Context: an optimization exercise on an open-source flow, tuned for small area, a short achievable clock period and few clock cycles. The choices shown serve that exercise and are no tape-out recipe. In this exercise RTL edits were held to simulation tests only and were not proved equivalent to the original. The series may have gaps, and a smaller design here may also do less where the tests do not look.

$ cat flow/flow/run.sh
#!/bin/bash
set -euo pipefail
export SETUP_SLACK_MARGIN=6.0
bash standard.sh > standard.log 2>&1
$ cat flow/standard.sh
#!/bin/bash
# synth_recipe.tcl (not shown) runs the flow's synth.tcl, then flattens the netlist and writes it again
# the make line also repeats each setting of config.mk as NAME=value (left out here)
make -C /OpenROAD-flow-scripts/flow DESIGN_CONFIG=/design/flow/config.mk WORK_HOME=/design/flow/orfs CLKGATE_MAP_FILE= SYNTH_SCRIPT=/design/flow/synth_recipe.tcl "${@:-finish}"
$ cat flow/config.mk
export PLATFORM = sky130hd
export DESIGN_NAME = conv_acc
export DESIGN_NICKNAME = conv_acc
export VERILOG_FILES = /design/flow/design.v
export SDC_FILE = /design/flow/constraint.sdc
export NUM_CORES = 4
export LEC_CHECK = 0
export ABC_AREA = 1
export CAP_MARGIN = 20
export CORE_MARGIN = 2
export CORE_UTILIZATION = 65
export CTS_CLUSTER_DIAMETER = 100
export CTS_CLUSTER_SIZE = 24
export PLACE_DENSITY = 0.72
export SLEW_MARGIN = 20
export SYNTH_HIERARCHICAL = 1
export SYNTH_MINIMUM_KEEP_SIZE = 0
$ cat flow/constraint.sdc
create_clock -name core_clock -period 9.0 [get_ports {clk}]
set_input_delay 1.8000 -clock core_clock [delete_from_list [all_inputs] [get_ports {clk}]]
set_output_delay 1.8000 -clock core_clock [all_outputs]
set_load 0.01 [all_outputs]
$ cat flow/design.v
`timescale 1ns / 1ns
module conv_acc(
    input         clk,
    input         rst_n,
    input         in_valid,
    input  [31:0] in_data,
    output        in_ready,
    output        out_valid,
    output [19:0] out_data
);
localparam W = 20;
localparam M_W = 2'd0, M_ING = 2'd1, M_FL = 2'd2;
reg       started;   
reg       wph;       
reg [1:0] phase;
reg [4:0] col;
reg [4:0] row;
reg [5:0] rot;       
reg       fl;        
reg [4:0] fpos;
reg       rdy;       
reg       canr;      
wire take = in_valid & canr;
wire adv  = take | (fl & ~started);
function [27:0] nxt;
    input       v;
    input       started;
    input       wph;
    input [1:0] phase;
    input [4:0] col;
    input [4:0] row;
    input [5:0] rot;
    input       fl;
    input [4:0] fpos;
    input       canr;
    reg st_n, wph_n, fl_n;
    reg [1:0] phase_n;
    reg [4:0] col_n, row_n, fpos_n;
    reg [5:0] rot_n;
    reg t, a;
    begin
        t = v & canr;
        a = t | (fl & ~started);
        st_n    = started;
        wph_n   = wph;
        phase_n = phase;
        col_n   = col;
        row_n   = row;
        rot_n   = rot;
        fl_n    = fl;
        fpos_n  = fpos;
        if (a)
            rot_n = 6'd0;
        else if (started)
            rot_n = (rot == 6'd57) ? 6'd0 : rot + 6'd1;
        if (a && fl) begin
            fpos_n = fpos + 5'd1;
            if (fpos == 5'd28) fl_n = 1'b0;
        end
        if (t) begin
            st_n    = 1'b1;
            phase_n = phase + 2'd1;
            if (wph) begin
                col_n = col + 5'd1;
                if (col == 5'd8) begin
                    wph_n   = 1'b0;
                    phase_n = 2'd0;
                    col_n   = 5'd0;
                end
            end else begin
                col_n = (col == 5'd27) ? 5'd0 : col + 5'd1;
                row_n = (col == 5'd27) ? row + 5'd1 : row;
                if (row == 5'd27 && col == 5'd27) begin
                    st_n   = 1'b0;
                    wph_n  = 1'b1;
                    row_n  = 5'd0;
                    fl_n   = 1'b1;
                    fpos_n = 5'd0;
                end
            end
        end
        nxt = {st_n, wph_n, phase_n, col_n, row_n, rot_n, fl_n, fpos_n,
               (~st_n | (rot_n == 6'd0)) & ((phase_n == 2'd3) | (wph_n & (col_n == 5'd8))),
               ~st_n | (rot_n == 6'd0)};
    end
endfunction
wire [27:0] nx1 = nxt(1'b1, started, wph, phase, col, row, rot, fl, fpos, canr);
wire [27:0] nx0 = nxt(1'b0, started, wph, phase, col, row, rot, fl, fpos, canr);
wire [27:0] nx  = in_valid ? nx1 : nx0;
always @(posedge clk or negedge rst_n) begin
    if (!rst_n) begin
        {started, wph, phase, col, row, rot, fl, fpos, rdy, canr} <= {1'b0, 1'b1, 25'd0, 1'b1};
    end else begin
        {started, wph, phase, col, row, rot, fl, fpos, rdy, canr} <= nx;
    end
end
assign in_ready = rdy;
wire [7:0] byte_in = in_data[8*phase +: 8];
reg  [7:0] ry [0:27];
reg  [7:0] rx [0:27];
reg  [7:0] t1, t2;
integer q;
always @(posedge clk) begin
    ry[0] <= adv ? byte_in : t2;
    rx[0] <= ry[27];
    for (q = 1; q < 28; q = q + 1) begin
        ry[q] <= ry[q-1];
        rx[q] <= rx[q-1];
    end
    t1 <= rx[27];
    t2 <= t1;
end
reg top1, bot1, cm2_1, ov1, wl1;
wire pix = take & ~wph;         
always @(posedge clk or negedge rst_n) begin
    if (!rst_n) begin
        ov1 <= 1'b0;
        wl1 <= 1'b0;
    end else begin
        ov1 <= adv & (fl | (pix & ((col != 5'd0) ? (row >= 5'd1) : (row >= 5'd2))));
        wl1 <= pix & (row == 5'd0) & (col == 5'd20);
    end
end
wire [2:0] fl_now = {~fl & (row <= 5'd1), fl,
                     fl ? (fpos == 5'd0 || fpos == 5'd28) : (col == 5'd0)};
reg  [2:0] h1, h2;
always @(posedge clk) begin
    if (adv) begin
        h1 <= fl_now;
        h2 <= h1;
    end
    {top1, bot1, cm2_1} <= adv ? fl_now : (rot == 6'd56) ? h2 : h1;
end
function [11:0] dig;
    input [7:0] k;
    integer m;
    begin
        for (m = 0; m < 4; m = m + 1) begin
            dig[3*m]   = (k[2*m +: 2] == 2'd1);
            dig[3*m+1] = (k[2*m +: 2] == 2'd2);
            dig[3*m+2] = (k[2*m +: 2] == 2'd3);
        end
    end
endfunction
reg [11:0] k0, k1, k2, k3, k4, k5, k6, k7, k8;
always @(posedge clk) begin
    if (wl1) begin
        k3 <= dig(rx[1]);
        k2 <= dig(rx[0]);
        k1 <= dig(ry[27]);
        k0 <= dig(ry[26]);
        k7 <= dig(ry[25]);
        k6 <= dig(ry[24]);
        k5 <= dig(ry[23]);
        k4 <= dig(ry[22]);
        k8 <= dig(ry[21]);
    end
end
reg [9:0] p3_0, p3_1, p3_2;      
reg [7:0] tm, bm;                
reg en2, mr1;
reg ov2;
always @(posedge clk) begin
    p3_0 <= top1 ? 10'd0 : {2'b0, t1} + {1'b0, t1, 1'b0};
    p3_1 <= {2'b0, rx[0]} + {1'b0, rx[0], 1'b0};
    p3_2 <= bot1 ? 10'd0 : {2'b0, ry[0]} + {1'b0, ry[0], 1'b0};
    tm  <= top1 ? 8'd0 : t1;
    bm  <= bot1 ? 8'd0 : ry[0];
    en2 <= ~cm2_1;
    mr1 <= cm2_1;
end
always @(posedge clk or negedge rst_n) begin
    if (!rst_n) ov2 <= 1'b0;
    else        ov2 <= ov1;
end
wire [7:0] px0 = tm;        
wire [7:0] px1 = rx[1];     
wire [7:0] px2 = bm;        
function [39:0] pp;    
    input [11:0] k;        
    input        en;
    input [7:0]  p;
    input [9:0]  p3;
    integer m;
    begin
        for (m = 0; m < 4; m = m + 1)
            pp[10*m +: 10] = ({10{k[3*m]   & en}} & {2'b0, p})
                           | ({10{k[3*m+1] & en}} & {1'b0, p, 1'b0})
                           | ({10{k[3*m+2] & en}} & p3);
    end
endfunction
wire [39:0] pp_0_0 = pp(k0, 1'b1, px0, p3_0);
wire [39:0] pp_0_1 = pp(k1, 1'b1, px0, p3_0);
wire [39:0] pp_0_2 = pp(k2, en2, px0, p3_0);
wire [39:0] pp_1_0 = pp(k3, 1'b1, px1, p3_1);
wire [39:0] pp_1_1 = pp(k4, 1'b1, px1, p3_1);
wire [39:0] pp_1_2 = pp(k5, en2, px1, p3_1);
wire [39:0] pp_2_0 = pp(k6, 1'b1, px2, p3_2);
wire [39:0] pp_2_1 = pp(k7, 1'b1, px2, p3_2);
wire [39:0] pp_2_2 = pp(k8, en2, px2, p3_2);
reg [3*W-1:0] r1;
reg [4*W-1:0] r2;
reg [4*W-1:0] o;
wire [3*W-1:0] r1m = mr1 ? {(3*W){1'b0}} : r1;
always @(posedge clk) begin
    r1 <= n0;
    r2 <= n1;
    o <= n2;
end
reg        ov3, ov4;
reg [W-1:0] res;
always @(posedge clk or negedge rst_n) begin
    if (!rst_n) begin
        ov3 <= 1'b0;
        ov4 <= 1'b0;
    end else begin
        ov3 <= ov2;
        ov4 <= ov3;
    end
end
always @(posedge clk) res <= fin[W-1:0] + fin[2*W-1:W];
assign out_valid = ov4;
assign out_data  = res;
wire [3*W-1:0] n0;
wire t0_w1;
wire t0_w2;
wire t0_w3;
wire t0_w4;
wire t0_w5;
wire t0_w6;
wire t0_w7;
wire t0_w8;
wire t0_w9;
wire t0_w10;
wire t0_w11;
wire t0_w12;
wire t0_w13;
wire t0_w14;
wire t0_w15;
wire t0_w16;
wire t0_w17;
wire t0_w18;
wire t0_w19;
wire t0_w20;
wire t0_w21;
wire t0_w22;
wire t0_w23;
wire t0_w24;
wire t0_w25;
wire t0_w26;
wire t0_w27;
wire t0_w28;
wire t0_w29;
wire t0_w30;
wire t0_w31;
wire t0_w32;
wire t0_w33;
wire t0_w34;
wire t0_w35;
wire t0_w36;
wire t0_w37;
wire t0_w38;
wire t0_w39;
wire t0_w40;
wire t0_w41;
wire t0_w42;
wire t0_w43;
wire t0_w44;
wire t0_w45;
wire t0_w46;
wire t0_w47;
wire t0_w48;
wire t0_w49;
wire t0_w50;
wire t0_w51;
wire t0_w52;
wire t0_w53;
wire t0_w54;
wire t0_w55;
wire t0_w56;
wire t0_w57;
wire t0_w58;
wire t0_w59;
wire t0_w60;
wire t0_w61;
wire t0_w62;
wire t0_w63;
wire t0_w64;
wire t0_w65;
wire t0_w66;
wire t0_w67;
wire t0_w68;
wire t0_w69;
wire t0_w70;
wire t0_w71;
wire t0_w72;
wire t0_w73;
wire t0_w74;
wire t0_w75;
wire t0_w76;
wire t0_w77;
wire t0_w78;
wire t0_w79;
wire t0_w80;
wire t0_w81;
wire t0_w82;
wire t0_w83;
wire t0_w84;
wire t0_w85;
wire t0_w86;
wire t0_w87;
wire t0_w88;
wire t0_w89;
wire t0_w90;
wire t0_w91;
wire t0_w92;
wire t0_w93;
wire t0_w94;
wire t0_w95;
wire t0_w96;
wire t0_w97;
wire t0_w98;
wire t0_w99;
wire t0_w100;
wire t0_w101;
wire t0_w102;
wire t0_w103;
wire t0_w104;
wire t0_w105;
wire t0_w106;
wire t0_w107;
wire t0_w108;
wire t0_w109;
wire t0_w110;
wire t0_w111;
wire t0_w112;
wire t0_w113;
wire t0_w114;
wire t0_w115;
wire t0_w116;
wire t0_w117;
wire t0_w118;
wire t0_w119;
wire t0_w120;
wire t0_w121;
wire t0_w122;
wire t0_w123;
wire t0_w124;
wire t0_w125;
wire t0_w126;
wire t0_w127;
wire t0_w128;
wire t0_w129;
wire t0_w130;
wire t0_w131;
wire t0_w132;
wire t0_w133;
wire t0_w134;
wire t0_w135;
wire t0_w136;
wire t0_w137;
wire t0_w138;
wire t0_w139;
wire t0_w140;
wire t0_w141;
wire t0_w142;
wire t0_w143;
wire t0_w144;
wire t0_w145;
wire t0_w146;
wire t0_w147;
wire t0_w148;
wire t0_w149;
wire t0_w150;
wire t0_w151;
wire t0_w152;
wire t0_w153;
wire t0_w154;
wire t0_w155;
wire t0_w156;
csa_fa u_t0_w1 (.a(pp_0_0[6]), .b(pp_0_0[14]), .c(pp_0_0[22]), .s(t0_w1), .co(t0_w2));
assign t0_w3 = pp_0_0[30] ^ pp_1_0[6];
assign t0_w4 = pp_0_0[30] & pp_1_0[6];
csa_fa u_t0_w5 (.a(pp_0_0[7]), .b(pp_0_0[15]), .c(pp_0_0[23]), .s(t0_w5), .co(t0_w6));
csa_fa u_t0_w7 (.a(pp_0_0[31]), .b(pp_1_0[7]), .c(pp_1_0[15]), .s(t0_w7), .co(t0_w8));
assign t0_w9 = pp_1_0[23] ^ pp_1_0[31];
assign t0_w10 = pp_1_0[23] & pp_1_0[31];
csa_fa u_t0_w11 (.a(pp_0_0[8]), .b(pp_0_0[16]), .c(pp_0_0[24]), .s(t0_w11), .co(t0_w12));
csa_fa u_t0_w13 (.a(pp_0_0[32]), .b(pp_1_0[8]), .c(pp_1_0[16]), .s(t0_w13), .co(t0_w14));
csa_fa u_t0_w15 (.a(pp_1_0[24]), .b(pp_1_0[32]), .c(pp_2_0[8]), .s(t0_w15), .co(t0_w16));
csa_fa u_t0_w17 (.a(pp_0_0[9]), .b(pp_0_0[17]), .c(pp_0_0[25]), .s(t0_w17), .co(t0_w18));
csa_fa u_t0_w19 (.a(pp_0_0[33]), .b(pp_1_0[9]), .c(pp_1_0[17]), .s(t0_w19), .co(t0_w20));
csa_fa u_t0_w21 (.a(pp_1_0[25]), .b(pp_1_0[33]), .c(pp_2_0[9]), .s(t0_w21), .co(t0_w22));
csa_fa u_t0_w23 (.a(pp_0_0[18]), .b(pp_0_0[26]), .c(pp_0_0[34]), .s(t0_w23), .co(t0_w24));
assign t0_w25 = pp_1_0[18] ^ pp_1_0[26];
assign t0_w26 = pp_1_0[18] & pp_1_0[26];
csa_fa u_t0_w27 (.a(pp_0_0[19]), .b(pp_0_0[27]), .c(pp_0_0[35]), .s(t0_w27), .co(t0_w28));
csa_fa u_t0_w29 (.a(pp_0_0[4]), .b(pp_0_0[12]), .c(pp_0_0[20]), .s(t0_w29), .co(t0_w30));
assign t0_w31 = pp_1_0[4] ^ pp_1_0[12];
assign t0_w32 = pp_1_0[4] & pp_1_0[12];
csa_fa u_t0_w33 (.a(pp_0_0[5]), .b(pp_0_0[13]), .c(pp_0_0[21]), .s(t0_w33), .co(t0_w34));
csa_fa u_t0_w35 (.a(pp_1_0[5]), .b(pp_1_0[13]), .c(pp_1_0[21]), .s(t0_w35), .co(t0_w36));
assign t0_w37 = pp_2_0[5] ^ pp_2_0[13];
assign t0_w38 = pp_2_0[5] & pp_2_0[13];
csa_fa u_t0_w39 (.a(t0_w1), .b(t0_w3), .c(pp_1_0[14]), .s(t0_w39), .co(t0_w40));
csa_fa u_t0_w41 (.a(pp_1_0[22]), .b(pp_1_0[30]), .c(pp_2_0[6]), .s(t0_w41), .co(t0_w42));
csa_fa u_t0_w43 (.a(pp_2_0[14]), .b(pp_2_0[22]), .c(pp_2_0[30]), .s(t0_w43), .co(t0_w44));
csa_fa u_t0_w45 (.a(t0_w2), .b(t0_w4), .c(t0_w5), .s(t0_w45), .co(t0_w46));
csa_fa u_t0_w47 (.a(t0_w7), .b(t0_w9), .c(pp_2_0[7]), .s(t0_w47), .co(t0_w48));
csa_fa u_t0_w49 (.a(pp_2_0[15]), .b(pp_2_0[23]), .c(pp_2_0[31]), .s(t0_w49), .co(t0_w50));
csa_fa u_t0_w51 (.a(t0_w6), .b(t0_w8), .c(t0_w10), .s(t0_w51), .co(t0_w52));
csa_fa u_t0_w53 (.a(t0_w11), .b(t0_w13), .c(t0_w15), .s(t0_w53), .co(t0_w54));
csa_fa u_t0_w55 (.a(pp_2_0[16]), .b(pp_2_0[24]), .c(pp_2_0[32]), .s(t0_w55), .co(t0_w56));
csa_fa u_t0_w57 (.a(t0_w12), .b(t0_w14), .c(t0_w16), .s(t0_w57), .co(t0_w58));
csa_fa u_t0_w59 (.a(t0_w17), .b(t0_w19), .c(t0_w21), .s(t0_w59), .co(t0_w60));
csa_fa u_t0_w61 (.a(pp_2_0[17]), .b(pp_2_0[25]), .c(pp_2_0[33]), .s(t0_w61), .co(t0_w62));
csa_fa u_t0_w63 (.a(t0_w18), .b(t0_w20), .c(t0_w22), .s(t0_w63), .co(t0_w64));
csa_fa u_t0_w65 (.a(t0_w23), .b(t0_w25), .c(pp_1_0[34]), .s(t0_w65), .co(t0_w66));
csa_fa u_t0_w67 (.a(pp_2_0[18]), .b(pp_2_0[26]), .c(pp_2_0[34]), .s(t0_w67), .co(t0_w68));
csa_fa u_t0_w69 (.a(t0_w24), .b(t0_w26), .c(t0_w27), .s(t0_w69), .co(t0_w70));
csa_fa u_t0_w71 (.a(pp_1_0[19]), .b(pp_1_0[27]), .c(pp_1_0[35]), .s(t0_w71), .co(t0_w72));
csa_fa u_t0_w73 (.a(pp_2_0[19]), .b(pp_2_0[27]), .c(pp_2_0[35]), .s(t0_w73), .co(t0_w74));
csa_fa u_t0_w75 (.a(t0_w28), .b(pp_0_0[28]), .c(pp_0_0[36]), .s(t0_w75), .co(t0_w76));
csa_fa u_t0_w77 (.a(pp_1_0[28]), .b(pp_1_0[36]), .c(pp_2_0[28]), .s(t0_w77), .co(t0_w78));
csa_fa u_t0_w79 (.a(pp_0_0[29]), .b(pp_0_0[37]), .c(pp_1_0[29]), .s(t0_w79), .co(t0_w80));
csa_fa u_t0_w81 (.a(pp_0_0[2]), .b(pp_0_0[10]), .c(pp_1_0[2]), .s(t0_w81), .co(t0_w82));
csa_fa u_t0_w83 (.a(pp_0_0[3]), .b(pp_0_0[11]), .c(pp_1_0[3]), .s(t0_w83), .co(t0_w84));
assign t0_w85 = pp_1_0[11] ^ pp_2_0[3];
assign t0_w86 = pp_1_0[11] & pp_2_0[3];
csa_fa u_t0_w87 (.a(t0_w29), .b(t0_w31), .c(pp_1_0[20]), .s(t0_w87), .co(t0_w88));
csa_fa u_t0_w89 (.a(pp_2_0[4]), .b(pp_2_0[12]), .c(pp_2_0[20]), .s(t0_w89), .co(t0_w90));
csa_fa u_t0_w91 (.a(t0_w30), .b(t0_w32), .c(t0_w33), .s(t0_w91), .co(t0_w92));
csa_fa u_t0_w93 (.a(t0_w35), .b(t0_w37), .c(pp_2_0[21]), .s(t0_w93), .co(t0_w94));
csa_fa u_t0_w95 (.a(t0_w34), .b(t0_w36), .c(t0_w38), .s(t0_w95), .co(t0_w96));
csa_fa u_t0_w97 (.a(t0_w39), .b(t0_w41), .c(t0_w43), .s(t0_w97), .co(t0_w98));
csa_fa u_t0_w99 (.a(t0_w40), .b(t0_w42), .c(t0_w44), .s(t0_w99), .co(t0_w100));
csa_fa u_t0_w101 (.a(t0_w45), .b(t0_w47), .c(t0_w49), .s(t0_w101), .co(t0_w102));
csa_fa u_t0_w103 (.a(t0_w46), .b(t0_w48), .c(t0_w50), .s(t0_w103), .co(t0_w104));
csa_fa u_t0_w105 (.a(t0_w51), .b(t0_w53), .c(t0_w55), .s(t0_w105), .co(t0_w106));
csa_fa u_t0_w107 (.a(t0_w52), .b(t0_w54), .c(t0_w56), .s(t0_w107), .co(t0_w108));
csa_fa u_t0_w109 (.a(t0_w57), .b(t0_w59), .c(t0_w61), .s(t0_w109), .co(t0_w110));
csa_fa u_t0_w111 (.a(t0_w58), .b(t0_w60), .c(t0_w62), .s(t0_w111), .co(t0_w112));
csa_fa u_t0_w113 (.a(t0_w63), .b(t0_w65), .c(t0_w67), .s(t0_w113), .co(t0_w114));
csa_fa u_t0_w115 (.a(t0_w64), .b(t0_w66), .c(t0_w68), .s(t0_w115), .co(t0_w116));
csa_fa u_t0_w117 (.a(t0_w69), .b(t0_w71), .c(t0_w73), .s(t0_w117), .co(t0_w118));
csa_fa u_t0_w119 (.a(t0_w70), .b(t0_w72), .c(t0_w74), .s(t0_w119), .co(t0_w120));
csa_fa u_t0_w121 (.a(t0_w75), .b(t0_w77), .c(pp_2_0[36]), .s(t0_w121), .co(t0_w122));
csa_fa u_t0_w123 (.a(t0_w76), .b(t0_w78), .c(t0_w79), .s(t0_w123), .co(t0_w124));
csa_fa u_t0_w125 (.a(pp_1_0[37]), .b(pp_2_0[29]), .c(pp_2_0[37]), .s(t0_w125), .co(t0_w126));
csa_fa u_t0_w127 (.a(t0_w80), .b(pp_0_0[38]), .c(pp_1_0[38]), .s(t0_w127), .co(t0_w128));
assign t0_w129 = t0_w81 ^ pp_1_0[10];
assign t0_w130 = t0_w81 & pp_1_0[10];
csa_fa u_t0_w131 (.a(t0_w82), .b(t0_w83), .c(t0_w85), .s(t0_w131), .co(t0_w132));
csa_fa u_t0_w133 (.a(t0_w84), .b(t0_w86), .c(t0_w87), .s(t0_w133), .co(t0_w134));
csa_fa u_t0_w135 (.a(t0_w88), .b(t0_w90), .c(t0_w91), .s(t0_w135), .co(t0_w136));
csa_fa u_t0_w137 (.a(t0_w92), .b(t0_w94), .c(t0_w95), .s(t0_w137), .co(t0_w138));
csa_fa u_t0_w139 (.a(t0_w96), .b(t0_w98), .c(t0_w99), .s(t0_w139), .co(t0_w140));
csa_fa u_t0_w141 (.a(t0_w100), .b(t0_w102), .c(t0_w103), .s(t0_w141), .co(t0_w142));
csa_fa u_t0_w143 (.a(t0_w104), .b(t0_w106), .c(t0_w107), .s(t0_w143), .co(t0_w144));
csa_fa u_t0_w145 (.a(t0_w108), .b(t0_w110), .c(t0_w111), .s(t0_w145), .co(t0_w146));
csa_fa u_t0_w147 (.a(t0_w112), .b(t0_w114), .c(t0_w115), .s(t0_w147), .co(t0_w148));
csa_fa u_t0_w149 (.a(t0_w116), .b(t0_w118), .c(t0_w119), .s(t0_w149), .co(t0_w150));
csa_fa u_t0_w151 (.a(t0_w120), .b(t0_w122), .c(t0_w123), .s(t0_w151), .co(t0_w152));
csa_fa u_t0_w153 (.a(t0_w124), .b(t0_w126), .c(t0_w127), .s(t0_w153), .co(t0_w154));
csa_fa u_t0_w155 (.a(t0_w128), .b(pp_0_0[39]), .c(pp_1_0[39]), .s(t0_w155), .co(t0_w156));
assign n0 = {1'b0, 1'b0, 1'b0, 1'b0, pp_2_0[39], pp_2_0[38], t0_w125, t0_w121, t0_w117, t0_w113, t0_w109, t0_w105, t0_w101, t0_w97, t0_w93, t0_w89, pp_2_0[11], pp_2_0[10], pp_2_0[1], pp_2_0[0], 1'b0, 1'b0, 1'b0, 1'b0, t0_w155, t0_w153, t0_w151, t0_w149, t0_w147, t0_w145, t0_w143, t0_w141, t0_w139, t0_w137, t0_w135, t0_w133, t0_w131, pp_2_0[2], pp_1_0[1], pp_1_0[0], 1'b0, 1'b0, 1'b0, t0_w156, t0_w154, t0_w152, t0_w150, t0_w148, t0_w146, t0_w144, t0_w142, t0_w140, t0_w138, t0_w136, t0_w134, t0_w132, t0_w130, t0_w129, pp_0_0[1], pp_0_0[0]};
wire [4*W-1:0] n1;
wire t1_w1;
wire t1_w2;
wire t1_w3;
wire t1_w4;
wire t1_w5;
wire t1_w6;
wire t1_w7;
wire t1_w8;
wire t1_w9;
wire t1_w10;
wire t1_w11;
wire t1_w12;
wire t1_w13;
wire t1_w14;
wire t1_w15;
wire t1_w16;
wire t1_w17;
wire t1_w18;
wire t1_w19;
wire t1_w20;
wire t1_w21;
wire t1_w22;
wire t1_w23;
wire t1_w24;
wire t1_w25;
wire t1_w26;
wire t1_w27;
wire t1_w28;
wire t1_w29;
wire t1_w30;
wire t1_w31;
wire t1_w32;
wire t1_w33;
wire t1_w34;
wire t1_w35;
wire t1_w36;
wire t1_w37;
wire t1_w38;
wire t1_w39;
wire t1_w40;
wire t1_w41;
wire t1_w42;
wire t1_w43;
wire t1_w44;
wire t1_w45;
wire t1_w46;
wire t1_w47;
wire t1_w48;
wire t1_w49;
wire t1_w50;
wire t1_w51;
wire t1_w52;
wire t1_w53;
wire t1_w54;
wire t1_w55;
wire t1_w56;
wire t1_w57;
wire t1_w58;
wire t1_w59;
wire t1_w60;
wire t1_w61;
wire t1_w62;
wire t1_w63;
wire t1_w64;
wire t1_w65;
wire t1_w66;
wire t1_w67;
wire t1_w68;
wire t1_w69;
wire t1_w70;
wire t1_w71;
wire t1_w72;
wire t1_w73;
wire t1_w74;
wire t1_w75;
wire t1_w76;
wire t1_w77;
wire t1_w78;
wire t1_w79;
wire t1_w80;
wire t1_w81;
wire t1_w82;
wire t1_w83;
wire t1_w84;
wire t1_w85;
wire t1_w86;
wire t1_w87;
wire t1_w88;
wire t1_w89;
wire t1_w90;
wire t1_w91;
wire t1_w92;
wire t1_w93;
wire t1_w94;
wire t1_w95;
wire t1_w96;
wire t1_w97;
wire t1_w98;
wire t1_w99;
wire t1_w100;
wire t1_w101;
wire t1_w102;
wire t1_w103;
wire t1_w104;
wire t1_w105;
wire t1_w106;
wire t1_w107;
wire t1_w108;
wire t1_w109;
wire t1_w110;
wire t1_w111;
wire t1_w112;
wire t1_w113;
wire t1_w114;
wire t1_w115;
wire t1_w116;
wire t1_w117;
wire t1_w118;
wire t1_w119;
wire t1_w120;
wire t1_w121;
wire t1_w122;
wire t1_w123;
wire t1_w124;
wire t1_w125;
wire t1_w126;
wire t1_w127;
wire t1_w128;
wire t1_w129;
wire t1_w130;
wire t1_w131;
wire t1_w132;
wire t1_w133;
wire t1_w134;
wire t1_w135;
wire t1_w136;
wire t1_w137;
wire t1_w138;
wire t1_w139;
wire t1_w140;
wire t1_w141;
wire t1_w142;
wire t1_w143;
wire t1_w144;
wire t1_w145;
wire t1_w146;
wire t1_w147;
wire t1_w148;
wire t1_w149;
wire t1_w150;
wire t1_w151;
wire t1_w152;
wire t1_w153;
wire t1_w154;
wire t1_w155;
wire t1_w156;
wire t1_w157;
wire t1_w158;
wire t1_w159;
wire t1_w160;
wire t1_w161;
wire t1_w162;
wire t1_w163;
wire t1_w164;
wire t1_w165;
wire t1_w166;
wire t1_w167;
wire t1_w168;
wire t1_w169;
wire t1_w170;
wire t1_w171;
wire t1_w172;
wire t1_w173;
wire t1_w174;
wire t1_w175;
wire t1_w176;
wire t1_w177;
wire t1_w178;
wire t1_w179;
wire t1_w180;
wire t1_w181;
wire t1_w182;
wire t1_w183;
wire t1_w184;
wire t1_w185;
wire t1_w186;
wire t1_w187;
wire t1_w188;
wire t1_w189;
wire t1_w190;
wire t1_w191;
wire t1_w192;
wire t1_w193;
wire t1_w194;
wire t1_w195;
wire t1_w196;
wire t1_w197;
wire t1_w198;
wire t1_w199;
wire t1_w200;
wire t1_w201;
wire t1_w202;
wire t1_w203;
wire t1_w204;
wire t1_w205;
wire t1_w206;
wire t1_w207;
wire t1_w208;
wire t1_w209;
wire t1_w210;
wire t1_w211;
wire t1_w212;
wire t1_w213;
wire t1_w214;
wire t1_w215;
wire t1_w216;
wire t1_w217;
wire t1_w218;
wire t1_w219;
wire t1_w220;
csa_fa u_t1_w1 (.a(r1m[6]), .b(r1m[26]), .c(r1m[46]), .s(t1_w1), .co(t1_w2));
csa_fa u_t1_w3 (.a(r1m[7]), .b(r1m[27]), .c(r1m[47]), .s(t1_w3), .co(t1_w4));
assign t1_w5 = pp_0_1[7] ^ pp_0_1[15];
assign t1_w6 = pp_0_1[7] & pp_0_1[15];
csa_fa u_t1_w7 (.a(r1m[8]), .b(r1m[28]), .c(r1m[48]), .s(t1_w7), .co(t1_w8));
csa_fa u_t1_w9 (.a(pp_0_1[8]), .b(pp_0_1[16]), .c(pp_0_1[24]), .s(t1_w9), .co(t1_w10));
csa_fa u_t1_w11 (.a(r1m[9]), .b(r1m[29]), .c(r1m[49]), .s(t1_w11), .co(t1_w12));
csa_fa u_t1_w13 (.a(pp_0_1[9]), .b(pp_0_1[17]), .c(pp_0_1[25]), .s(t1_w13), .co(t1_w14));
assign t1_w15 = r1m[10] ^ r1m[30];
assign t1_w16 = r1m[10] & r1m[30];
csa_fa u_t1_w17 (.a(r1m[4]), .b(r1m[24]), .c(r1m[44]), .s(t1_w17), .co(t1_w18));
assign t1_w19 = pp_0_1[4] ^ pp_0_1[12];
assign t1_w20 = pp_0_1[4] & pp_0_1[12];
csa_fa u_t1_w21 (.a(r1m[5]), .b(r1m[25]), .c(r1m[45]), .s(t1_w21), .co(t1_w22));
csa_fa u_t1_w23 (.a(pp_0_1[5]), .b(pp_0_1[13]), .c(pp_0_1[21]), .s(t1_w23), .co(t1_w24));
assign t1_w25 = pp_1_1[5] ^ pp_1_1[13];
assign t1_w26 = pp_1_1[5] & pp_1_1[13];
csa_fa u_t1_w27 (.a(t1_w1), .b(pp_0_1[6]), .c(pp_0_1[14]), .s(t1_w27), .co(t1_w28));
csa_fa u_t1_w29 (.a(pp_0_1[22]), .b(pp_0_1[30]), .c(pp_1_1[6]), .s(t1_w29), .co(t1_w30));
csa_fa u_t1_w31 (.a(pp_1_1[14]), .b(pp_1_1[22]), .c(pp_1_1[30]), .s(t1_w31), .co(t1_w32));
assign t1_w33 = pp_2_1[6] ^ pp_2_1[14];
assign t1_w34 = pp_2_1[6] & pp_2_1[14];
csa_fa u_t1_w35 (.a(t1_w2), .b(t1_w3), .c(t1_w5), .s(t1_w35), .co(t1_w36));
csa_fa u_t1_w37 (.a(pp_0_1[23]), .b(pp_0_1[31]), .c(pp_1_1[7]), .s(t1_w37), .co(t1_w38));
csa_fa u_t1_w39 (.a(pp_1_1[15]), .b(pp_1_1[23]), .c(pp_1_1[31]), .s(t1_w39), .co(t1_w40));
csa_fa u_t1_w41 (.a(pp_2_1[7]), .b(pp_2_1[15]), .c(pp_2_1[23]), .s(t1_w41), .co(t1_w42));
csa_fa u_t1_w43 (.a(t1_w4), .b(t1_w6), .c(t1_w7), .s(t1_w43), .co(t1_w44));
csa_fa u_t1_w45 (.a(t1_w9), .b(pp_0_1[32]), .c(pp_1_1[8]), .s(t1_w45), .co(t1_w46));
csa_fa u_t1_w47 (.a(pp_1_1[16]), .b(pp_1_1[24]), .c(pp_1_1[32]), .s(t1_w47), .co(t1_w48));
csa_fa u_t1_w49 (.a(pp_2_1[8]), .b(pp_2_1[16]), .c(pp_2_1[24]), .s(t1_w49), .co(t1_w50));
csa_fa u_t1_w51 (.a(t1_w8), .b(t1_w10), .c(t1_w11), .s(t1_w51), .co(t1_w52));
csa_fa u_t1_w53 (.a(t1_w13), .b(pp_0_1[33]), .c(pp_1_1[9]), .s(t1_w53), .co(t1_w54));
csa_fa u_t1_w55 (.a(pp_1_1[17]), .b(pp_1_1[25]), .c(pp_1_1[33]), .s(t1_w55), .co(t1_w56));
csa_fa u_t1_w57 (.a(pp_2_1[9]), .b(pp_2_1[17]), .c(pp_2_1[25]), .s(t1_w57), .co(t1_w58));
csa_fa u_t1_w59 (.a(t1_w12), .b(t1_w14), .c(t1_w15), .s(t1_w59), .co(t1_w60));
csa_fa u_t1_w61 (.a(r1m[50]), .b(pp_0_1[18]), .c(pp_0_1[26]), .s(t1_w61), .co(t1_w62));
csa_fa u_t1_w63 (.a(pp_0_1[34]), .b(pp_1_1[18]), .c(pp_1_1[26]), .s(t1_w63), .co(t1_w64));
csa_fa u_t1_w65 (.a(pp_1_1[34]), .b(pp_2_1[18]), .c(pp_2_1[26]), .s(t1_w65), .co(t1_w66));
csa_fa u_t1_w67 (.a(t1_w16), .b(r1m[11]), .c(r1m[31]), .s(t1_w67), .co(t1_w68));
csa_fa u_t1_w69 (.a(r1m[51]), .b(pp_0_1[19]), .c(pp_0_1[27]), .s(t1_w69), .co(t1_w70));
csa_fa u_t1_w71 (.a(pp_0_1[35]), .b(pp_1_1[19]), .c(pp_1_1[27]), .s(t1_w71), .co(t1_w72));
csa_fa u_t1_w73 (.a(pp_1_1[35]), .b(pp_2_1[19]), .c(pp_2_1[27]), .s(t1_w73), .co(t1_w74));
csa_fa u_t1_w75 (.a(r1m[12]), .b(r1m[32]), .c(r1m[52]), .s(t1_w75), .co(t1_w76));
csa_fa u_t1_w77 (.a(pp_0_1[28]), .b(pp_0_1[36]), .c(pp_1_1[28]), .s(t1_w77), .co(t1_w78));
csa_fa u_t1_w79 (.a(r1m[13]), .b(r1m[33]), .c(r1m[53]), .s(t1_w79), .co(t1_w80));
csa_fa u_t1_w81 (.a(r1m[2]), .b(r1m[22]), .c(r1m[42]), .s(t1_w81), .co(t1_w82));
assign t1_w83 = pp_0_1[2] ^ pp_0_1[10];
assign t1_w84 = pp_0_1[2] & pp_0_1[10];
csa_fa u_t1_w85 (.a(r1m[3]), .b(r1m[23]), .c(r1m[43]), .s(t1_w85), .co(t1_w86));
csa_fa u_t1_w87 (.a(pp_0_1[3]), .b(pp_0_1[11]), .c(pp_1_1[3]), .s(t1_w87), .co(t1_w88));
assign t1_w89 = pp_1_1[11] ^ pp_2_1[3];
assign t1_w90 = pp_1_1[11] & pp_2_1[3];
csa_fa u_t1_w91 (.a(t1_w17), .b(t1_w19), .c(pp_0_1[20]), .s(t1_w91), .co(t1_w92));
csa_fa u_t1_w93 (.a(pp_1_1[4]), .b(pp_1_1[12]), .c(pp_1_1[20]), .s(t1_w93), .co(t1_w94));
csa_fa u_t1_w95 (.a(pp_2_1[4]), .b(pp_2_1[12]), .c(pp_2_1[20]), .s(t1_w95), .co(t1_w96));
csa_fa u_t1_w97 (.a(t1_w18), .b(t1_w20), .c(t1_w21), .s(t1_w97), .co(t1_w98));
csa_fa u_t1_w99 (.a(t1_w23), .b(t1_w25), .c(pp_1_1[21]), .s(t1_w99), .co(t1_w100));
csa_fa u_t1_w101 (.a(pp_2_1[5]), .b(pp_2_1[13]), .c(pp_2_1[21]), .s(t1_w101), .co(t1_w102));
csa_fa u_t1_w103 (.a(t1_w22), .b(t1_w24), .c(t1_w26), .s(t1_w103), .co(t1_w104));
csa_fa u_t1_w105 (.a(t1_w27), .b(t1_w29), .c(t1_w31), .s(t1_w105), .co(t1_w106));
csa_fa u_t1_w107 (.a(t1_w33), .b(pp_2_1[22]), .c(pp_2_1[30]), .s(t1_w107), .co(t1_w108));
csa_fa u_t1_w109 (.a(t1_w28), .b(t1_w30), .c(t1_w32), .s(t1_w109), .co(t1_w110));
csa_fa u_t1_w111 (.a(t1_w34), .b(t1_w35), .c(t1_w37), .s(t1_w111), .co(t1_w112));
csa_fa u_t1_w113 (.a(t1_w39), .b(t1_w41), .c(pp_2_1[31]), .s(t1_w113), .co(t1_w114));
csa_fa u_t1_w115 (.a(t1_w36), .b(t1_w38), .c(t1_w40), .s(t1_w115), .co(t1_w116));
csa_fa u_t1_w117 (.a(t1_w42), .b(t1_w43), .c(t1_w45), .s(t1_w117), .co(t1_w118));
csa_fa u_t1_w119 (.a(t1_w47), .b(t1_w49), .c(pp_2_1[32]), .s(t1_w119), .co(t1_w120));
csa_fa u_t1_w121 (.a(t1_w44), .b(t1_w46), .c(t1_w48), .s(t1_w121), .co(t1_w122));
csa_fa u_t1_w123 (.a(t1_w50), .b(t1_w51), .c(t1_w53), .s(t1_w123), .co(t1_w124));
csa_fa u_t1_w125 (.a(t1_w55), .b(t1_w57), .c(pp_2_1[33]), .s(t1_w125), .co(t1_w126));
csa_fa u_t1_w127 (.a(t1_w52), .b(t1_w54), .c(t1_w56), .s(t1_w127), .co(t1_w128));
csa_fa u_t1_w129 (.a(t1_w58), .b(t1_w59), .c(t1_w61), .s(t1_w129), .co(t1_w130));
csa_fa u_t1_w131 (.a(t1_w63), .b(t1_w65), .c(pp_2_1[34]), .s(t1_w131), .co(t1_w132));
csa_fa u_t1_w133 (.a(t1_w60), .b(t1_w62), .c(t1_w64), .s(t1_w133), .co(t1_w134));
csa_fa u_t1_w135 (.a(t1_w66), .b(t1_w67), .c(t1_w69), .s(t1_w135), .co(t1_w136));
csa_fa u_t1_w137 (.a(t1_w71), .b(t1_w73), .c(pp_2_1[35]), .s(t1_w137), .co(t1_w138));
csa_fa u_t1_w139 (.a(t1_w68), .b(t1_w70), .c(t1_w72), .s(t1_w139), .co(t1_w140));
csa_fa u_t1_w141 (.a(t1_w74), .b(t1_w75), .c(t1_w77), .s(t1_w141), .co(t1_w142));
csa_fa u_t1_w143 (.a(pp_1_1[36]), .b(pp_2_1[28]), .c(pp_2_1[36]), .s(t1_w143), .co(t1_w144));
csa_fa u_t1_w145 (.a(t1_w76), .b(t1_w78), .c(t1_w79), .s(t1_w145), .co(t1_w146));
csa_fa u_t1_w147 (.a(pp_0_1[29]), .b(pp_0_1[37]), .c(pp_1_1[29]), .s(t1_w147), .co(t1_w148));
csa_fa u_t1_w149 (.a(pp_1_1[37]), .b(pp_2_1[29]), .c(pp_2_1[37]), .s(t1_w149), .co(t1_w150));
csa_fa u_t1_w151 (.a(t1_w80), .b(r1m[14]), .c(r1m[34]), .s(t1_w151), .co(t1_w152));
csa_fa u_t1_w153 (.a(r1m[54]), .b(pp_0_1[38]), .c(pp_1_1[38]), .s(t1_w153), .co(t1_w154));
csa_fa u_t1_w155 (.a(r1m[15]), .b(r1m[35]), .c(r1m[55]), .s(t1_w155), .co(t1_w156));
csa_fa u_t1_w157 (.a(r1m[0]), .b(r1m[20]), .c(r1m[40]), .s(t1_w157), .co(t1_w158));
csa_fa u_t1_w159 (.a(r1m[1]), .b(r1m[21]), .c(r1m[41]), .s(t1_w159), .co(t1_w160));
assign t1_w161 = pp_0_1[1] ^ pp_1_1[1];
assign t1_w162 = pp_0_1[1] & pp_1_1[1];
csa_fa u_t1_w163 (.a(t1_w81), .b(t1_w83), .c(pp_1_1[2]), .s(t1_w163), .co(t1_w164));
csa_fa u_t1_w165 (.a(pp_1_1[10]), .b(pp_2_1[2]), .c(pp_2_1[10]), .s(t1_w165), .co(t1_w166));
csa_fa u_t1_w167 (.a(t1_w82), .b(t1_w84), .c(t1_w85), .s(t1_w167), .co(t1_w168));
csa_fa u_t1_w169 (.a(t1_w87), .b(t1_w89), .c(pp_2_1[11]), .s(t1_w169), .co(t1_w170));
csa_fa u_t1_w171 (.a(t1_w86), .b(t1_w88), .c(t1_w90), .s(t1_w171), .co(t1_w172));
csa_fa u_t1_w173 (.a(t1_w91), .b(t1_w93), .c(t1_w95), .s(t1_w173), .co(t1_w174));
csa_fa u_t1_w175 (.a(t1_w92), .b(t1_w94), .c(t1_w96), .s(t1_w175), .co(t1_w176));
csa_fa u_t1_w177 (.a(t1_w97), .b(t1_w99), .c(t1_w101), .s(t1_w177), .co(t1_w178));
csa_fa u_t1_w179 (.a(t1_w98), .b(t1_w100), .c(t1_w102), .s(t1_w179), .co(t1_w180));
csa_fa u_t1_w181 (.a(t1_w103), .b(t1_w105), .c(t1_w107), .s(t1_w181), .co(t1_w182));
csa_fa u_t1_w183 (.a(t1_w104), .b(t1_w106), .c(t1_w108), .s(t1_w183), .co(t1_w184));
csa_fa u_t1_w185 (.a(t1_w109), .b(t1_w111), .c(t1_w113), .s(t1_w185), .co(t1_w186));
csa_fa u_t1_w187 (.a(t1_w110), .b(t1_w112), .c(t1_w114), .s(t1_w187), .co(t1_w188));
csa_fa u_t1_w189 (.a(t1_w115), .b(t1_w117), .c(t1_w119), .s(t1_w189), .co(t1_w190));
csa_fa u_t1_w191 (.a(t1_w116), .b(t1_w118), .c(t1_w120), .s(t1_w191), .co(t1_w192));
csa_fa u_t1_w193 (.a(t1_w121), .b(t1_w123), .c(t1_w125), .s(t1_w193), .co(t1_w194));
csa_fa u_t1_w195 (.a(t1_w122), .b(t1_w124), .c(t1_w126), .s(t1_w195), .co(t1_w196));
csa_fa u_t1_w197 (.a(t1_w127), .b(t1_w129), .c(t1_w131), .s(t1_w197), .co(t1_w198));
csa_fa u_t1_w199 (.a(t1_w128), .b(t1_w130), .c(t1_w132), .s(t1_w199), .co(t1_w200));
csa_fa u_t1_w201 (.a(t1_w133), .b(t1_w135), .c(t1_w137), .s(t1_w201), .co(t1_w202));
csa_fa u_t1_w203 (.a(t1_w134), .b(t1_w136), .c(t1_w138), .s(t1_w203), .co(t1_w204));
csa_fa u_t1_w205 (.a(t1_w139), .b(t1_w141), .c(t1_w143), .s(t1_w205), .co(t1_w206));
csa_fa u_t1_w207 (.a(t1_w140), .b(t1_w142), .c(t1_w144), .s(t1_w207), .co(t1_w208));
csa_fa u_t1_w209 (.a(t1_w145), .b(t1_w147), .c(t1_w149), .s(t1_w209), .co(t1_w210));
csa_fa u_t1_w211 (.a(t1_w146), .b(t1_w148), .c(t1_w150), .s(t1_w211), .co(t1_w212));
csa_fa u_t1_w213 (.a(t1_w151), .b(t1_w153), .c(pp_2_1[38]), .s(t1_w213), .co(t1_w214));
csa_fa u_t1_w215 (.a(t1_w152), .b(t1_w154), .c(t1_w155), .s(t1_w215), .co(t1_w216));
csa_fa u_t1_w217 (.a(pp_0_1[39]), .b(pp_1_1[39]), .c(pp_2_1[39]), .s(t1_w217), .co(t1_w218));
csa_fa u_t1_w219 (.a(t1_w156), .b(r1m[16]), .c(r1m[36]), .s(t1_w219), .co(t1_w220));
assign n1 = {1'b0, 1'b0, r1m[57], r1m[56], t1_w217, t1_w213, t1_w209, t1_w205, t1_w201, t1_w197, t1_w193, t1_w189, t1_w185, t1_w181, t1_w177, t1_w173, t1_w169, t1_w165, pp_2_1[1], pp_2_1[0], r1m[59], r1m[58], r1m[37], t1_w219, t1_w215, t1_w211, t1_w207, t1_w203, t1_w199, t1_w195, t1_w191, t1_w187, t1_w183, t1_w179, t1_w175, t1_w171, t1_w167, t1_w163, t1_w161, pp_1_1[0], r1m[39], r1m[38], r1m[17], t1_w218, t1_w214, t1_w210, t1_w206, t1_w202, t1_w198, t1_w194, t1_w190, t1_w186, t1_w182, t1_w178, t1_w174, t1_w170, t1_w166, t1_w162, t1_w159, pp_0_1[0], r1m[19], r1m[18], t1_w220, t1_w216, t1_w212, t1_w208, t1_w204, t1_w200, t1_w196, t1_w192, t1_w188, t1_w184, t1_w180, t1_w176, t1_w172, t1_w168, t1_w164, t1_w160, t1_w158, t1_w157};
wire [4*W-1:0] n2;
wire t2_w1;
wire t2_w2;
wire t2_w3;
wire t2_w4;
wire t2_w5;
wire t2_w6;
wire t2_w7;
wire t2_w8;
wire t2_w9;
wire t2_w10;
wire t2_w11;
wire t2_w12;
wire t2_w13;
wire t2_w14;
wire t2_w15;
wire t2_w16;
wire t2_w17;
wire t2_w18;
wire t2_w19;
wire t2_w20;
wire t2_w21;
wire t2_w22;
wire t2_w23;
wire t2_w24;
wire t2_w25;
wire t2_w26;
wire t2_w27;
wire t2_w28;
wire t2_w29;
wire t2_w30;
wire t2_w31;
wire t2_w32;
wire t2_w33;
wire t2_w34;
wire t2_w35;
wire t2_w36;
wire t2_w37;
wire t2_w38;
wire t2_w39;
wire t2_w40;
wire t2_w41;
wire t2_w42;
wire t2_w43;
wire t2_w44;
wire t2_w45;
wire t2_w46;
wire t2_w47;
wire t2_w48;
wire t2_w49;
wire t2_w50;
wire t2_w51;
wire t2_w52;
wire t2_w53;
wire t2_w54;
wire t2_w55;
wire t2_w56;
wire t2_w57;
wire t2_w58;
wire t2_w59;
wire t2_w60;
wire t2_w61;
wire t2_w62;
wire t2_w63;
wire t2_w64;
wire t2_w65;
wire t2_w66;
wire t2_w67;
wire t2_w68;
wire t2_w69;
wire t2_w70;
wire t2_w71;
wire t2_w72;
wire t2_w73;
wire t2_w74;
wire t2_w75;
wire t2_w76;
wire t2_w77;
wire t2_w78;
wire t2_w79;
wire t2_w80;
wire t2_w81;
wire t2_w82;
wire t2_w83;
wire t2_w84;
wire t2_w85;
wire t2_w86;
wire t2_w87;
wire t2_w88;
wire t2_w89;
wire t2_w90;
wire t2_w91;
wire t2_w92;
wire t2_w93;
wire t2_w94;
wire t2_w95;
wire t2_w96;
wire t2_w97;
wire t2_w98;
wire t2_w99;
wire t2_w100;
wire t2_w101;
wire t2_w102;
wire t2_w103;
wire t2_w104;
wire t2_w105;
wire t2_w106;
wire t2_w107;
wire t2_w108;
wire t2_w109;
wire t2_w110;
wire t2_w111;
wire t2_w112;
wire t2_w113;
wire t2_w114;
wire t2_w115;
wire t2_w116;
wire t2_w117;
wire t2_w118;
wire t2_w119;
wire t2_w120;
wire t2_w121;
wire t2_w122;
wire t2_w123;
wire t2_w124;
wire t2_w125;
wire t2_w126;
wire t2_w127;
wire t2_w128;
wire t2_w129;
wire t2_w130;
wire t2_w131;
wire t2_w132;
wire t2_w133;
wire t2_w134;
wire t2_w135;
wire t2_w136;
wire t2_w137;
wire t2_w138;
wire t2_w139;
wire t2_w140;
wire t2_w141;
wire t2_w142;
wire t2_w143;
wire t2_w144;
wire t2_w145;
wire t2_w146;
wire t2_w147;
wire t2_w148;
wire t2_w149;
wire t2_w150;
wire t2_w151;
wire t2_w152;
wire t2_w153;
wire t2_w154;
wire t2_w155;
wire t2_w156;
wire t2_w157;
wire t2_w158;
wire t2_w159;
wire t2_w160;
wire t2_w161;
wire t2_w162;
wire t2_w163;
wire t2_w164;
wire t2_w165;
wire t2_w166;
wire t2_w167;
wire t2_w168;
wire t2_w169;
wire t2_w170;
wire t2_w171;
wire t2_w172;
wire t2_w173;
wire t2_w174;
wire t2_w175;
wire t2_w176;
wire t2_w177;
wire t2_w178;
wire t2_w179;
wire t2_w180;
wire t2_w181;
wire t2_w182;
wire t2_w183;
wire t2_w184;
wire t2_w185;
wire t2_w186;
wire t2_w187;
wire t2_w188;
wire t2_w189;
wire t2_w190;
wire t2_w191;
wire t2_w192;
wire t2_w193;
wire t2_w194;
wire t2_w195;
wire t2_w196;
wire t2_w197;
wire t2_w198;
wire t2_w199;
wire t2_w200;
wire t2_w201;
wire t2_w202;
wire t2_w203;
wire t2_w204;
wire t2_w205;
wire t2_w206;
wire t2_w207;
wire t2_w208;
wire t2_w209;
wire t2_w210;
wire t2_w211;
wire t2_w212;
wire t2_w213;
wire t2_w214;
wire t2_w215;
wire t2_w216;
wire t2_w217;
wire t2_w218;
wire t2_w219;
wire t2_w220;
wire t2_w221;
wire t2_w222;
wire t2_w223;
wire t2_w224;
wire t2_w225;
wire t2_w226;
wire t2_w227;
wire t2_w228;
wire t2_w229;
wire t2_w230;
wire t2_w231;
wire t2_w232;
wire t2_w233;
wire t2_w234;
wire t2_w235;
wire t2_w236;
wire t2_w237;
wire t2_w238;
wire t2_w239;
wire t2_w240;
wire t2_w241;
wire t2_w242;
wire t2_w243;
wire t2_w244;
wire t2_w245;
wire t2_w246;
wire t2_w247;
wire t2_w248;
wire t2_w249;
wire t2_w250;
wire t2_w251;
wire t2_w252;
wire t2_w253;
wire t2_w254;
wire t2_w255;
wire t2_w256;
wire t2_w257;
wire t2_w258;
wire t2_w259;
wire t2_w260;
csa_fa u_t2_w1 (.a(r2[6]), .b(r2[26]), .c(r2[46]), .s(t2_w1), .co(t2_w2));
assign t2_w3 = r2[66] ^ pp_0_2[6];
assign t2_w4 = r2[66] & pp_0_2[6];
csa_fa u_t2_w5 (.a(r2[7]), .b(r2[27]), .c(r2[47]), .s(t2_w5), .co(t2_w6));
csa_fa u_t2_w7 (.a(r2[67]), .b(pp_0_2[7]), .c(pp_0_2[15]), .s(t2_w7), .co(t2_w8));
assign t2_w9 = pp_0_2[23] ^ pp_0_2[31];
assign t2_w10 = pp_0_2[23] & pp_0_2[31];
csa_fa u_t2_w11 (.a(r2[8]), .b(r2[28]), .c(r2[48]), .s(t2_w11), .co(t2_w12));
csa_fa u_t2_w13 (.a(r2[68]), .b(pp_0_2[8]), .c(pp_0_2[16]), .s(t2_w13), .co(t2_w14));
csa_fa u_t2_w15 (.a(pp_0_2[24]), .b(pp_0_2[32]), .c(pp_1_2[8]), .s(t2_w15), .co(t2_w16));
csa_fa u_t2_w17 (.a(r2[9]), .b(r2[29]), .c(r2[49]), .s(t2_w17), .co(t2_w18));
csa_fa u_t2_w19 (.a(r2[69]), .b(pp_0_2[9]), .c(pp_0_2[17]), .s(t2_w19), .co(t2_w20));
csa_fa u_t2_w21 (.a(pp_0_2[25]), .b(pp_0_2[33]), .c(pp_1_2[9]), .s(t2_w21), .co(t2_w22));
csa_fa u_t2_w23 (.a(r2[10]), .b(r2[30]), .c(r2[50]), .s(t2_w23), .co(t2_w24));
assign t2_w25 = r2[70] ^ pp_0_2[18];
assign t2_w26 = r2[70] & pp_0_2[18];
csa_fa u_t2_w27 (.a(r2[11]), .b(r2[31]), .c(r2[51]), .s(t2_w27), .co(t2_w28));
assign t2_w29 = r2[2] ^ r2[22];
assign t2_w30 = r2[2] & r2[22];
csa_fa u_t2_w31 (.a(r2[3]), .b(r2[23]), .c(r2[43]), .s(t2_w31), .co(t2_w32));
csa_fa u_t2_w33 (.a(r2[4]), .b(r2[24]), .c(r2[44]), .s(t2_w33), .co(t2_w34));
csa_fa u_t2_w35 (.a(r2[64]), .b(pp_0_2[4]), .c(pp_0_2[12]), .s(t2_w35), .co(t2_w36));
assign t2_w37 = pp_0_2[20] ^ pp_1_2[4];
assign t2_w38 = pp_0_2[20] & pp_1_2[4];
csa_fa u_t2_w39 (.a(r2[5]), .b(r2[25]), .c(r2[45]), .s(t2_w39), .co(t2_w40));
csa_fa u_t2_w41 (.a(r2[65]), .b(pp_0_2[5]), .c(pp_0_2[13]), .s(t2_w41), .co(t2_w42));
csa_fa u_t2_w43 (.a(pp_0_2[21]), .b(pp_1_2[5]), .c(pp_1_2[13]), .s(t2_w43), .co(t2_w44));
assign t2_w45 = pp_1_2[21] ^ pp_2_2[5];
assign t2_w46 = pp_1_2[21] & pp_2_2[5];
csa_fa u_t2_w47 (.a(t2_w1), .b(t2_w3), .c(pp_0_2[14]), .s(t2_w47), .co(t2_w48));
csa_fa u_t2_w49 (.a(pp_0_2[22]), .b(pp_0_2[30]), .c(pp_1_2[6]), .s(t2_w49), .co(t2_w50));
csa_fa u_t2_w51 (.a(pp_1_2[14]), .b(pp_1_2[22]), .c(pp_1_2[30]), .s(t2_w51), .co(t2_w52));
csa_fa u_t2_w53 (.a(pp_2_2[6]), .b(pp_2_2[14]), .c(pp_2_2[22]), .s(t2_w53), .co(t2_w54));
csa_fa u_t2_w55 (.a(t2_w2), .b(t2_w4), .c(t2_w5), .s(t2_w55), .co(t2_w56));
csa_fa u_t2_w57 (.a(t2_w7), .b(t2_w9), .c(pp_1_2[7]), .s(t2_w57), .co(t2_w58));
csa_fa u_t2_w59 (.a(pp_1_2[15]), .b(pp_1_2[23]), .c(pp_1_2[31]), .s(t2_w59), .co(t2_w60));
csa_fa u_t2_w61 (.a(pp_2_2[7]), .b(pp_2_2[15]), .c(pp_2_2[23]), .s(t2_w61), .co(t2_w62));
csa_fa u_t2_w63 (.a(t2_w6), .b(t2_w8), .c(t2_w10), .s(t2_w63), .co(t2_w64));
csa_fa u_t2_w65 (.a(t2_w11), .b(t2_w13), .c(t2_w15), .s(t2_w65), .co(t2_w66));
csa_fa u_t2_w67 (.a(pp_1_2[16]), .b(pp_1_2[24]), .c(pp_1_2[32]), .s(t2_w67), .co(t2_w68));
csa_fa u_t2_w69 (.a(pp_2_2[8]), .b(pp_2_2[16]), .c(pp_2_2[24]), .s(t2_w69), .co(t2_w70));
csa_fa u_t2_w71 (.a(t2_w12), .b(t2_w14), .c(t2_w16), .s(t2_w71), .co(t2_w72));
csa_fa u_t2_w73 (.a(t2_w17), .b(t2_w19), .c(t2_w21), .s(t2_w73), .co(t2_w74));
csa_fa u_t2_w75 (.a(pp_1_2[17]), .b(pp_1_2[25]), .c(pp_1_2[33]), .s(t2_w75), .co(t2_w76));
csa_fa u_t2_w77 (.a(pp_2_2[9]), .b(pp_2_2[17]), .c(pp_2_2[25]), .s(t2_w77), .co(t2_w78));
csa_fa u_t2_w79 (.a(t2_w18), .b(t2_w20), .c(t2_w22), .s(t2_w79), .co(t2_w80));
csa_fa u_t2_w81 (.a(t2_w23), .b(t2_w25), .c(pp_0_2[26]), .s(t2_w81), .co(t2_w82));
csa_fa u_t2_w83 (.a(pp_0_2[34]), .b(pp_1_2[18]), .c(pp_1_2[26]), .s(t2_w83), .co(t2_w84));
csa_fa u_t2_w85 (.a(pp_1_2[34]), .b(pp_2_2[18]), .c(pp_2_2[26]), .s(t2_w85), .co(t2_w86));
csa_fa u_t2_w87 (.a(t2_w24), .b(t2_w26), .c(t2_w27), .s(t2_w87), .co(t2_w88));
csa_fa u_t2_w89 (.a(r2[71]), .b(pp_0_2[19]), .c(pp_0_2[27]), .s(t2_w89), .co(t2_w90));
csa_fa u_t2_w91 (.a(pp_0_2[35]), .b(pp_1_2[19]), .c(pp_1_2[27]), .s(t2_w91), .co(t2_w92));
csa_fa u_t2_w93 (.a(pp_1_2[35]), .b(pp_2_2[19]), .c(pp_2_2[27]), .s(t2_w93), .co(t2_w94));
csa_fa u_t2_w95 (.a(t2_w28), .b(r2[12]), .c(r2[32]), .s(t2_w95), .co(t2_w96));
csa_fa u_t2_w97 (.a(r2[52]), .b(r2[72]), .c(pp_0_2[28]), .s(t2_w97), .co(t2_w98));
csa_fa u_t2_w99 (.a(pp_0_2[36]), .b(pp_1_2[28]), .c(pp_1_2[36]), .s(t2_w99), .co(t2_w100));
csa_fa u_t2_w101 (.a(r2[13]), .b(r2[33]), .c(r2[53]), .s(t2_w101), .co(t2_w102));
csa_fa u_t2_w103 (.a(r2[73]), .b(pp_0_2[29]), .c(pp_0_2[37]), .s(t2_w103), .co(t2_w104));
assign t2_w105 = r2[0] ^ r2[20];
assign t2_w106 = r2[0] & r2[20];
csa_fa u_t2_w107 (.a(r2[1]), .b(r2[21]), .c(r2[41]), .s(t2_w107), .co(t2_w108));
csa_fa u_t2_w109 (.a(t2_w29), .b(r2[42]), .c(r2[62]), .s(t2_w109), .co(t2_w110));
csa_fa u_t2_w111 (.a(pp_0_2[2]), .b(pp_0_2[10]), .c(pp_1_2[2]), .s(t2_w111), .co(t2_w112));
csa_fa u_t2_w113 (.a(t2_w30), .b(t2_w31), .c(r2[63]), .s(t2_w113), .co(t2_w114));
csa_fa u_t2_w115 (.a(pp_0_2[3]), .b(pp_0_2[11]), .c(pp_1_2[3]), .s(t2_w115), .co(t2_w116));
assign t2_w117 = pp_1_2[11] ^ pp_2_2[3];
assign t2_w118 = pp_1_2[11] & pp_2_2[3];
csa_fa u_t2_w119 (.a(t2_w32), .b(t2_w33), .c(t2_w35), .s(t2_w119), .co(t2_w120));
csa_fa u_t2_w121 (.a(t2_w37), .b(pp_1_2[12]), .c(pp_1_2[20]), .s(t2_w121), .co(t2_w122));
csa_fa u_t2_w123 (.a(pp_2_2[4]), .b(pp_2_2[12]), .c(pp_2_2[20]), .s(t2_w123), .co(t2_w124));
csa_fa u_t2_w125 (.a(t2_w34), .b(t2_w36), .c(t2_w38), .s(t2_w125), .co(t2_w126));
csa_fa u_t2_w127 (.a(t2_w39), .b(t2_w41), .c(t2_w43), .s(t2_w127), .co(t2_w128));
csa_fa u_t2_w129 (.a(t2_w45), .b(pp_2_2[13]), .c(pp_2_2[21]), .s(t2_w129), .co(t2_w130));
csa_fa u_t2_w131 (.a(t2_w40), .b(t2_w42), .c(t2_w44), .s(t2_w131), .co(t2_w132));
csa_fa u_t2_w133 (.a(t2_w46), .b(t2_w47), .c(t2_w49), .s(t2_w133), .co(t2_w134));
csa_fa u_t2_w135 (.a(t2_w51), .b(t2_w53), .c(pp_2_2[30]), .s(t2_w135), .co(t2_w136));
csa_fa u_t2_w137 (.a(t2_w48), .b(t2_w50), .c(t2_w52), .s(t2_w137), .co(t2_w138));
csa_fa u_t2_w139 (.a(t2_w54), .b(t2_w55), .c(t2_w57), .s(t2_w139), .co(t2_w140));
csa_fa u_t2_w141 (.a(t2_w59), .b(t2_w61), .c(pp_2_2[31]), .s(t2_w141), .co(t2_w142));
csa_fa u_t2_w143 (.a(t2_w56), .b(t2_w58), .c(t2_w60), .s(t2_w143), .co(t2_w144));
csa_fa u_t2_w145 (.a(t2_w62), .b(t2_w63), .c(t2_w65), .s(t2_w145), .co(t2_w146));
csa_fa u_t2_w147 (.a(t2_w67), .b(t2_w69), .c(pp_2_2[32]), .s(t2_w147), .co(t2_w148));
csa_fa u_t2_w149 (.a(t2_w64), .b(t2_w66), .c(t2_w68), .s(t2_w149), .co(t2_w150));
csa_fa u_t2_w151 (.a(t2_w70), .b(t2_w71), .c(t2_w73), .s(t2_w151), .co(t2_w152));
csa_fa u_t2_w153 (.a(t2_w75), .b(t2_w77), .c(pp_2_2[33]), .s(t2_w153), .co(t2_w154));
csa_fa u_t2_w155 (.a(t2_w72), .b(t2_w74), .c(t2_w76), .s(t2_w155), .co(t2_w156));
csa_fa u_t2_w157 (.a(t2_w78), .b(t2_w79), .c(t2_w81), .s(t2_w157), .co(t2_w158));
csa_fa u_t2_w159 (.a(t2_w83), .b(t2_w85), .c(pp_2_2[34]), .s(t2_w159), .co(t2_w160));
csa_fa u_t2_w161 (.a(t2_w80), .b(t2_w82), .c(t2_w84), .s(t2_w161), .co(t2_w162));
csa_fa u_t2_w163 (.a(t2_w86), .b(t2_w87), .c(t2_w89), .s(t2_w163), .co(t2_w164));
csa_fa u_t2_w165 (.a(t2_w91), .b(t2_w93), .c(pp_2_2[35]), .s(t2_w165), .co(t2_w166));
csa_fa u_t2_w167 (.a(t2_w88), .b(t2_w90), .c(t2_w92), .s(t2_w167), .co(t2_w168));
csa_fa u_t2_w169 (.a(t2_w94), .b(t2_w95), .c(t2_w97), .s(t2_w169), .co(t2_w170));
csa_fa u_t2_w171 (.a(t2_w99), .b(pp_2_2[28]), .c(pp_2_2[36]), .s(t2_w171), .co(t2_w172));
csa_fa u_t2_w173 (.a(t2_w96), .b(t2_w98), .c(t2_w100), .s(t2_w173), .co(t2_w174));
csa_fa u_t2_w175 (.a(t2_w101), .b(t2_w103), .c(pp_1_2[29]), .s(t2_w175), .co(t2_w176));
csa_fa u_t2_w177 (.a(pp_1_2[37]), .b(pp_2_2[29]), .c(pp_2_2[37]), .s(t2_w177), .co(t2_w178));
csa_fa u_t2_w179 (.a(t2_w102), .b(t2_w104), .c(r2[14]), .s(t2_w179), .co(t2_w180));
csa_fa u_t2_w181 (.a(r2[34]), .b(r2[54]), .c(r2[74]), .s(t2_w181), .co(t2_w182));
csa_fa u_t2_w183 (.a(pp_0_2[38]), .b(pp_1_2[38]), .c(pp_2_2[38]), .s(t2_w183), .co(t2_w184));
csa_fa u_t2_w185 (.a(r2[15]), .b(r2[35]), .c(r2[55]), .s(t2_w185), .co(t2_w186));
csa_fa u_t2_w187 (.a(r2[75]), .b(pp_0_2[39]), .c(pp_1_2[39]), .s(t2_w187), .co(t2_w188));
csa_fa u_t2_w189 (.a(t2_w105), .b(r2[40]), .c(r2[60]), .s(t2_w189), .co(t2_w190));
csa_fa u_t2_w191 (.a(t2_w106), .b(t2_w107), .c(r2[61]), .s(t2_w191), .co(t2_w192));
assign t2_w193 = pp_0_2[1] ^ pp_1_2[1];
assign t2_w194 = pp_0_2[1] & pp_1_2[1];
csa_fa u_t2_w195 (.a(t2_w108), .b(t2_w109), .c(t2_w111), .s(t2_w195), .co(t2_w196));
csa_fa u_t2_w197 (.a(pp_1_2[10]), .b(pp_2_2[2]), .c(pp_2_2[10]), .s(t2_w197), .co(t2_w198));
csa_fa u_t2_w199 (.a(t2_w110), .b(t2_w112), .c(t2_w113), .s(t2_w199), .co(t2_w200));
csa_fa u_t2_w201 (.a(t2_w115), .b(t2_w117), .c(pp_2_2[11]), .s(t2_w201), .co(t2_w202));
csa_fa u_t2_w203 (.a(t2_w114), .b(t2_w116), .c(t2_w118), .s(t2_w203), .co(t2_w204));
csa_fa u_t2_w205 (.a(t2_w119), .b(t2_w121), .c(t2_w123), .s(t2_w205), .co(t2_w206));
csa_fa u_t2_w207 (.a(t2_w120), .b(t2_w122), .c(t2_w124), .s(t2_w207), .co(t2_w208));
csa_fa u_t2_w209 (.a(t2_w125), .b(t2_w127), .c(t2_w129), .s(t2_w209), .co(t2_w210));
csa_fa u_t2_w211 (.a(t2_w126), .b(t2_w128), .c(t2_w130), .s(t2_w211), .co(t2_w212));
csa_fa u_t2_w213 (.a(t2_w131), .b(t2_w133), .c(t2_w135), .s(t2_w213), .co(t2_w214));
csa_fa u_t2_w215 (.a(t2_w132), .b(t2_w134), .c(t2_w136), .s(t2_w215), .co(t2_w216));
csa_fa u_t2_w217 (.a(t2_w137), .b(t2_w139), .c(t2_w141), .s(t2_w217), .co(t2_w218));
csa_fa u_t2_w219 (.a(t2_w138), .b(t2_w140), .c(t2_w142), .s(t2_w219), .co(t2_w220));
csa_fa u_t2_w221 (.a(t2_w143), .b(t2_w145), .c(t2_w147), .s(t2_w221), .co(t2_w222));
csa_fa u_t2_w223 (.a(t2_w144), .b(t2_w146), .c(t2_w148), .s(t2_w223), .co(t2_w224));
csa_fa u_t2_w225 (.a(t2_w149), .b(t2_w151), .c(t2_w153), .s(t2_w225), .co(t2_w226));
csa_fa u_t2_w227 (.a(t2_w150), .b(t2_w152), .c(t2_w154), .s(t2_w227), .co(t2_w228));
csa_fa u_t2_w229 (.a(t2_w155), .b(t2_w157), .c(t2_w159), .s(t2_w229), .co(t2_w230));
csa_fa u_t2_w231 (.a(t2_w156), .b(t2_w158), .c(t2_w160), .s(t2_w231), .co(t2_w232));
csa_fa u_t2_w233 (.a(t2_w161), .b(t2_w163), .c(t2_w165), .s(t2_w233), .co(t2_w234));
csa_fa u_t2_w235 (.a(t2_w162), .b(t2_w164), .c(t2_w166), .s(t2_w235), .co(t2_w236));
csa_fa u_t2_w237 (.a(t2_w167), .b(t2_w169), .c(t2_w171), .s(t2_w237), .co(t2_w238));
csa_fa u_t2_w239 (.a(t2_w168), .b(t2_w170), .c(t2_w172), .s(t2_w239), .co(t2_w240));
csa_fa u_t2_w241 (.a(t2_w173), .b(t2_w175), .c(t2_w177), .s(t2_w241), .co(t2_w242));
csa_fa u_t2_w243 (.a(t2_w174), .b(t2_w176), .c(t2_w178), .s(t2_w243), .co(t2_w244));
csa_fa u_t2_w245 (.a(t2_w179), .b(t2_w181), .c(t2_w183), .s(t2_w245), .co(t2_w246));
csa_fa u_t2_w247 (.a(t2_w180), .b(t2_w182), .c(t2_w184), .s(t2_w247), .co(t2_w248));
csa_fa u_t2_w249 (.a(t2_w185), .b(t2_w187), .c(pp_2_2[39]), .s(t2_w249), .co(t2_w250));
csa_fa u_t2_w251 (.a(t2_w186), .b(t2_w188), .c(r2[16]), .s(t2_w251), .co(t2_w252));
csa_fa u_t2_w253 (.a(r2[36]), .b(r2[56]), .c(r2[76]), .s(t2_w253), .co(t2_w254));
csa_fa u_t2_w255 (.a(r2[17]), .b(r2[37]), .c(r2[57]), .s(t2_w255), .co(t2_w256));
assign t2_w257 = r2[18] ^ r2[38];
assign t2_w258 = r2[18] & r2[38];
assign t2_w259 = r2[19] ^ r2[39];
assign t2_w260 = r2[19] & r2[39];
assign n2 = {r2[79], r2[78], r2[77], t2_w253, t2_w249, t2_w245, t2_w241, t2_w237, t2_w233, t2_w229, t2_w225, t2_w221, t2_w217, t2_w213, t2_w209, t2_w205, t2_w201, t2_w197, pp_2_2[1], pp_2_2[0], r2[59], r2[58], t2_w255, t2_w251, t2_w247, t2_w243, t2_w239, t2_w235, t2_w231, t2_w227, t2_w223, t2_w219, t2_w215, t2_w211, t2_w207, t2_w203, t2_w199, t2_w195, t2_w193, pp_1_2[0], t2_w259, t2_w257, t2_w254, t2_w250, t2_w246, t2_w242, t2_w238, t2_w234, t2_w230, t2_w226, t2_w222, t2_w218, t2_w214, t2_w210, t2_w206, t2_w202, t2_w198, t2_w194, t2_w191, pp_0_2[0], t2_w258, t2_w256, t2_w252, t2_w248, t2_w244, t2_w240, t2_w236, t2_w232, t2_w228, t2_w224, t2_w220, t2_w216, t2_w212, t2_w208, t2_w204, t2_w200, t2_w196, t2_w192, t2_w190, t2_w189};
wire [2*W-1:0] fin;
wire t3_w1;
wire t3_w2;
wire t3_w3;
wire t3_w4;
wire t3_w5;
wire t3_w6;
wire t3_w7;
wire t3_w8;
wire t3_w9;
wire t3_w10;
wire t3_w11;
wire t3_w12;
wire t3_w13;
wire t3_w14;
wire t3_w15;
wire t3_w16;
wire t3_w17;
wire t3_w18;
wire t3_w19;
wire t3_w20;
wire t3_w21;
wire t3_w22;
wire t3_w23;
wire t3_w24;
wire t3_w25;
wire t3_w26;
wire t3_w27;
wire t3_w28;
wire t3_w29;
wire t3_w30;
wire t3_w31;
wire t3_w32;
wire t3_w33;
wire t3_w34;
wire t3_w35;
wire t3_w36;
wire t3_w37;
wire t3_w38;
wire t3_w39;
wire t3_w40;
wire t3_w41;
wire t3_w42;
wire t3_w43;
wire t3_w44;
wire t3_w45;
wire t3_w46;
wire t3_w47;
wire t3_w48;
wire t3_w49;
wire t3_w50;
wire t3_w51;
wire t3_w52;
wire t3_w53;
wire t3_w54;
wire t3_w55;
wire t3_w56;
wire t3_w57;
wire t3_w58;
wire t3_w59;
wire t3_w60;
wire t3_w61;
wire t3_w62;
wire t3_w63;
wire t3_w64;
wire t3_w65;
wire t3_w66;
wire t3_w67;
wire t3_w68;
wire t3_w69;
wire t3_w70;
wire t3_w71;
wire t3_w72;
wire t3_w73;
wire t3_w74;
wire t3_w75;
wire t3_w76;
wire t3_w77;
wire t3_w78;
wire t3_w79;
wire t3_w80;
assign t3_w1 = o[0] ^ o[20];
assign t3_w2 = o[0] & o[20];
csa_fa u_t3_w3 (.a(o[1]), .b(o[21]), .c(o[41]), .s(t3_w3), .co(t3_w4));
csa_fa u_t3_w5 (.a(o[2]), .b(o[22]), .c(o[42]), .s(t3_w5), .co(t3_w6));
csa_fa u_t3_w7 (.a(o[3]), .b(o[23]), .c(o[43]), .s(t3_w7), .co(t3_w8));
csa_fa u_t3_w9 (.a(o[4]), .b(o[24]), .c(o[44]), .s(t3_w9), .co(t3_w10));
csa_fa u_t3_w11 (.a(o[5]), .b(o[25]), .c(o[45]), .s(t3_w11), .co(t3_w12));
csa_fa u_t3_w13 (.a(o[6]), .b(o[26]), .c(o[46]), .s(t3_w13), .co(t3_w14));
csa_fa u_t3_w15 (.a(o[7]), .b(o[27]), .c(o[47]), .s(t3_w15), .co(t3_w16));
csa_fa u_t3_w17 (.a(o[8]), .b(o[28]), .c(o[48]), .s(t3_w17), .co(t3_w18));
csa_fa u_t3_w19 (.a(o[9]), .b(o[29]), .c(o[49]), .s(t3_w19), .co(t3_w20));
csa_fa u_t3_w21 (.a(o[10]), .b(o[30]), .c(o[50]), .s(t3_w21), .co(t3_w22));
csa_fa u_t3_w23 (.a(o[11]), .b(o[31]), .c(o[51]), .s(t3_w23), .co(t3_w24));
csa_fa u_t3_w25 (.a(o[12]), .b(o[32]), .c(o[52]), .s(t3_w25), .co(t3_w26));
csa_fa u_t3_w27 (.a(o[13]), .b(o[33]), .c(o[53]), .s(t3_w27), .co(t3_w28));
csa_fa u_t3_w29 (.a(o[14]), .b(o[34]), .c(o[54]), .s(t3_w29), .co(t3_w30));
csa_fa u_t3_w31 (.a(o[15]), .b(o[35]), .c(o[55]), .s(t3_w31), .co(t3_w32));
csa_fa u_t3_w33 (.a(o[16]), .b(o[36]), .c(o[56]), .s(t3_w33), .co(t3_w34));
csa_fa u_t3_w35 (.a(o[17]), .b(o[37]), .c(o[57]), .s(t3_w35), .co(t3_w36));
csa_fa u_t3_w37 (.a(o[18]), .b(o[38]), .c(o[58]), .s(t3_w37), .co(t3_w38));
csa_fa u_t3_w39 (.a(o[19]), .b(o[39]), .c(o[59]), .s(t3_w39), .co(t3_w40));
assign t3_w41 = t3_w1 ^ o[40];
assign t3_w42 = t3_w1 & o[40];
csa_fa u_t3_w43 (.a(t3_w2), .b(t3_w3), .c(o[61]), .s(t3_w43), .co(t3_w44));
csa_fa u_t3_w45 (.a(t3_w4), .b(t3_w5), .c(o[62]), .s(t3_w45), .co(t3_w46));
csa_fa u_t3_w47 (.a(t3_w6), .b(t3_w7), .c(o[63]), .s(t3_w47), .co(t3_w48));
csa_fa u_t3_w49 (.a(t3_w8), .b(t3_w9), .c(o[64]), .s(t3_w49), .co(t3_w50));
csa_fa u_t3_w51 (.a(t3_w10), .b(t3_w11), .c(o[65]), .s(t3_w51), .co(t3_w52));
csa_fa u_t3_w53 (.a(t3_w12), .b(t3_w13), .c(o[66]), .s(t3_w53), .co(t3_w54));
csa_fa u_t3_w55 (.a(t3_w14), .b(t3_w15), .c(o[67]), .s(t3_w55), .co(t3_w56));
csa_fa u_t3_w57 (.a(t3_w16), .b(t3_w17), .c(o[68]), .s(t3_w57), .co(t3_w58));
csa_fa u_t3_w59 (.a(t3_w18), .b(t3_w19), .c(o[69]), .s(t3_w59), .co(t3_w60));
csa_fa u_t3_w61 (.a(t3_w20), .b(t3_w21), .c(o[70]), .s(t3_w61), .co(t3_w62));
csa_fa u_t3_w63 (.a(t3_w22), .b(t3_w23), .c(o[71]), .s(t3_w63), .co(t3_w64));
csa_fa u_t3_w65 (.a(t3_w24), .b(t3_w25), .c(o[72]), .s(t3_w65), .co(t3_w66));
csa_fa u_t3_w67 (.a(t3_w26), .b(t3_w27), .c(o[73]), .s(t3_w67), .co(t3_w68));
csa_fa u_t3_w69 (.a(t3_w28), .b(t3_w29), .c(o[74]), .s(t3_w69), .co(t3_w70));
csa_fa u_t3_w71 (.a(t3_w30), .b(t3_w31), .c(o[75]), .s(t3_w71), .co(t3_w72));
csa_fa u_t3_w73 (.a(t3_w32), .b(t3_w33), .c(o[76]), .s(t3_w73), .co(t3_w74));
csa_fa u_t3_w75 (.a(t3_w34), .b(t3_w35), .c(o[77]), .s(t3_w75), .co(t3_w76));
csa_fa u_t3_w77 (.a(t3_w36), .b(t3_w37), .c(o[78]), .s(t3_w77), .co(t3_w78));
csa_fa u_t3_w79 (.a(t3_w38), .b(t3_w39), .c(o[79]), .s(t3_w79), .co(t3_w80));
assign fin = {t3_w79, t3_w77, t3_w75, t3_w73, t3_w71, t3_w69, t3_w67, t3_w65, t3_w63, t3_w61, t3_w59, t3_w57, t3_w55, t3_w53, t3_w51, t3_w49, t3_w47, t3_w45, t3_w43, o[60], t3_w78, t3_w76, t3_w74, t3_w72, t3_w70, t3_w68, t3_w66, t3_w64, t3_w62, t3_w60, t3_w58, t3_w56, t3_w54, t3_w52, t3_w50, t3_w48, t3_w46, t3_w44, t3_w42, t3_w41};
endmodule
module csa_fa(input a, input b, input c, output s, output co);
assign s = a ^ b ^ c;
assign co = (a & b) | (a & c) | (b & c);
endmodule
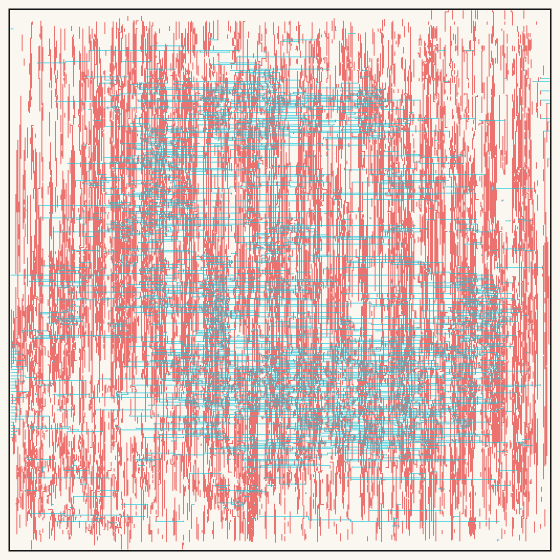
Figure 1: run 1, signal wires by layer.
Two of the layers only.
[cyan] met3 | wire length: 16700 um
[red] met2 | wire length: 55.9 mm
routed wire length per instance: 31.0 um
overall routing resource usage: 43.9%

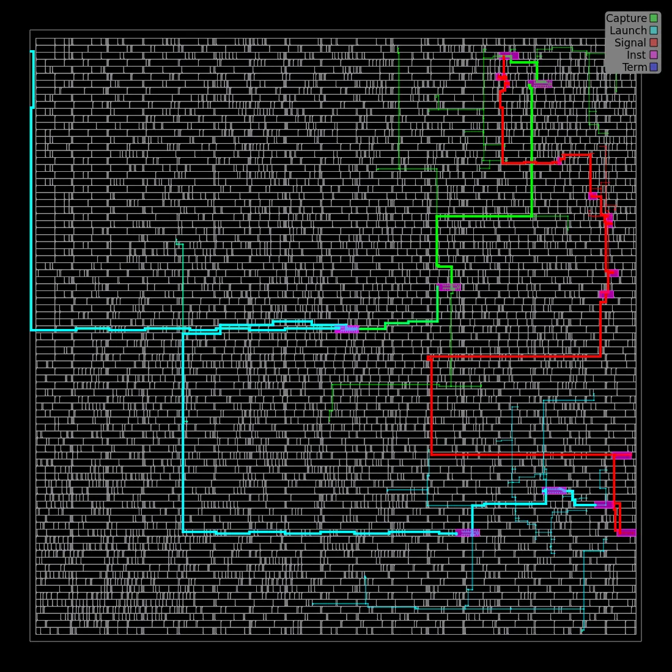
Figure 2: run 1, worst path highlighted.
final worst setup slack: 5.84 ns
post-route core utilization: 74.6%
non-filler cells in the finished layout: 4011

==> out/metrics.cfg, run 1 <==
[synthesis]
yosysMostFrequentCell = sky130_fd_sc_hd__dfxtp_1
post_synth_inst_count = 3122
postSynthAreaPerCell_um2 = 11.3
synth.lib_cells_used.distinct = 45
synth.top_cells.by_area = sky130_fd_sc_hd__dfxtp_1, sky130_fd_sc_hd__fa_1, sky130_fd_sc_hd__edfxtp_1, sky130_fd_sc_hd__o221ai_1, sky130_fd_sc_hd__nand2_1
yosys_register_bits = 868
synth.yosys.seq_area_share_pct = 52.9
synthesis.area_mm2 = 0.0353
synth-edff-count = 114

[final_layout]
num-nets-final = 3740
layout.non_clock_inverters = 400
nonClockBufferCount = 212
clock_buf_count = 70
drive_above_1_share_pct = 14.0
total_area_of_sequential_cells_mm2 = 0.0187
multi_input_gate_share_of_total_cell_area_pct = 38.7
fin_area_mm2 = 0.0401
multi_input_area_mm2 = 0.0155
syn_to_final_growth_pct = 13.6
design.seq.count = 868
sh_seq_area_pct = 46.7
fillerInstances = 3242
number_of_multi_input_logic_gates = 1757

[timing]
period_utilisation_layout_pct = 35.2
maxSlewViolCount = 0
setup_viol_count_final = 0
tightestPinTransition_ns = 1.29
fmaxAchievable_mhz = 316
final.min_clock_period_ns = 3.16
fin_setup_tns_ns = 0
finalHoldViolCount = 0

[route]
dr.first_iter.drc_count = 3496
drtAntennaViolNets = 0

[placement]
dp_slack_ns = 4.74
dpl.hpwl_mm = 82.9
portBuffers = 56
post-place-cells = 3811
gp_congestion = 1.02
post_dp_cell_area_mm2 = 0.0366

[setup_path]
reg2reg_from = o[3]
reg2reg_slack_ns = 5.84
cp_slowest_cell = sky130_fd_sc_hd__fa_1
timing.critical_path.cells = fa_1 -> fa_1 -> ha_2 -> a21oi_2 -> o21ai_1 -> nor2_2 -> o21ai_2 -> nand2_1 -> nand2_1 -> nand2_1 -> nand2_1
cp.buffers_inverters = 0
critical_path_peak_fanout = 5
rr_endpoint = res[15]
critical_path_class = reg -> reg
cp_data_arrival_time_ns = 3.70
rr_worst_depth = 11
worst_ep_required_time_ns = 9.54

[clock_tree]
clock_sinks = 868
max-clock-path-buffers = 3
post-cts-setup-buffer-count = 81
worstSkewPairLatency_ns = 0.65
cts-buffers-inserted = 42
htreeDepth = 2

[global_routing]
grt_overflow_total = 0
grt_pass1_wl_mm = 177

[floorplanning]
die_span_y_um = 237
ioPinCount = 57
die_w_um = 237
die_area_mm2 = 0.0562

[status]
status = finished clean

Testbench counts for the RTL of run 1, summed over its fixed seeds: cycles 19,296.
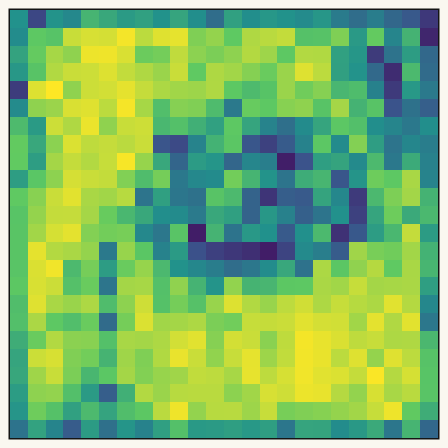
Figure 3: run 1, local utilization.
24 x 24 tiles, from dark purple (low) to yellow (high), 0 to 100% covered.
emptiest ninth of the die: center
mean over tiles: 70%
tiles over 75% full: 51%
core area: 0.0538 mm^2
initial cell density of the core: 65.6%

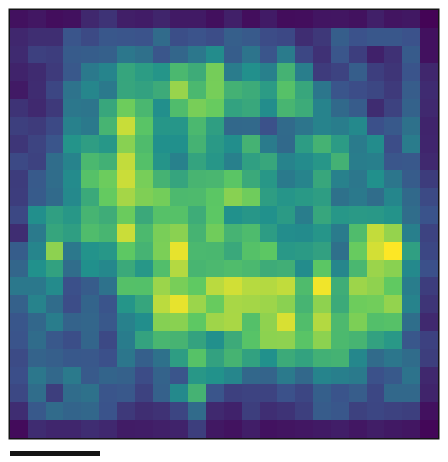
Figure 4: run 1, routed metal per tile.
Scale bar: 50 um. 24 x 24 tiles, from dark purple (low) to yellow (high), scaled to the fullest tile. Values are wire area over tile area, all layers added.
nearly empty tiles: 0.30%
mean over tiles: 0.41
emptiest ninth of the die: north-east
densest ninth of the die: center
detailed-route via count: 26382
Final Routed Wirelength: 124 mm

-- run 1: cells in the final DEF, fill, tap and decap left out, types with 20 or more instances in the layout --
cell type,count
sky130_fd_sc_hd__dfxtp_1,703
sky130_fd_sc_hd__nand2_1,486
sky130_fd_sc_hd__inv_1,321
sky130_fd_sc_hd__fa_1,304
sky130_fd_sc_hd__nor2_1,226
sky130_fd_sc_hd__o221ai_1,208
sky130_fd_sc_hd__buf_4,122
sky130_fd_sc_hd__edfxtp_1,114
sky130_fd_sc_hd__ha_1,87
sky130_fd_sc_hd__a21oi_1,86
sky130_fd_sc_hd__o21ai_0,74
sky130_fd_sc_hd__clkbuf_16,45
sky130_fd_sc_hd__nand3_1,42
sky130_fd_sc_hd__clkinvlp_4,35
sky130_fd_sc_hd__clkdlybuf4s50_1,33
sky130_fd_sc_hd__fa_2,30
sky130_fd_sc_hd__dfrtp_1,30
sky130_fd_sc_hd__o221ai_2,29
sky130_fd_sc_hd__nand2_2,28
sky130_fd_sc_hd__o22ai_1,27
sky130_fd_sc_hd__clkbuf_1,25
sky130_fd_sc_hd__buf_12,20
-- run 1: state kept, by name (all words and copies together) (netlist names), 20 cells and up --
| name | count |
|---|---|
| rx | 224 |
| r2 | 68 |
| r1 | 49 |
| o | 71 |
| res | 20 |
| ry | 224 |
-- run 1: layer usage --
metal	share of wire [%]	GRT usage (%)	up-vias
met5	0.050	0	-
li1	-	-	10546
met3	13	14.2	815
met4	9.3	31.8	4
met1	32	50.6	12664
met2	45	69.5	2353
-- run 1: Yosys stat by module (local to each module, per instance) --
module    flip-flops and latches  area [um^2]
csa_fa                         0         20.0
conv_acc                     868        28700
-- run 1: worst max path at each step --
stage                     startpoint       to  depth (start not counted)
after global placement      in_valid     bot1                          6
after detailed placement    in_valid     bot1                          6
final                           o[3]  res[15]                         11
after global routing            o[3]  res[15]                         11
after CTS                        en2    o[67]                          8
after floorplan                  en2    o[68]                          8
-- run 1: logic make-up after synthesis --
family,synth area share [%]
flip-flops,52.9
AO/OA/AOI/OAI,9.53
XOR/XNOR,0.521
other,0.0106
adder cells (fa/ha/maj),22.1
buffers and inverters,5.55
AND/OR/NAND/NOR,9.38
Figure 5. Logic cells by family (run 1).
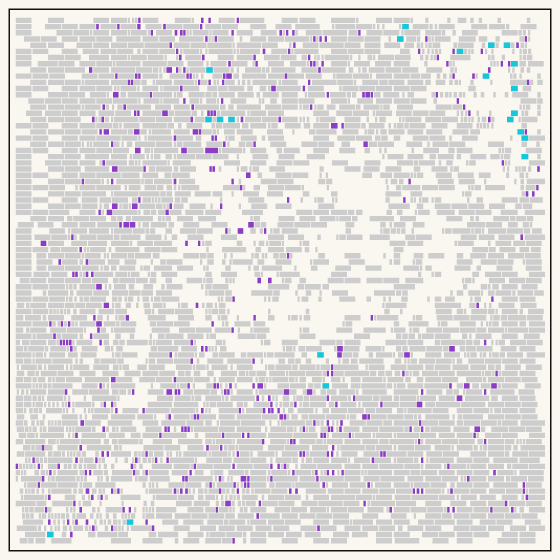

## Run 2: what changed since run 1
--- a/flow/design.v
+++ b/flow/design.v
@@ -17,3 +17,3 @@
 reg [4:0] row;
-reg [5:0] rot;       
+reg [4:0] rot;
 reg       fl;        
@@ -24,3 +24,3 @@
 wire adv  = take | (fl & ~started);
-function [27:0] nxt;
+function [26:0] nxt;
     input       v;
@@ -31,3 +31,3 @@
     input [4:0] row;
-    input [5:0] rot;
+    input [4:0] rot;
     input       fl;
@@ -37,4 +37,3 @@
     reg [1:0] phase_n;
-    reg [4:0] col_n, row_n, fpos_n;
-    reg [5:0] rot_n;
+    reg [4:0] col_n, row_n, rot_n, fpos_n;
     reg t, a;
@@ -52,5 +51,5 @@
         if (a)
-            rot_n = 6'd0;
+            rot_n = 5'd0;
         else if (started)
-            rot_n = (rot == 6'd57) ? 6'd0 : rot + 6'd1;
+            rot_n = (rot == 5'd27) ? 5'd0 : rot + 5'd1;
         if (a && fl) begin
@@ -82,12 +81,12 @@
         nxt = {st_n, wph_n, phase_n, col_n, row_n, rot_n, fl_n, fpos_n,
-               (~st_n | (rot_n == 6'd0)) & ((phase_n == 2'd3) | (wph_n & (col_n == 5'd8))),
-               ~st_n | (rot_n == 6'd0)};
+               (~st_n | (rot_n == 5'd0)) & ((phase_n == 2'd3) | (wph_n & (col_n == 5'd8))),
+               ~st_n | (rot_n == 5'd0)};
     end
 endfunction
-wire [27:0] nx1 = nxt(1'b1, started, wph, phase, col, row, rot, fl, fpos, canr);
-wire [27:0] nx0 = nxt(1'b0, started, wph, phase, col, row, rot, fl, fpos, canr);
-wire [27:0] nx  = in_valid ? nx1 : nx0;
+wire [26:0] nx1 = nxt(1'b1, started, wph, phase, col, row, rot, fl, fpos, canr);
+wire [26:0] nx0 = nxt(1'b0, started, wph, phase, col, row, rot, fl, fpos, canr);
+wire [26:0] nx  = in_valid ? nx1 : nx0;
 always @(posedge clk or negedge rst_n) begin
     if (!rst_n) begin
-        {started, wph, phase, col, row, rot, fl, fpos, rdy, canr} <= {1'b0, 1'b1, 25'd0, 1'b1};
+        {started, wph, phase, col, row, rot, fl, fpos, rdy, canr} <= {1'b0, 1'b1, 24'd0, 1'b1};
     end else begin
@@ -100,7 +99,7 @@
 reg  [7:0] rx [0:27];
-reg  [7:0] t1, t2;
+reg  [7:0] t1;
 integer q;
 always @(posedge clk) begin
-    ry[0] <= adv ? byte_in : t2;
-    rx[0] <= ry[27];
+    ry[0] <= adv ? byte_in : ry[27];
+    rx[0] <= adv ? ry[27]  : rx[27];
     for (q = 1; q < 28; q = q + 1) begin
@@ -110,5 +109,4 @@
     t1 <= rx[27];
-    t2 <= t1;
 end
-reg top1, bot1, cm2_1, ov1, wl1;
+reg v1, top1, bot1, cm2_1, ov1, wl1;
 wire pix = take & ~wph;         
@@ -116,2 +114,3 @@
     if (!rst_n) begin
+        v1  <= 1'b0;
         ov1 <= 1'b0;
@@ -119,2 +118,3 @@
     end else begin
+        v1  <= adv;
         ov1 <= adv & (fl | (pix & ((col != 5'd0) ? (row >= 5'd1) : (row >= 5'd2))));
@@ -123,11 +123,6 @@
 end
-wire [2:0] fl_now = {~fl & (row <= 5'd1), fl,
-                     fl ? (fpos == 5'd0 || fpos == 5'd28) : (col == 5'd0)};
-reg  [2:0] h1, h2;
 always @(posedge clk) begin
-    if (adv) begin
-        h1 <= fl_now;
-        h2 <= h1;
-    end
-    {top1, bot1, cm2_1} <= adv ? fl_now : (rot == 6'd56) ? h2 : h1;
+    top1  <= ~fl & (row <= 5'd1);
+    bot1  <= fl;
+    cm2_1 <= fl ? (fpos == 5'd0 || fpos == 5'd28) : (col == 5'd0);
 end
@@ -159,5 +154,5 @@
 reg [9:0] p3_0, p3_1, p3_2;      
-reg [7:0] tm, bm;                
+reg [7:0] t2, b2;                
 reg en2, mr1;
-reg ov2;
+reg v2, ov2;
 always @(posedge clk) begin
@@ -166,4 +161,4 @@
     p3_2 <= bot1 ? 10'd0 : {2'b0, ry[0]} + {1'b0, ry[0], 1'b0};
-    tm  <= top1 ? 8'd0 : t1;
-    bm  <= bot1 ? 8'd0 : ry[0];
+    t2  <= top1 ? 8'd0 : t1;
+    b2  <= bot1 ? 8'd0 : ry[0];
     en2 <= ~cm2_1;
@@ -172,8 +167,13 @@
 always @(posedge clk or negedge rst_n) begin
-    if (!rst_n) ov2 <= 1'b0;
-    else        ov2 <= ov1;
+    if (!rst_n) begin
+        v2 <= 1'b0;
+        ov2 <= 1'b0;
+    end else begin
+        v2  <= v1;
+        ov2 <= ov1;
+    end
 end
-wire [7:0] px0 = tm;        
+wire [7:0] px0 = t2;        
 wire [7:0] px1 = rx[1];     
-wire [7:0] px2 = bm;        
+wire [7:0] px2 = b2;        
 function [39:0] pp;    
@@ -205,4 +205,6 @@
 always @(posedge clk) begin
-    r1 <= n0;
-    r2 <= n1;
+    if (v2) begin
+        r1 <= n0;
+        r2 <= n1;
+    end
     o <= n2;
==> flow/flow/run.sh (replaced) <==
#!/bin/bash
set -euo pipefail
export SETUP_SLACK_MARGIN=5.8
bash standard.sh > standard.log 2>&1
--- a/flow/config.mk
+++ b/flow/config.mk
@@ -12,3 +12,3 @@
 export CTS_CLUSTER_DIAMETER = 100
-export CTS_CLUSTER_SIZE = 24
+export CTS_CLUSTER_SIZE = 30
 export PLACE_DENSITY = 0.72
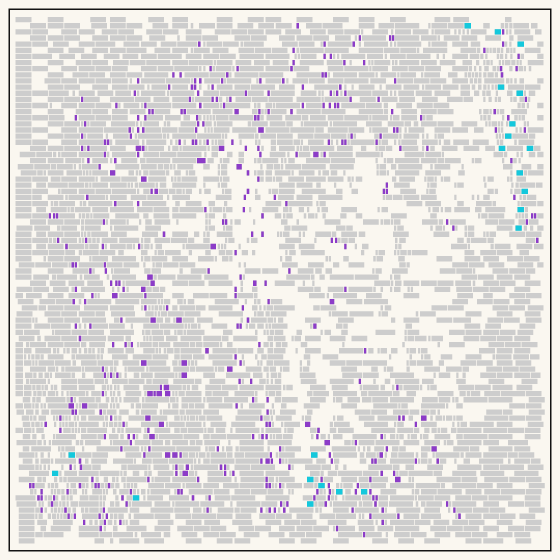
Figure 6: run 2, logic cells by family.
[purple] inverters | cells: 388 | most used: inv_1
[cyan] XOR/XNOR gates | cells: 22 | most used: xor2_1 | where: widely spread
non-filler cells in the finished layout: 3980
multi-input gate share of total cell area: 37.5%
most common cell after layout, fill and taps aside: sky130_fd_sc_hd__dfxtp_1

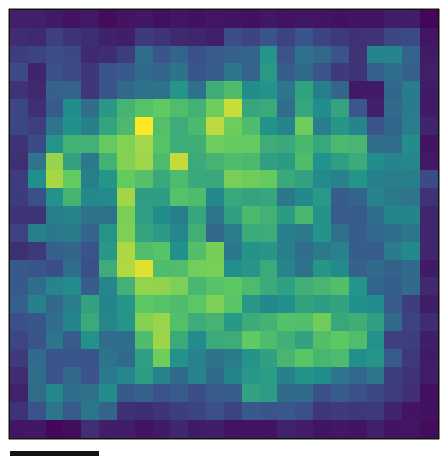
Figure 7: run 2, routed metal per tile.
Scale bar: 50 um. 24 x 24 tiles, from dark purple (low) to yellow (high), scaled to the fullest tile. Values are wire area over tile area, all layers added.
mean over tiles: 0.36
densest ninth of the die: center
tiles over half the peak: 35%
Final Routed Wirelength: 114 mm
routed wire length per instance: 28.5 um

==> out/metrics.cfg, run 2 <==
[route]
wl_met2_mm = 51.8  ; -7.3%
route.layer.met1.wl_mm = 38.3  ; -4.6%
num_vias = 25238  ; -4.3%
detailroute.wirelength.met3_mm = 13.4  ; -20%
dr.first_iter.drc_count = 3417  ; -2.3%

[timing]
setup_viol_count_final = 0  ; unchanged
final.min_clock_period_ns = 3.27  ; +0.106 ns
maxSlewViolCount = 0  ; unchanged
fin_setup_tns_ns = 0  ; unchanged
finalHoldViolCount = 0  ; unchanged
fmaxAchievable_mhz = 306  ; -3.2%

[synthesis]
synth_compound_area_share_pct = 9.47  ; -0.060 points
synth.mux.area_fraction_pct = 0.0278  ; +0.028 points
synth-edff-count = 225  ; +97%
post_synth_inst_count = 3081  ; -1.3%
synthesis.area_mm2 = 0.0361  ; +2.1%
yosys_register_bits = 855  ; -1.5%
synth.lib_cells_used.distinct = 51  ; +13%
adder_and_majority_gate_portion_of_the_synthesized_area_pct = 21.6  ; -0.49 points
yosysMostFrequentCell = sky130_fd_sc_hd__dfxtp_1
synthXorXnorAreaFrac_pct = 0.534  ; +0.014 points
synth-simple-area-share_pct = 8.96  ; -0.42 points
synth.top_cells.by_area = sky130_fd_sc_hd__dfxtp_1, sky130_fd_sc_hd__edfxtp_1, sky130_fd_sc_hd__fa_1, sky130_fd_sc_hd__o221ai_1, sky130_fd_sc_hd__nand2_1
postSynthAreaPerCell_um2 = 11.7  ; +3.4%

[setup_path]
cp_data_arrival_time_ns = 3.65  ; -0.05 ns
critical_path_peak_fanout = 13  ; +8
timing.critical_path.cells = buf_4 -> inv_1 -> a21oi_1 -> ha_1 -> fa_2 -> fa_1 -> fa_1
worst_ep_required_time_ns = 9.38  ; -0.16 ns
critical_path_class = reg -> reg
cp.buffers_inverters = 2  ; +2
cp_slowest_cell = sky130_fd_sc_hd__inv_1

[floorplanning]
start_util_pct = 65.6  ; about the same
die_span_y_um = 240  ; +1.0%
die_w_um = 240  ; +1.0%
floorplan_row_count = 86
core_mm2 = 0.0550  ; +2.2%
ioPinCount = 57  ; unchanged
die_area_mm2 = 0.0574  ; +2.1%

[clock_tree]
worstSkewPairLatency_ns = 0.63  ; -0.02 ns
htreeDepth = 2  ; unchanged
max-clock-path-buffers = 3  ; unchanged
post-cts-setup-buffer-count = 50  ; -38%
clock_sinks = 855  ; -1.5%
path_clk_slew_ns = 0.12

[placement]
portBuffers = 56  ; unchanged
dpl.hpwl_mm = 80.1  ; -3.4%
post-place-cells = 3819  ; +0.21%
gp_congestion = 1.02  ; +0.57%

[final_layout]
num-nets-final = 3663  ; -2.1%
biggestRegsByFlops = rx: 224 flops, ry: 224 flops, o: 71 flops
drive_above_1_share_pct = 9.41  ; -4.6 points
syn_to_final_growth_pct = 10.9
mostFrequentLayoutCells = sky130_fd_sc_hd__dfxtp_1, sky130_fd_sc_hd__nand2_1, sky130_fd_sc_hd__fa_1, sky130_fd_sc_hd__inv_1, sky130_fd_sc_hd__o221ai_1

[global_routing]
grt_pass1_wl_mm = 163  ; -7.8%
met1_use_gr_pct = 48.0  ; -2.6 points
gr_busiest_metal = met2
grt_usage_pct = 39.9  ; -4.0 points
grt_overflow_total = 0  ; unchanged

[status]
status = finished clean

Testbench counts for the RTL of run 2, summed over its fixed seeds: cycles 19,296.
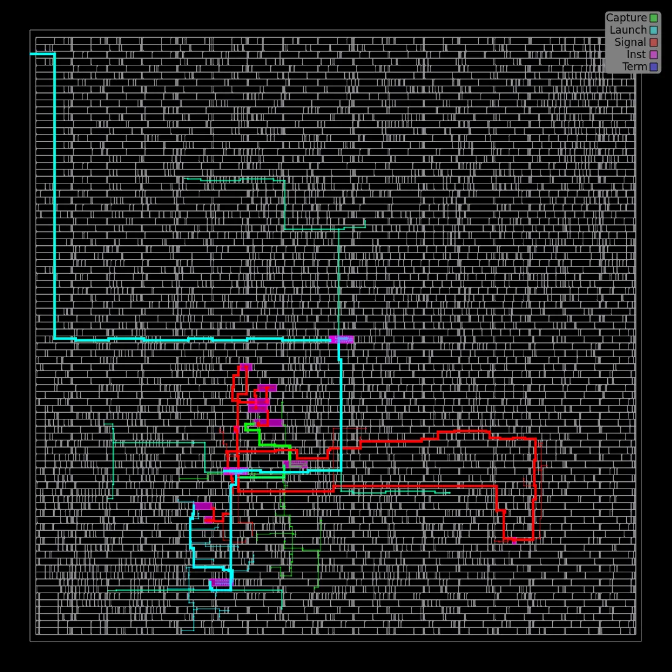
Figure 8: run 2, worst path highlighted.
final worst setup slack: 5.73 ns
post-route core utilization: 72.7%

[run 2: logic make-up (layout without fill, tap and decap cells)]
logic type / after synthesis / in the layout
muxes: 1 / 1
other: 1 / 12
and+or+nand+nor: 812 / 813
AOI/OAI and AO/OA: 476 / 476
DFF: 855 / 855
xor gates and xnor gates: 22 / 22
adders and majority gates: 423 / 423
buffers and inverters: 491 / 630
[run 2: through the flow]
step | setup slack [ns] | cell area, um^2 | util [%] | hold WS [ns]
after global placement | 5.19 | 37400 | 68.0 | 0.310
final | 5.73 | 40000 | 72.7 | 0.333
after CTS | 5.78 | 39300 | 71.4 | 0.331
after floorplan | 5.86 | 36100 | - | 0.310
after detailed placement | 5.09 | 37400 | 68.0 | 0.312
after global routing | 5.70 | 40000 | 72.7 | 0.334
[run 2: layout make-up]
class                   instances  area, um^2
flip-flops and latches        855       19600
well taps                     748         936
inverters                     385        1590
fillers                      3499       15000
multi-input cells            1747       15000
clock inverters                 9         164
repair buffers                177        1730
repair inverters                3        20.0
clock buffers                  56         976
[run 2: worst reg2reg max path: stages (launching register included)]
cell,delay (ns)
sky130_fd_sc_hd__dfxtp_1,0.32
sky130_fd_sc_hd__buf_4,0.20
sky130_fd_sc_hd__inv_1,0.57
sky130_fd_sc_hd__a21oi_1,0.16
sky130_fd_sc_hd__ha_1,0.38
sky130_fd_sc_hd__fa_2,0.46
sky130_fd_sc_hd__fa_1,0.46
sky130_fd_sc_hd__fa_1,0.47
[run 2: worst paths after layout]
| check | startpoint | depth (start not counted) | endpoint | slack, ns |
|---|---|---|---|---|
| hold / removal | ry[4][1] | 0 | ry[5][1] | 0.33 |
| setup reg to reg | p3_0[0] | 7 | r1[27] | 5.73 |
| setup / recovery | p3_0[0] | 7 | r1[27] | 5.73 |
| min in group asynchronous | rst_n | 2 | col[2] | 1.58 |
| hold reg to reg | ry[4][1] | 0 | ry[5][1] | 0.33 |
| max in group asynchronous | rst_n | 2 | v2 | 7.06 |
[run 2: Yosys stat by module, one instance, submodules excluded]
module,copies in the design,cell area [um^2],cells inside,flops+latches
conv_acc,1,29500,2751,855
csa_fa,330,20.0,1,0
Figure 9. Local utilization (run 2).
24 x 24 tiles, from dark purple (low) to yellow (high), 0 to 100% covered.
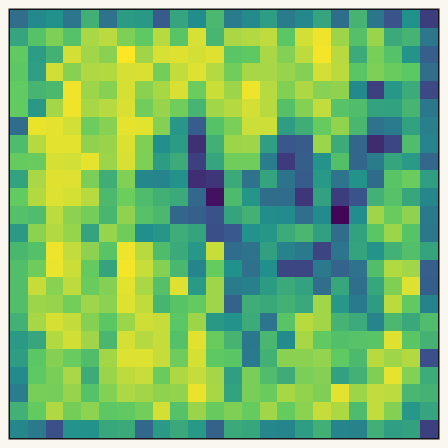

## Run 3: large edit since run 2, in outline
flow/design.v: 1340 -> 1367 lines; modules unchanged: 1
  conv_acc: edited, 1335 -> 1362 lines
==> flow/flow/run.sh (replaced) <==
#!/bin/bash
set -euo pipefail
export SETUP_SLACK_MARGIN=6.2
export BUFFER_PORTS_ARGS="-buffer_cell sky130_fd_sc_hd__buf_2"
bash standard.sh > standard.log 2>&1
--- a/flow/config.mk
+++ b/flow/config.mk
@@ -11,5 +11,5 @@
 export CORE_UTILIZATION = 65
 export CTS_CLUSTER_DIAMETER = 100
-export CTS_CLUSTER_SIZE = 30
+export CTS_CLUSTER_SIZE = 24
 export PLACE_DENSITY = 0.72
 export SLEW_MARGIN = 20
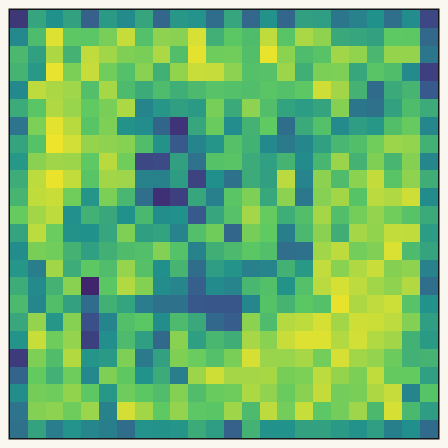
Figure 10: run 3, local utilization.
24 x 24 tiles, from dark purple (low) to yellow (high), 0 to 100% covered.
mean over tiles: 67%
tiles over 75% full: 40%
fullest tile: 98%
core area: 0.0551 mm^2
initial cell density of the core: 65.6%
post-route core utilization: 71.5%

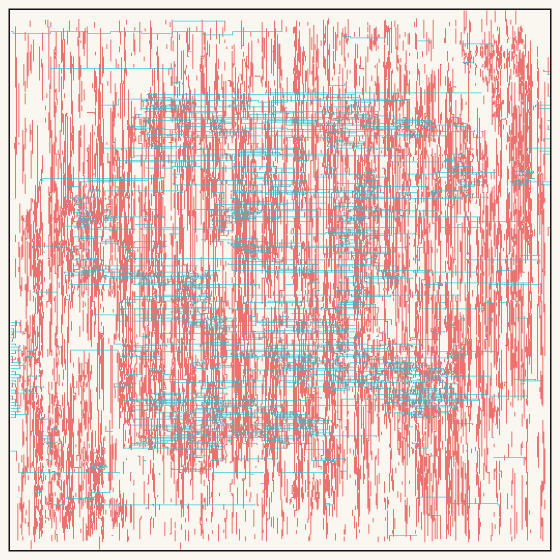
Figure 11: run 3, signal wires by layer.
Two of the layers only.
[red] met2 | wire length: 48.5 mm
[cyan] met3 | wire length: 11300 um
overall routing resource usage: 37.8%
detailed-route via count: 24730

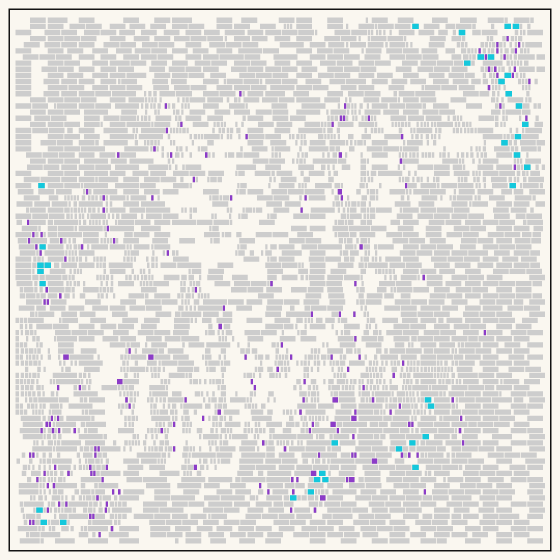
Figure 12: run 3, logic cells by family.
[purple] inverters | cells: 180 | most used: inv_1 | where: widely spread
[cyan] XOR/XNOR gates | cells: 38 | most used: xor2_1 | where: widely spread
most common cell after layout, fill and taps aside: sky130_fd_sc_hd__nand2_1
non-filler cells in the finished layout: 4137
multi-input gate share of total cell area: 39.8%

==> out/metrics.cfg, run 3 <==
[setup_path]
setup.worst_path.end_class = output pin
cpLargestDelayFamily = flip-flops
crit_path_start_kind = flip-flop
reg2reg_from = p3_1[4]
timing.critical_path.cells = buf_2
crit_path_max_incr_delay_ns = 0.37
critical_path_class = reg -> out
cp.buffers_inverters = 1  ; -1
cp_slowest_cell = sky130_fd_sc_hd__dfrtp_1
worst_ep_required_time_ns = 7.20  ; -2.18 ns
reg2reg_slack_ns = 6.17  ; +0.44 ns
critical_path_peak_fanout = 1  ; -12
cp_data_arrival_time_ns = 1.12  ; -2.53 ns
rr_worst_depth = 5  ; -2
path_depth = 1  ; -6
rr_endpoint = r1[68]

[synthesis]
synth_area_leader_cell = sky130_fd_sc_hd__dfxtp_1
synth_top_family_by_area = adder cells
yosys_register_bits = 940  ; +9.9%
synthesis.area_mm2 = 0.0362  ; +0.24%
postSynthAreaPerCell_um2 = 11.1  ; -5.4%
synth_compound_area_share_pct = 4.85  ; -4.6 points
asyncSetResetFlopFracSynth_pct = 3.62
synth.top_cells.by_area = sky130_fd_sc_hd__dfxtp_1, sky130_fd_sc_hd__fa_1, sky130_fd_sc_hd__nand2_1, sky130_fd_sc_hd__edfxtp_1, sky130_fd_sc_hd__ha_1
synth-simple-area-share_pct = 14.7  ; +5.7 points
ys.flop_type = sky130_fd_sc_hd__dfxtp_1
synth.lib_cells_used.distinct = 44  ; -14%
post_synth_top_area_share_pct = 45.7
synth-edff-count = 80  ; -64%
synthXorXnorAreaFrac_pct = 0.921  ; +0.39 points
synth.cells.most_frequent = sky130_fd_sc_hd__nand2_1, sky130_fd_sc_hd__dfxtp_1, sky130_fd_sc_hd__fa_1
yosysMostFrequentCell = sky130_fd_sc_hd__nand2_1
post_synth_inst_count = 3265  ; +6.0%
synth.mux.area_fraction_pct = 0  ; -0.028 points
ys.warnings.count = 9
adder_and_majority_gate_portion_of_the_synthesized_area_pct = 21.9  ; +0.27 points
synth.yosys.seq_area_share_pct = 54.7

[placement]
post-place-cells = 4024  ; +5.4%
gp_congestion = 1.02  ; -0.52%
dpl.hpwl_mm = 76.6  ; -4.3%
post_dp_cell_area_mm2 = 0.0373  ; -0.34%
portBuffers = 56  ; unchanged

[clock_tree]
cts_root_buffer = sky130_fd_sc_hd__clkbuf_16
clock_sinks = 940  ; +9.9%
path_clk_slew_ns = 0.11  ; about the same
cts-buffers-inserted = 45
max-clock-path-buffers = 3  ; unchanged
worstSkewPairLatency_ns = 0.63  ; about the same
cts_tree = done
htreeDepth = 2  ; unchanged

[timing]
setup_viol_count_final = 0  ; unchanged
final.min_clock_period_ns = 2.92  ; -0.346 ns
tightestPinTransition_ns = 1.11
clock-skew-final_ns = 0.0422
maxSlewViolCount = 0  ; unchanged
max_slew_margin_pct = 25.8
finalHoldViolCount = 0  ; unchanged
fin_setup_tns_ns = 0  ; unchanged
fmaxAchievable_mhz = 342  ; +12%
grt_setup_unrepaired = yes
period_utilisation_layout_pct = 32.5

[global_routing]
grt_overflow_total = 0  ; unchanged
antenna_found_initial = 4
grt_pass1_wl_mm = 156  ; -4.3%
pin_count_of_the_biggest_net_entering_global_routing = 50
first_global_vias = 25119

[run]
timing.max_cap.violations = 0

[worst_hold_path]
min_to = rx[3][2]
hold_path.class = reg -> reg
hold_crit_depth = 0  ; unchanged
hp-start = rx[2][2]

[floorplanning]
die_area_mm2 = 0.0575  ; +0.23%
die_w_um = 240  ; +0.12%
die_span_y_um = 240  ; +0.12%
ioPinCount = 57  ; unchanged
floorplan_row_count = 86  ; unchanged

[final_layout]
fin_area_mm2 = 0.0394  ; -1.4%
drive_above_1_share_pct = 9.24  ; -0.17 points
mostFrequentLayoutCells = sky130_fd_sc_hd__nand2_1, sky130_fd_sc_hd__dfxtp_1, sky130_fd_sc_hd__fa_1, sky130_fd_sc_hd__nand3_1, sky130_fd_sc_hd__nor2_1
biggestRegsByFlops = rx: 224 flops, ry: 224 flops, o: 104 flops
num-nets-final = 3830  ; +4.6%
syn_to_final_growth_pct = 9.01

[route]
drc = 0
routed_wl_mm = 107  ; -6.2%
detail_route.wl_per_cell_um = 25.8  ; -9.7%
drtAntennaViolNets = 0
dr.first_iter.drc_count = 2841  ; -17%
viasPerCell = 5.98
drt_first_pass_iters = 7

[status]
status = finished clean

Testbench counts for the RTL of run 3, summed over its fixed seeds: cycles 19,304.
run 3: cell count changes after synthesis, sizes merged, moves of 55 or more:
cell	delta
nand2	+335
o211ai	+55
inv	-189
edfxtp	-145
o221ai	-210
dfxtp	+230
nand3	+159
run 3: per-module statistics from Yosys, one instance, submodules excluded:
module,area [um^2],copies in the design,flops+latches,cells
conv_acc,29400,1,940,2926
csa_fa,20.0,339,0,1
run 3: through the flow:
| stage | worst slack, ns | hold slack, ns | utilization (%) |
|---|---|---|---|
| after floorplan | 6.26 | 0.310 | - |
| after global placement | 5.76 | 0.309 | 67.7 |
| after detailed placement | 5.67 | 0.312 | 67.7 |
| after CTS | 6.06 | 0.320 | 70.4 |
| after global routing | 6.04 | 0.332 | 71.5 |
| final | 6.08 | 0.319 | 71.5 |
run 3: final cells by class:
class | count | area, um^2
diodes | 1 | 2.50
clock buffers | 63 | 1220
clock inverters | 4 | 63.8
fillers | 3814 | 15700
inverters | 180 | 722
multi-input cells | 2073 | 15700
flip-flops and latches | 940 | 19800
well taps | 748 | 936
repair buffers | 128 | 932
run 3: layer usage:
layer  global-route usage, %  up-vias  share of wire [%]  wire, um
li1                        -    10631                  -         -
met1                    47.5    11972                 36     38500
met2                    59.8     1663                 45     48500
met3                    8.23      462                 11     11300
met4                    24.2        2                7.8      8330
met5                       0        -              0.012        13
run 3: logic make-up after synthesis:
logic type      count (synthesis)
other cells                     1
simple gates                 1313
xor+xnor                       38
fa+ha+maj                     427
compound gates                272
buf+inv                       274
flops                         940
run 3: worst max path at each step:
stage	from	endpoint	slack, ns
after global routing	rdy	in_ready	6.04
after CTS	rdy	in_ready	6.06
after detailed placement	in_valid	top1	5.67
after floorplan	in_valid	h1[0]	6.26
final	rdy	in_ready	6.08
after global placement	in_valid	cm2_1	5.76
run 3: repair_timing:
action,CTS,global route
pin swaps,10,17
hold buffers,0,0
endpoints found under the setup margin,90,83
buffers inserted,9,36
gates resized for setup,63,89
Figure 13. Worst path highlighted (run 3).
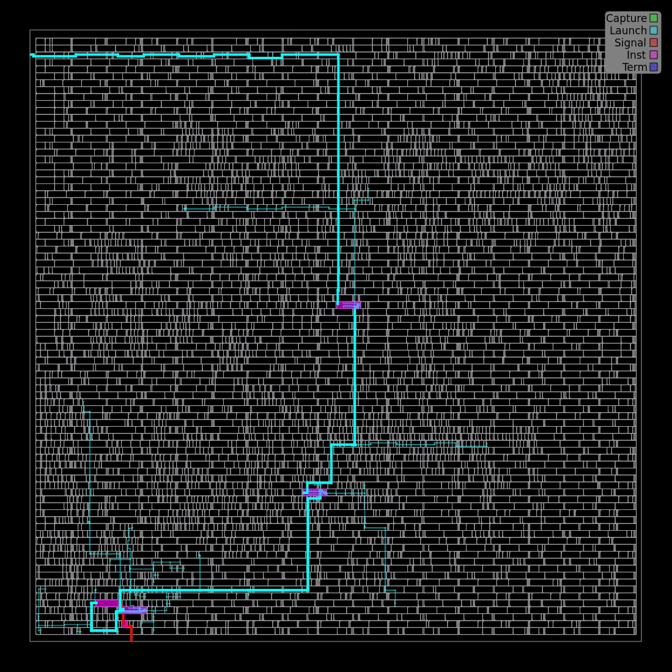

## Run 4: what changed since run 3
==> flow/flow/run.sh (replaced) <==
#!/bin/bash
set -euo pipefail
export SETUP_SLACK_MARGIN=6.0
export BUFFER_PORTS_ARGS="-buffer_cell sky130_fd_sc_hd__buf_2"
bash standard.sh > standard.log 2>&1
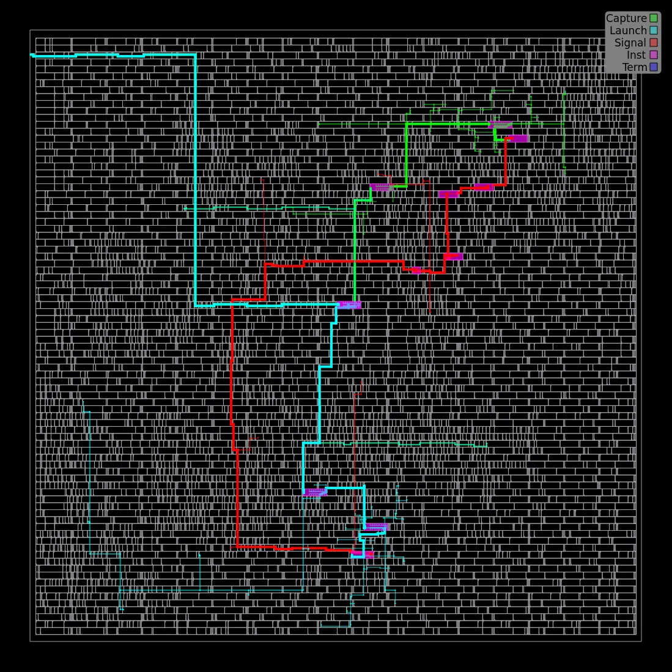
Figure 14: run 4, worst path highlighted.
post-route core utilization: 70.2%
final worst setup slack: 5.99 ns
post-layout min period: 3.01 ns
aggregate negative setup slack: 0 ns

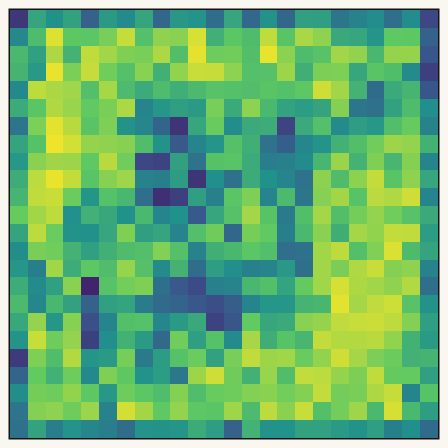
Figure 15: run 4, local utilization.
24 x 24 tiles, from dark purple (low) to yellow (high), 0 to 100% covered.
emptiest ninth of the die: center
tiles over 75% full: 38%
mean over tiles: 66%
fullest tile: 98%

==> out/metrics.cfg, run 4 <==
[status]
status = finished clean

[floorplanning]
die_w_um = 240  ; unchanged
core_mm2 = 0.0551  ; unchanged
die_area_mm2 = 0.0575  ; unchanged
die_span_y_um = 240  ; unchanged
start_util_pct = 65.6  ; unchanged
ioPinCount = 57  ; unchanged
floorplan_row_count = 86  ; unchanged

[worst_hold_path]
min_to = rx[3][2]
hp-start = rx[2][2]
hold_crit_depth = 0  ; unchanged
hold_path.class = reg -> reg

[clock_tree]
worstSkewPairLatency_ns = 0.63  ; about the same
htreeDepth = 2  ; unchanged
clock_sinks = 940  ; unchanged
cts_tree = done
cts-buffers-inserted = 45  ; unchanged
path_clk_slew_ns = 0.11  ; about the same
max-clock-path-buffers = 3  ; unchanged
cts_root_buffer = sky130_fd_sc_hd__clkbuf_16

[global_routing]
antenna_found_initial = 7  ; +3
first_global_vias = 25072  ; -0.19%
grt_pass1_wl_mm = 155  ; -0.22%
pin_count_of_the_biggest_net_entering_global_routing = 50  ; unchanged
grt_overflow_total = 0  ; unchanged

[setup_path]
cpMostUsedCell = sky130_fd_sc_hd__fa_1
timing.critical_path.cells = inv_1 -> o221ai_1 -> fa_1 -> fa_1 -> fa_1
setup.worst_path.end_class = flip-flop
crit_path_max_incr_delay_ns = 0.68  ; +0.31 ns
cpLargestDelayFamily = adder cells
critical_path_peak_fanout = 12  ; +11
reg2reg_from = p3_1[7]
crit_path_start_kind = flip-flop
cp_data_arrival_time_ns = 3.48  ; +2.36 ns
cp_slowest_cell = sky130_fd_sc_hd__inv_1
reg2reg_slack_ns = 5.99  ; -0.18 ns
critical_path_class = reg -> reg
cp.buffers_inverters = 1  ; unchanged
worst_ep_required_time_ns = 9.47  ; +2.27 ns
rr_endpoint = o[90]
rr_worst_depth = 5  ; unchanged

[synthesis]
synthXorXnorAreaFrac_pct = 0.921  ; unchanged
yosysMostFrequentCell = sky130_fd_sc_hd__nand2_1
ys.flop_type = sky130_fd_sc_hd__dfxtp_1
synth.lib_cells_used.distinct = 44  ; unchanged
synth_compound_area_share_pct = 4.85  ; unchanged
synthesis.area_mm2 = 0.0362  ; unchanged
post_synth_inst_count = 3265  ; unchanged
synth-simple-area-share_pct = 14.7  ; unchanged
synth-edff-count = 80  ; unchanged
synth_top_family_by_area = adder cells
ys.warnings.count = 9  ; unchanged
post_synth_top_area_share_pct = 45.7  ; unchanged
yosys_register_bits = 940  ; unchanged
synth.mux.area_fraction_pct = 0  ; unchanged
synth.yosys.seq_area_share_pct = 54.7  ; unchanged
adder_and_majority_gate_portion_of_the_synthesized_area_pct = 21.9  ; unchanged
asyncSetResetFlopFracSynth_pct = 3.62  ; unchanged
synth.top_cells.by_area = sky130_fd_sc_hd__dfxtp_1, sky130_fd_sc_hd__fa_1, sky130_fd_sc_hd__nand2_1, sky130_fd_sc_hd__edfxtp_1, sky130_fd_sc_hd__ha_1
synth.cells.most_frequent = sky130_fd_sc_hd__nand2_1, sky130_fd_sc_hd__dfxtp_1, sky130_fd_sc_hd__fa_1
synth_area_leader_cell = sky130_fd_sc_hd__dfxtp_1
postSynthAreaPerCell_um2 = 11.1  ; unchanged

[final_layout]
drive_above_1_share_pct = 5.95  ; -3.3 points
mostFrequentLayoutCells = sky130_fd_sc_hd__nand2_1, sky130_fd_sc_hd__dfxtp_1, sky130_fd_sc_hd__fa_1, sky130_fd_sc_hd__nor2_1, sky130_fd_sc_hd__nand3_1
biggestRegsByFlops = rx: 224 flops, ry: 224 flops, o: 104 flops
num-nets-final = 3785  ; -1.2%
stdcell_count = 4094  ; -1.0%
syn_to_final_growth_pct = 6.98
fillerInstances = 3890  ; +2.0%
final_common_cell = sky130_fd_sc_hd__nand2_1
fin_area_mm2 = 0.0387  ; -1.9%

[timing]
setup_viol_count_final = 0  ; unchanged
clock-skew-final_ns = 0.0354  ; -0.00678 ns
finalHoldViolCount = 0  ; unchanged
tightestPinTransition_ns = 1.17  ; +0.0610 ns
max_slew_margin_pct = 21.8  ; -4.1 points
period_utilisation_layout_pct = 33.4  ; +0.93 points
fmaxAchievable_mhz = 332  ; -2.8%
maxSlewViolCount = 0  ; unchanged
grt_setup_unrepaired = yes
hold-worst-slack_ns = 0.317  ; -0.00204 ns

[route]
dr.first_iter.drc_count = 2707  ; -4.7%
num_vias = 24354  ; -1.5%
drt_first_pass_iters = 8  ; +1
viasPerCell = 5.95  ; -0.49%
drtAntennaViolNets = 0  ; unchanged
drc = 0  ; unchanged
routed_wl_mm = 106  ; -0.86%

[placement]
post_dp_cell_area_mm2 = 0.0373  ; unchanged
dp_slack_ns = 5.67  ; unchanged
portBuffers = 56  ; unchanged
post-place-cells = 4024  ; unchanged
gp_congestion = 1.02  ; unchanged
dpl.hpwl_mm = 76.6  ; unchanged

[run]
timing.max_cap.violations = 0  ; unchanged

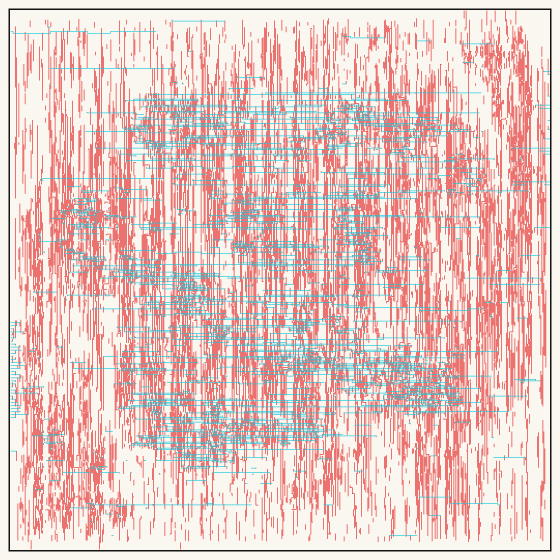
Figure 16: run 4, signal wires by layer.
Two of the layers only.
[red] met2 | wire length: 47.9 mm
[cyan] met3 | wire length: 11000 um
overall routing resource usage: 37.7%
routed wire length per instance: 25.8 um

-- run 4: cell counts after synthesis --
Identical to the previous run, type by type.
-- run 4: kinds of logic (layout without fill, tap and decap cells) --
family	count (synthesis)	count (layout)
AND/OR/NAND/NOR	1313	1313
buffers and inverters	274	330
adder cells (fa/ha/maj)	427	427
AO/OA/AOI/OAI	272	272
flip-flops	940	940
XOR/XNOR	38	38
other	1	26
-- run 4: final cells by class --
class	instances	area (um^2)	share of cell area, %
antenna	3	7.51	0.0194
clock buffer	63	1220	3.17
clock inverter	4	63.8	0.165
inverter	180	676	1.75
multi-input combinational	2073	15500	40.0
sequential	940	19800	51.2
tap	748	936	2.42
timing repair buffer	83	483	1.25
-- run 4: metal layers --
metal	vias to the layer above	track usage [%]	share of wire (%)
met2	1585	59.6	45
li1	10520	-	-
met3	448	8.93	10
met5	-	0	0.026
met1	11797	46.8	36
met4	4	24.5	7.8
-- run 4: repair_timing --
item                       4_1_cts  5_1_grt
hold buffers                     0        0
setup endpoints to repair       11       45
setup buffers                    0        0
pin swaps                        0        2
resized for setup                9       36
-- run 4: Yosys stat by module (local to each module, per instance) --
module | cell area [um^2] | flops+latches | cells inside | copies in the design
conv_acc | 29400 | 940 | 2926 | 1
csa_fa | 20.0 | 0 | 1 | 339
-- run 4: worst max-delay path by stage --
stage | end | cells after the start | slack, ns | start
after floorplan | h1[0] | 4 | 6.26 | in_valid
after global placement | cm2_1 | 6 | 5.76 | in_valid
after detailed placement | top1 | 6 | 5.67 | in_valid
after CTS | o[108] | 7 | 6.01 | en[8]
after global routing | r1[68] | 7 | 5.92 | en[0]
final | o[90] | 5 | 5.99 | p3_1[7]

static timing again, ports no longer ideal:
Ports are ideal in the flow. The routed layouts listed here were re-timed in OpenROAD. Step 1, drivers: a clkbuf_16 drives clk and a buf_2 each remaining input, both assumed. Step 2 also shifts input and output timing later by t, the mid clock arrival at the registers, as if the neighbouring blocks saw the same clock. a / b / c = ideal ports / drivers / drivers and shift; a / b = the first two.
| run | t, ns | setup WS [ns] | hold WS [ns] | latest minus earliest clock arrival (ns) | slew at the worst register clock pin (ns) |
|---|---|---|---|---|---|
| run 1 | 0.697 | 5.836 / 5.836 / 5.691 | 0.320 / 0.320 / 0.320 | 0.036 / 0.035 | 0.11 / 0.11 |
| run 2 | 0.681 | 5.730 / 5.730 / 5.638 | 0.333 / 0.333 / 0.333 | 0.029 / 0.029 | 0.12 / 0.12 |
| run 3 | 0.668 | 6.076 / 6.017 / 5.719 | 0.319 / 0.319 / 0.319 | 0.045 / 0.045 | 0.11 / 0.11 |
| run 4 | 0.674 | 5.992 / 5.992 / 5.676 | 0.317 / 0.317 / 0.317 | 0.039 / 0.039 | 0.11 / 0.11 |
After both steps setup and hold are still met in every run listed. For run 3, which loses most, drivers alone change the setup slack by -0.059 ns; drivers and shift together by -0.357 ns.
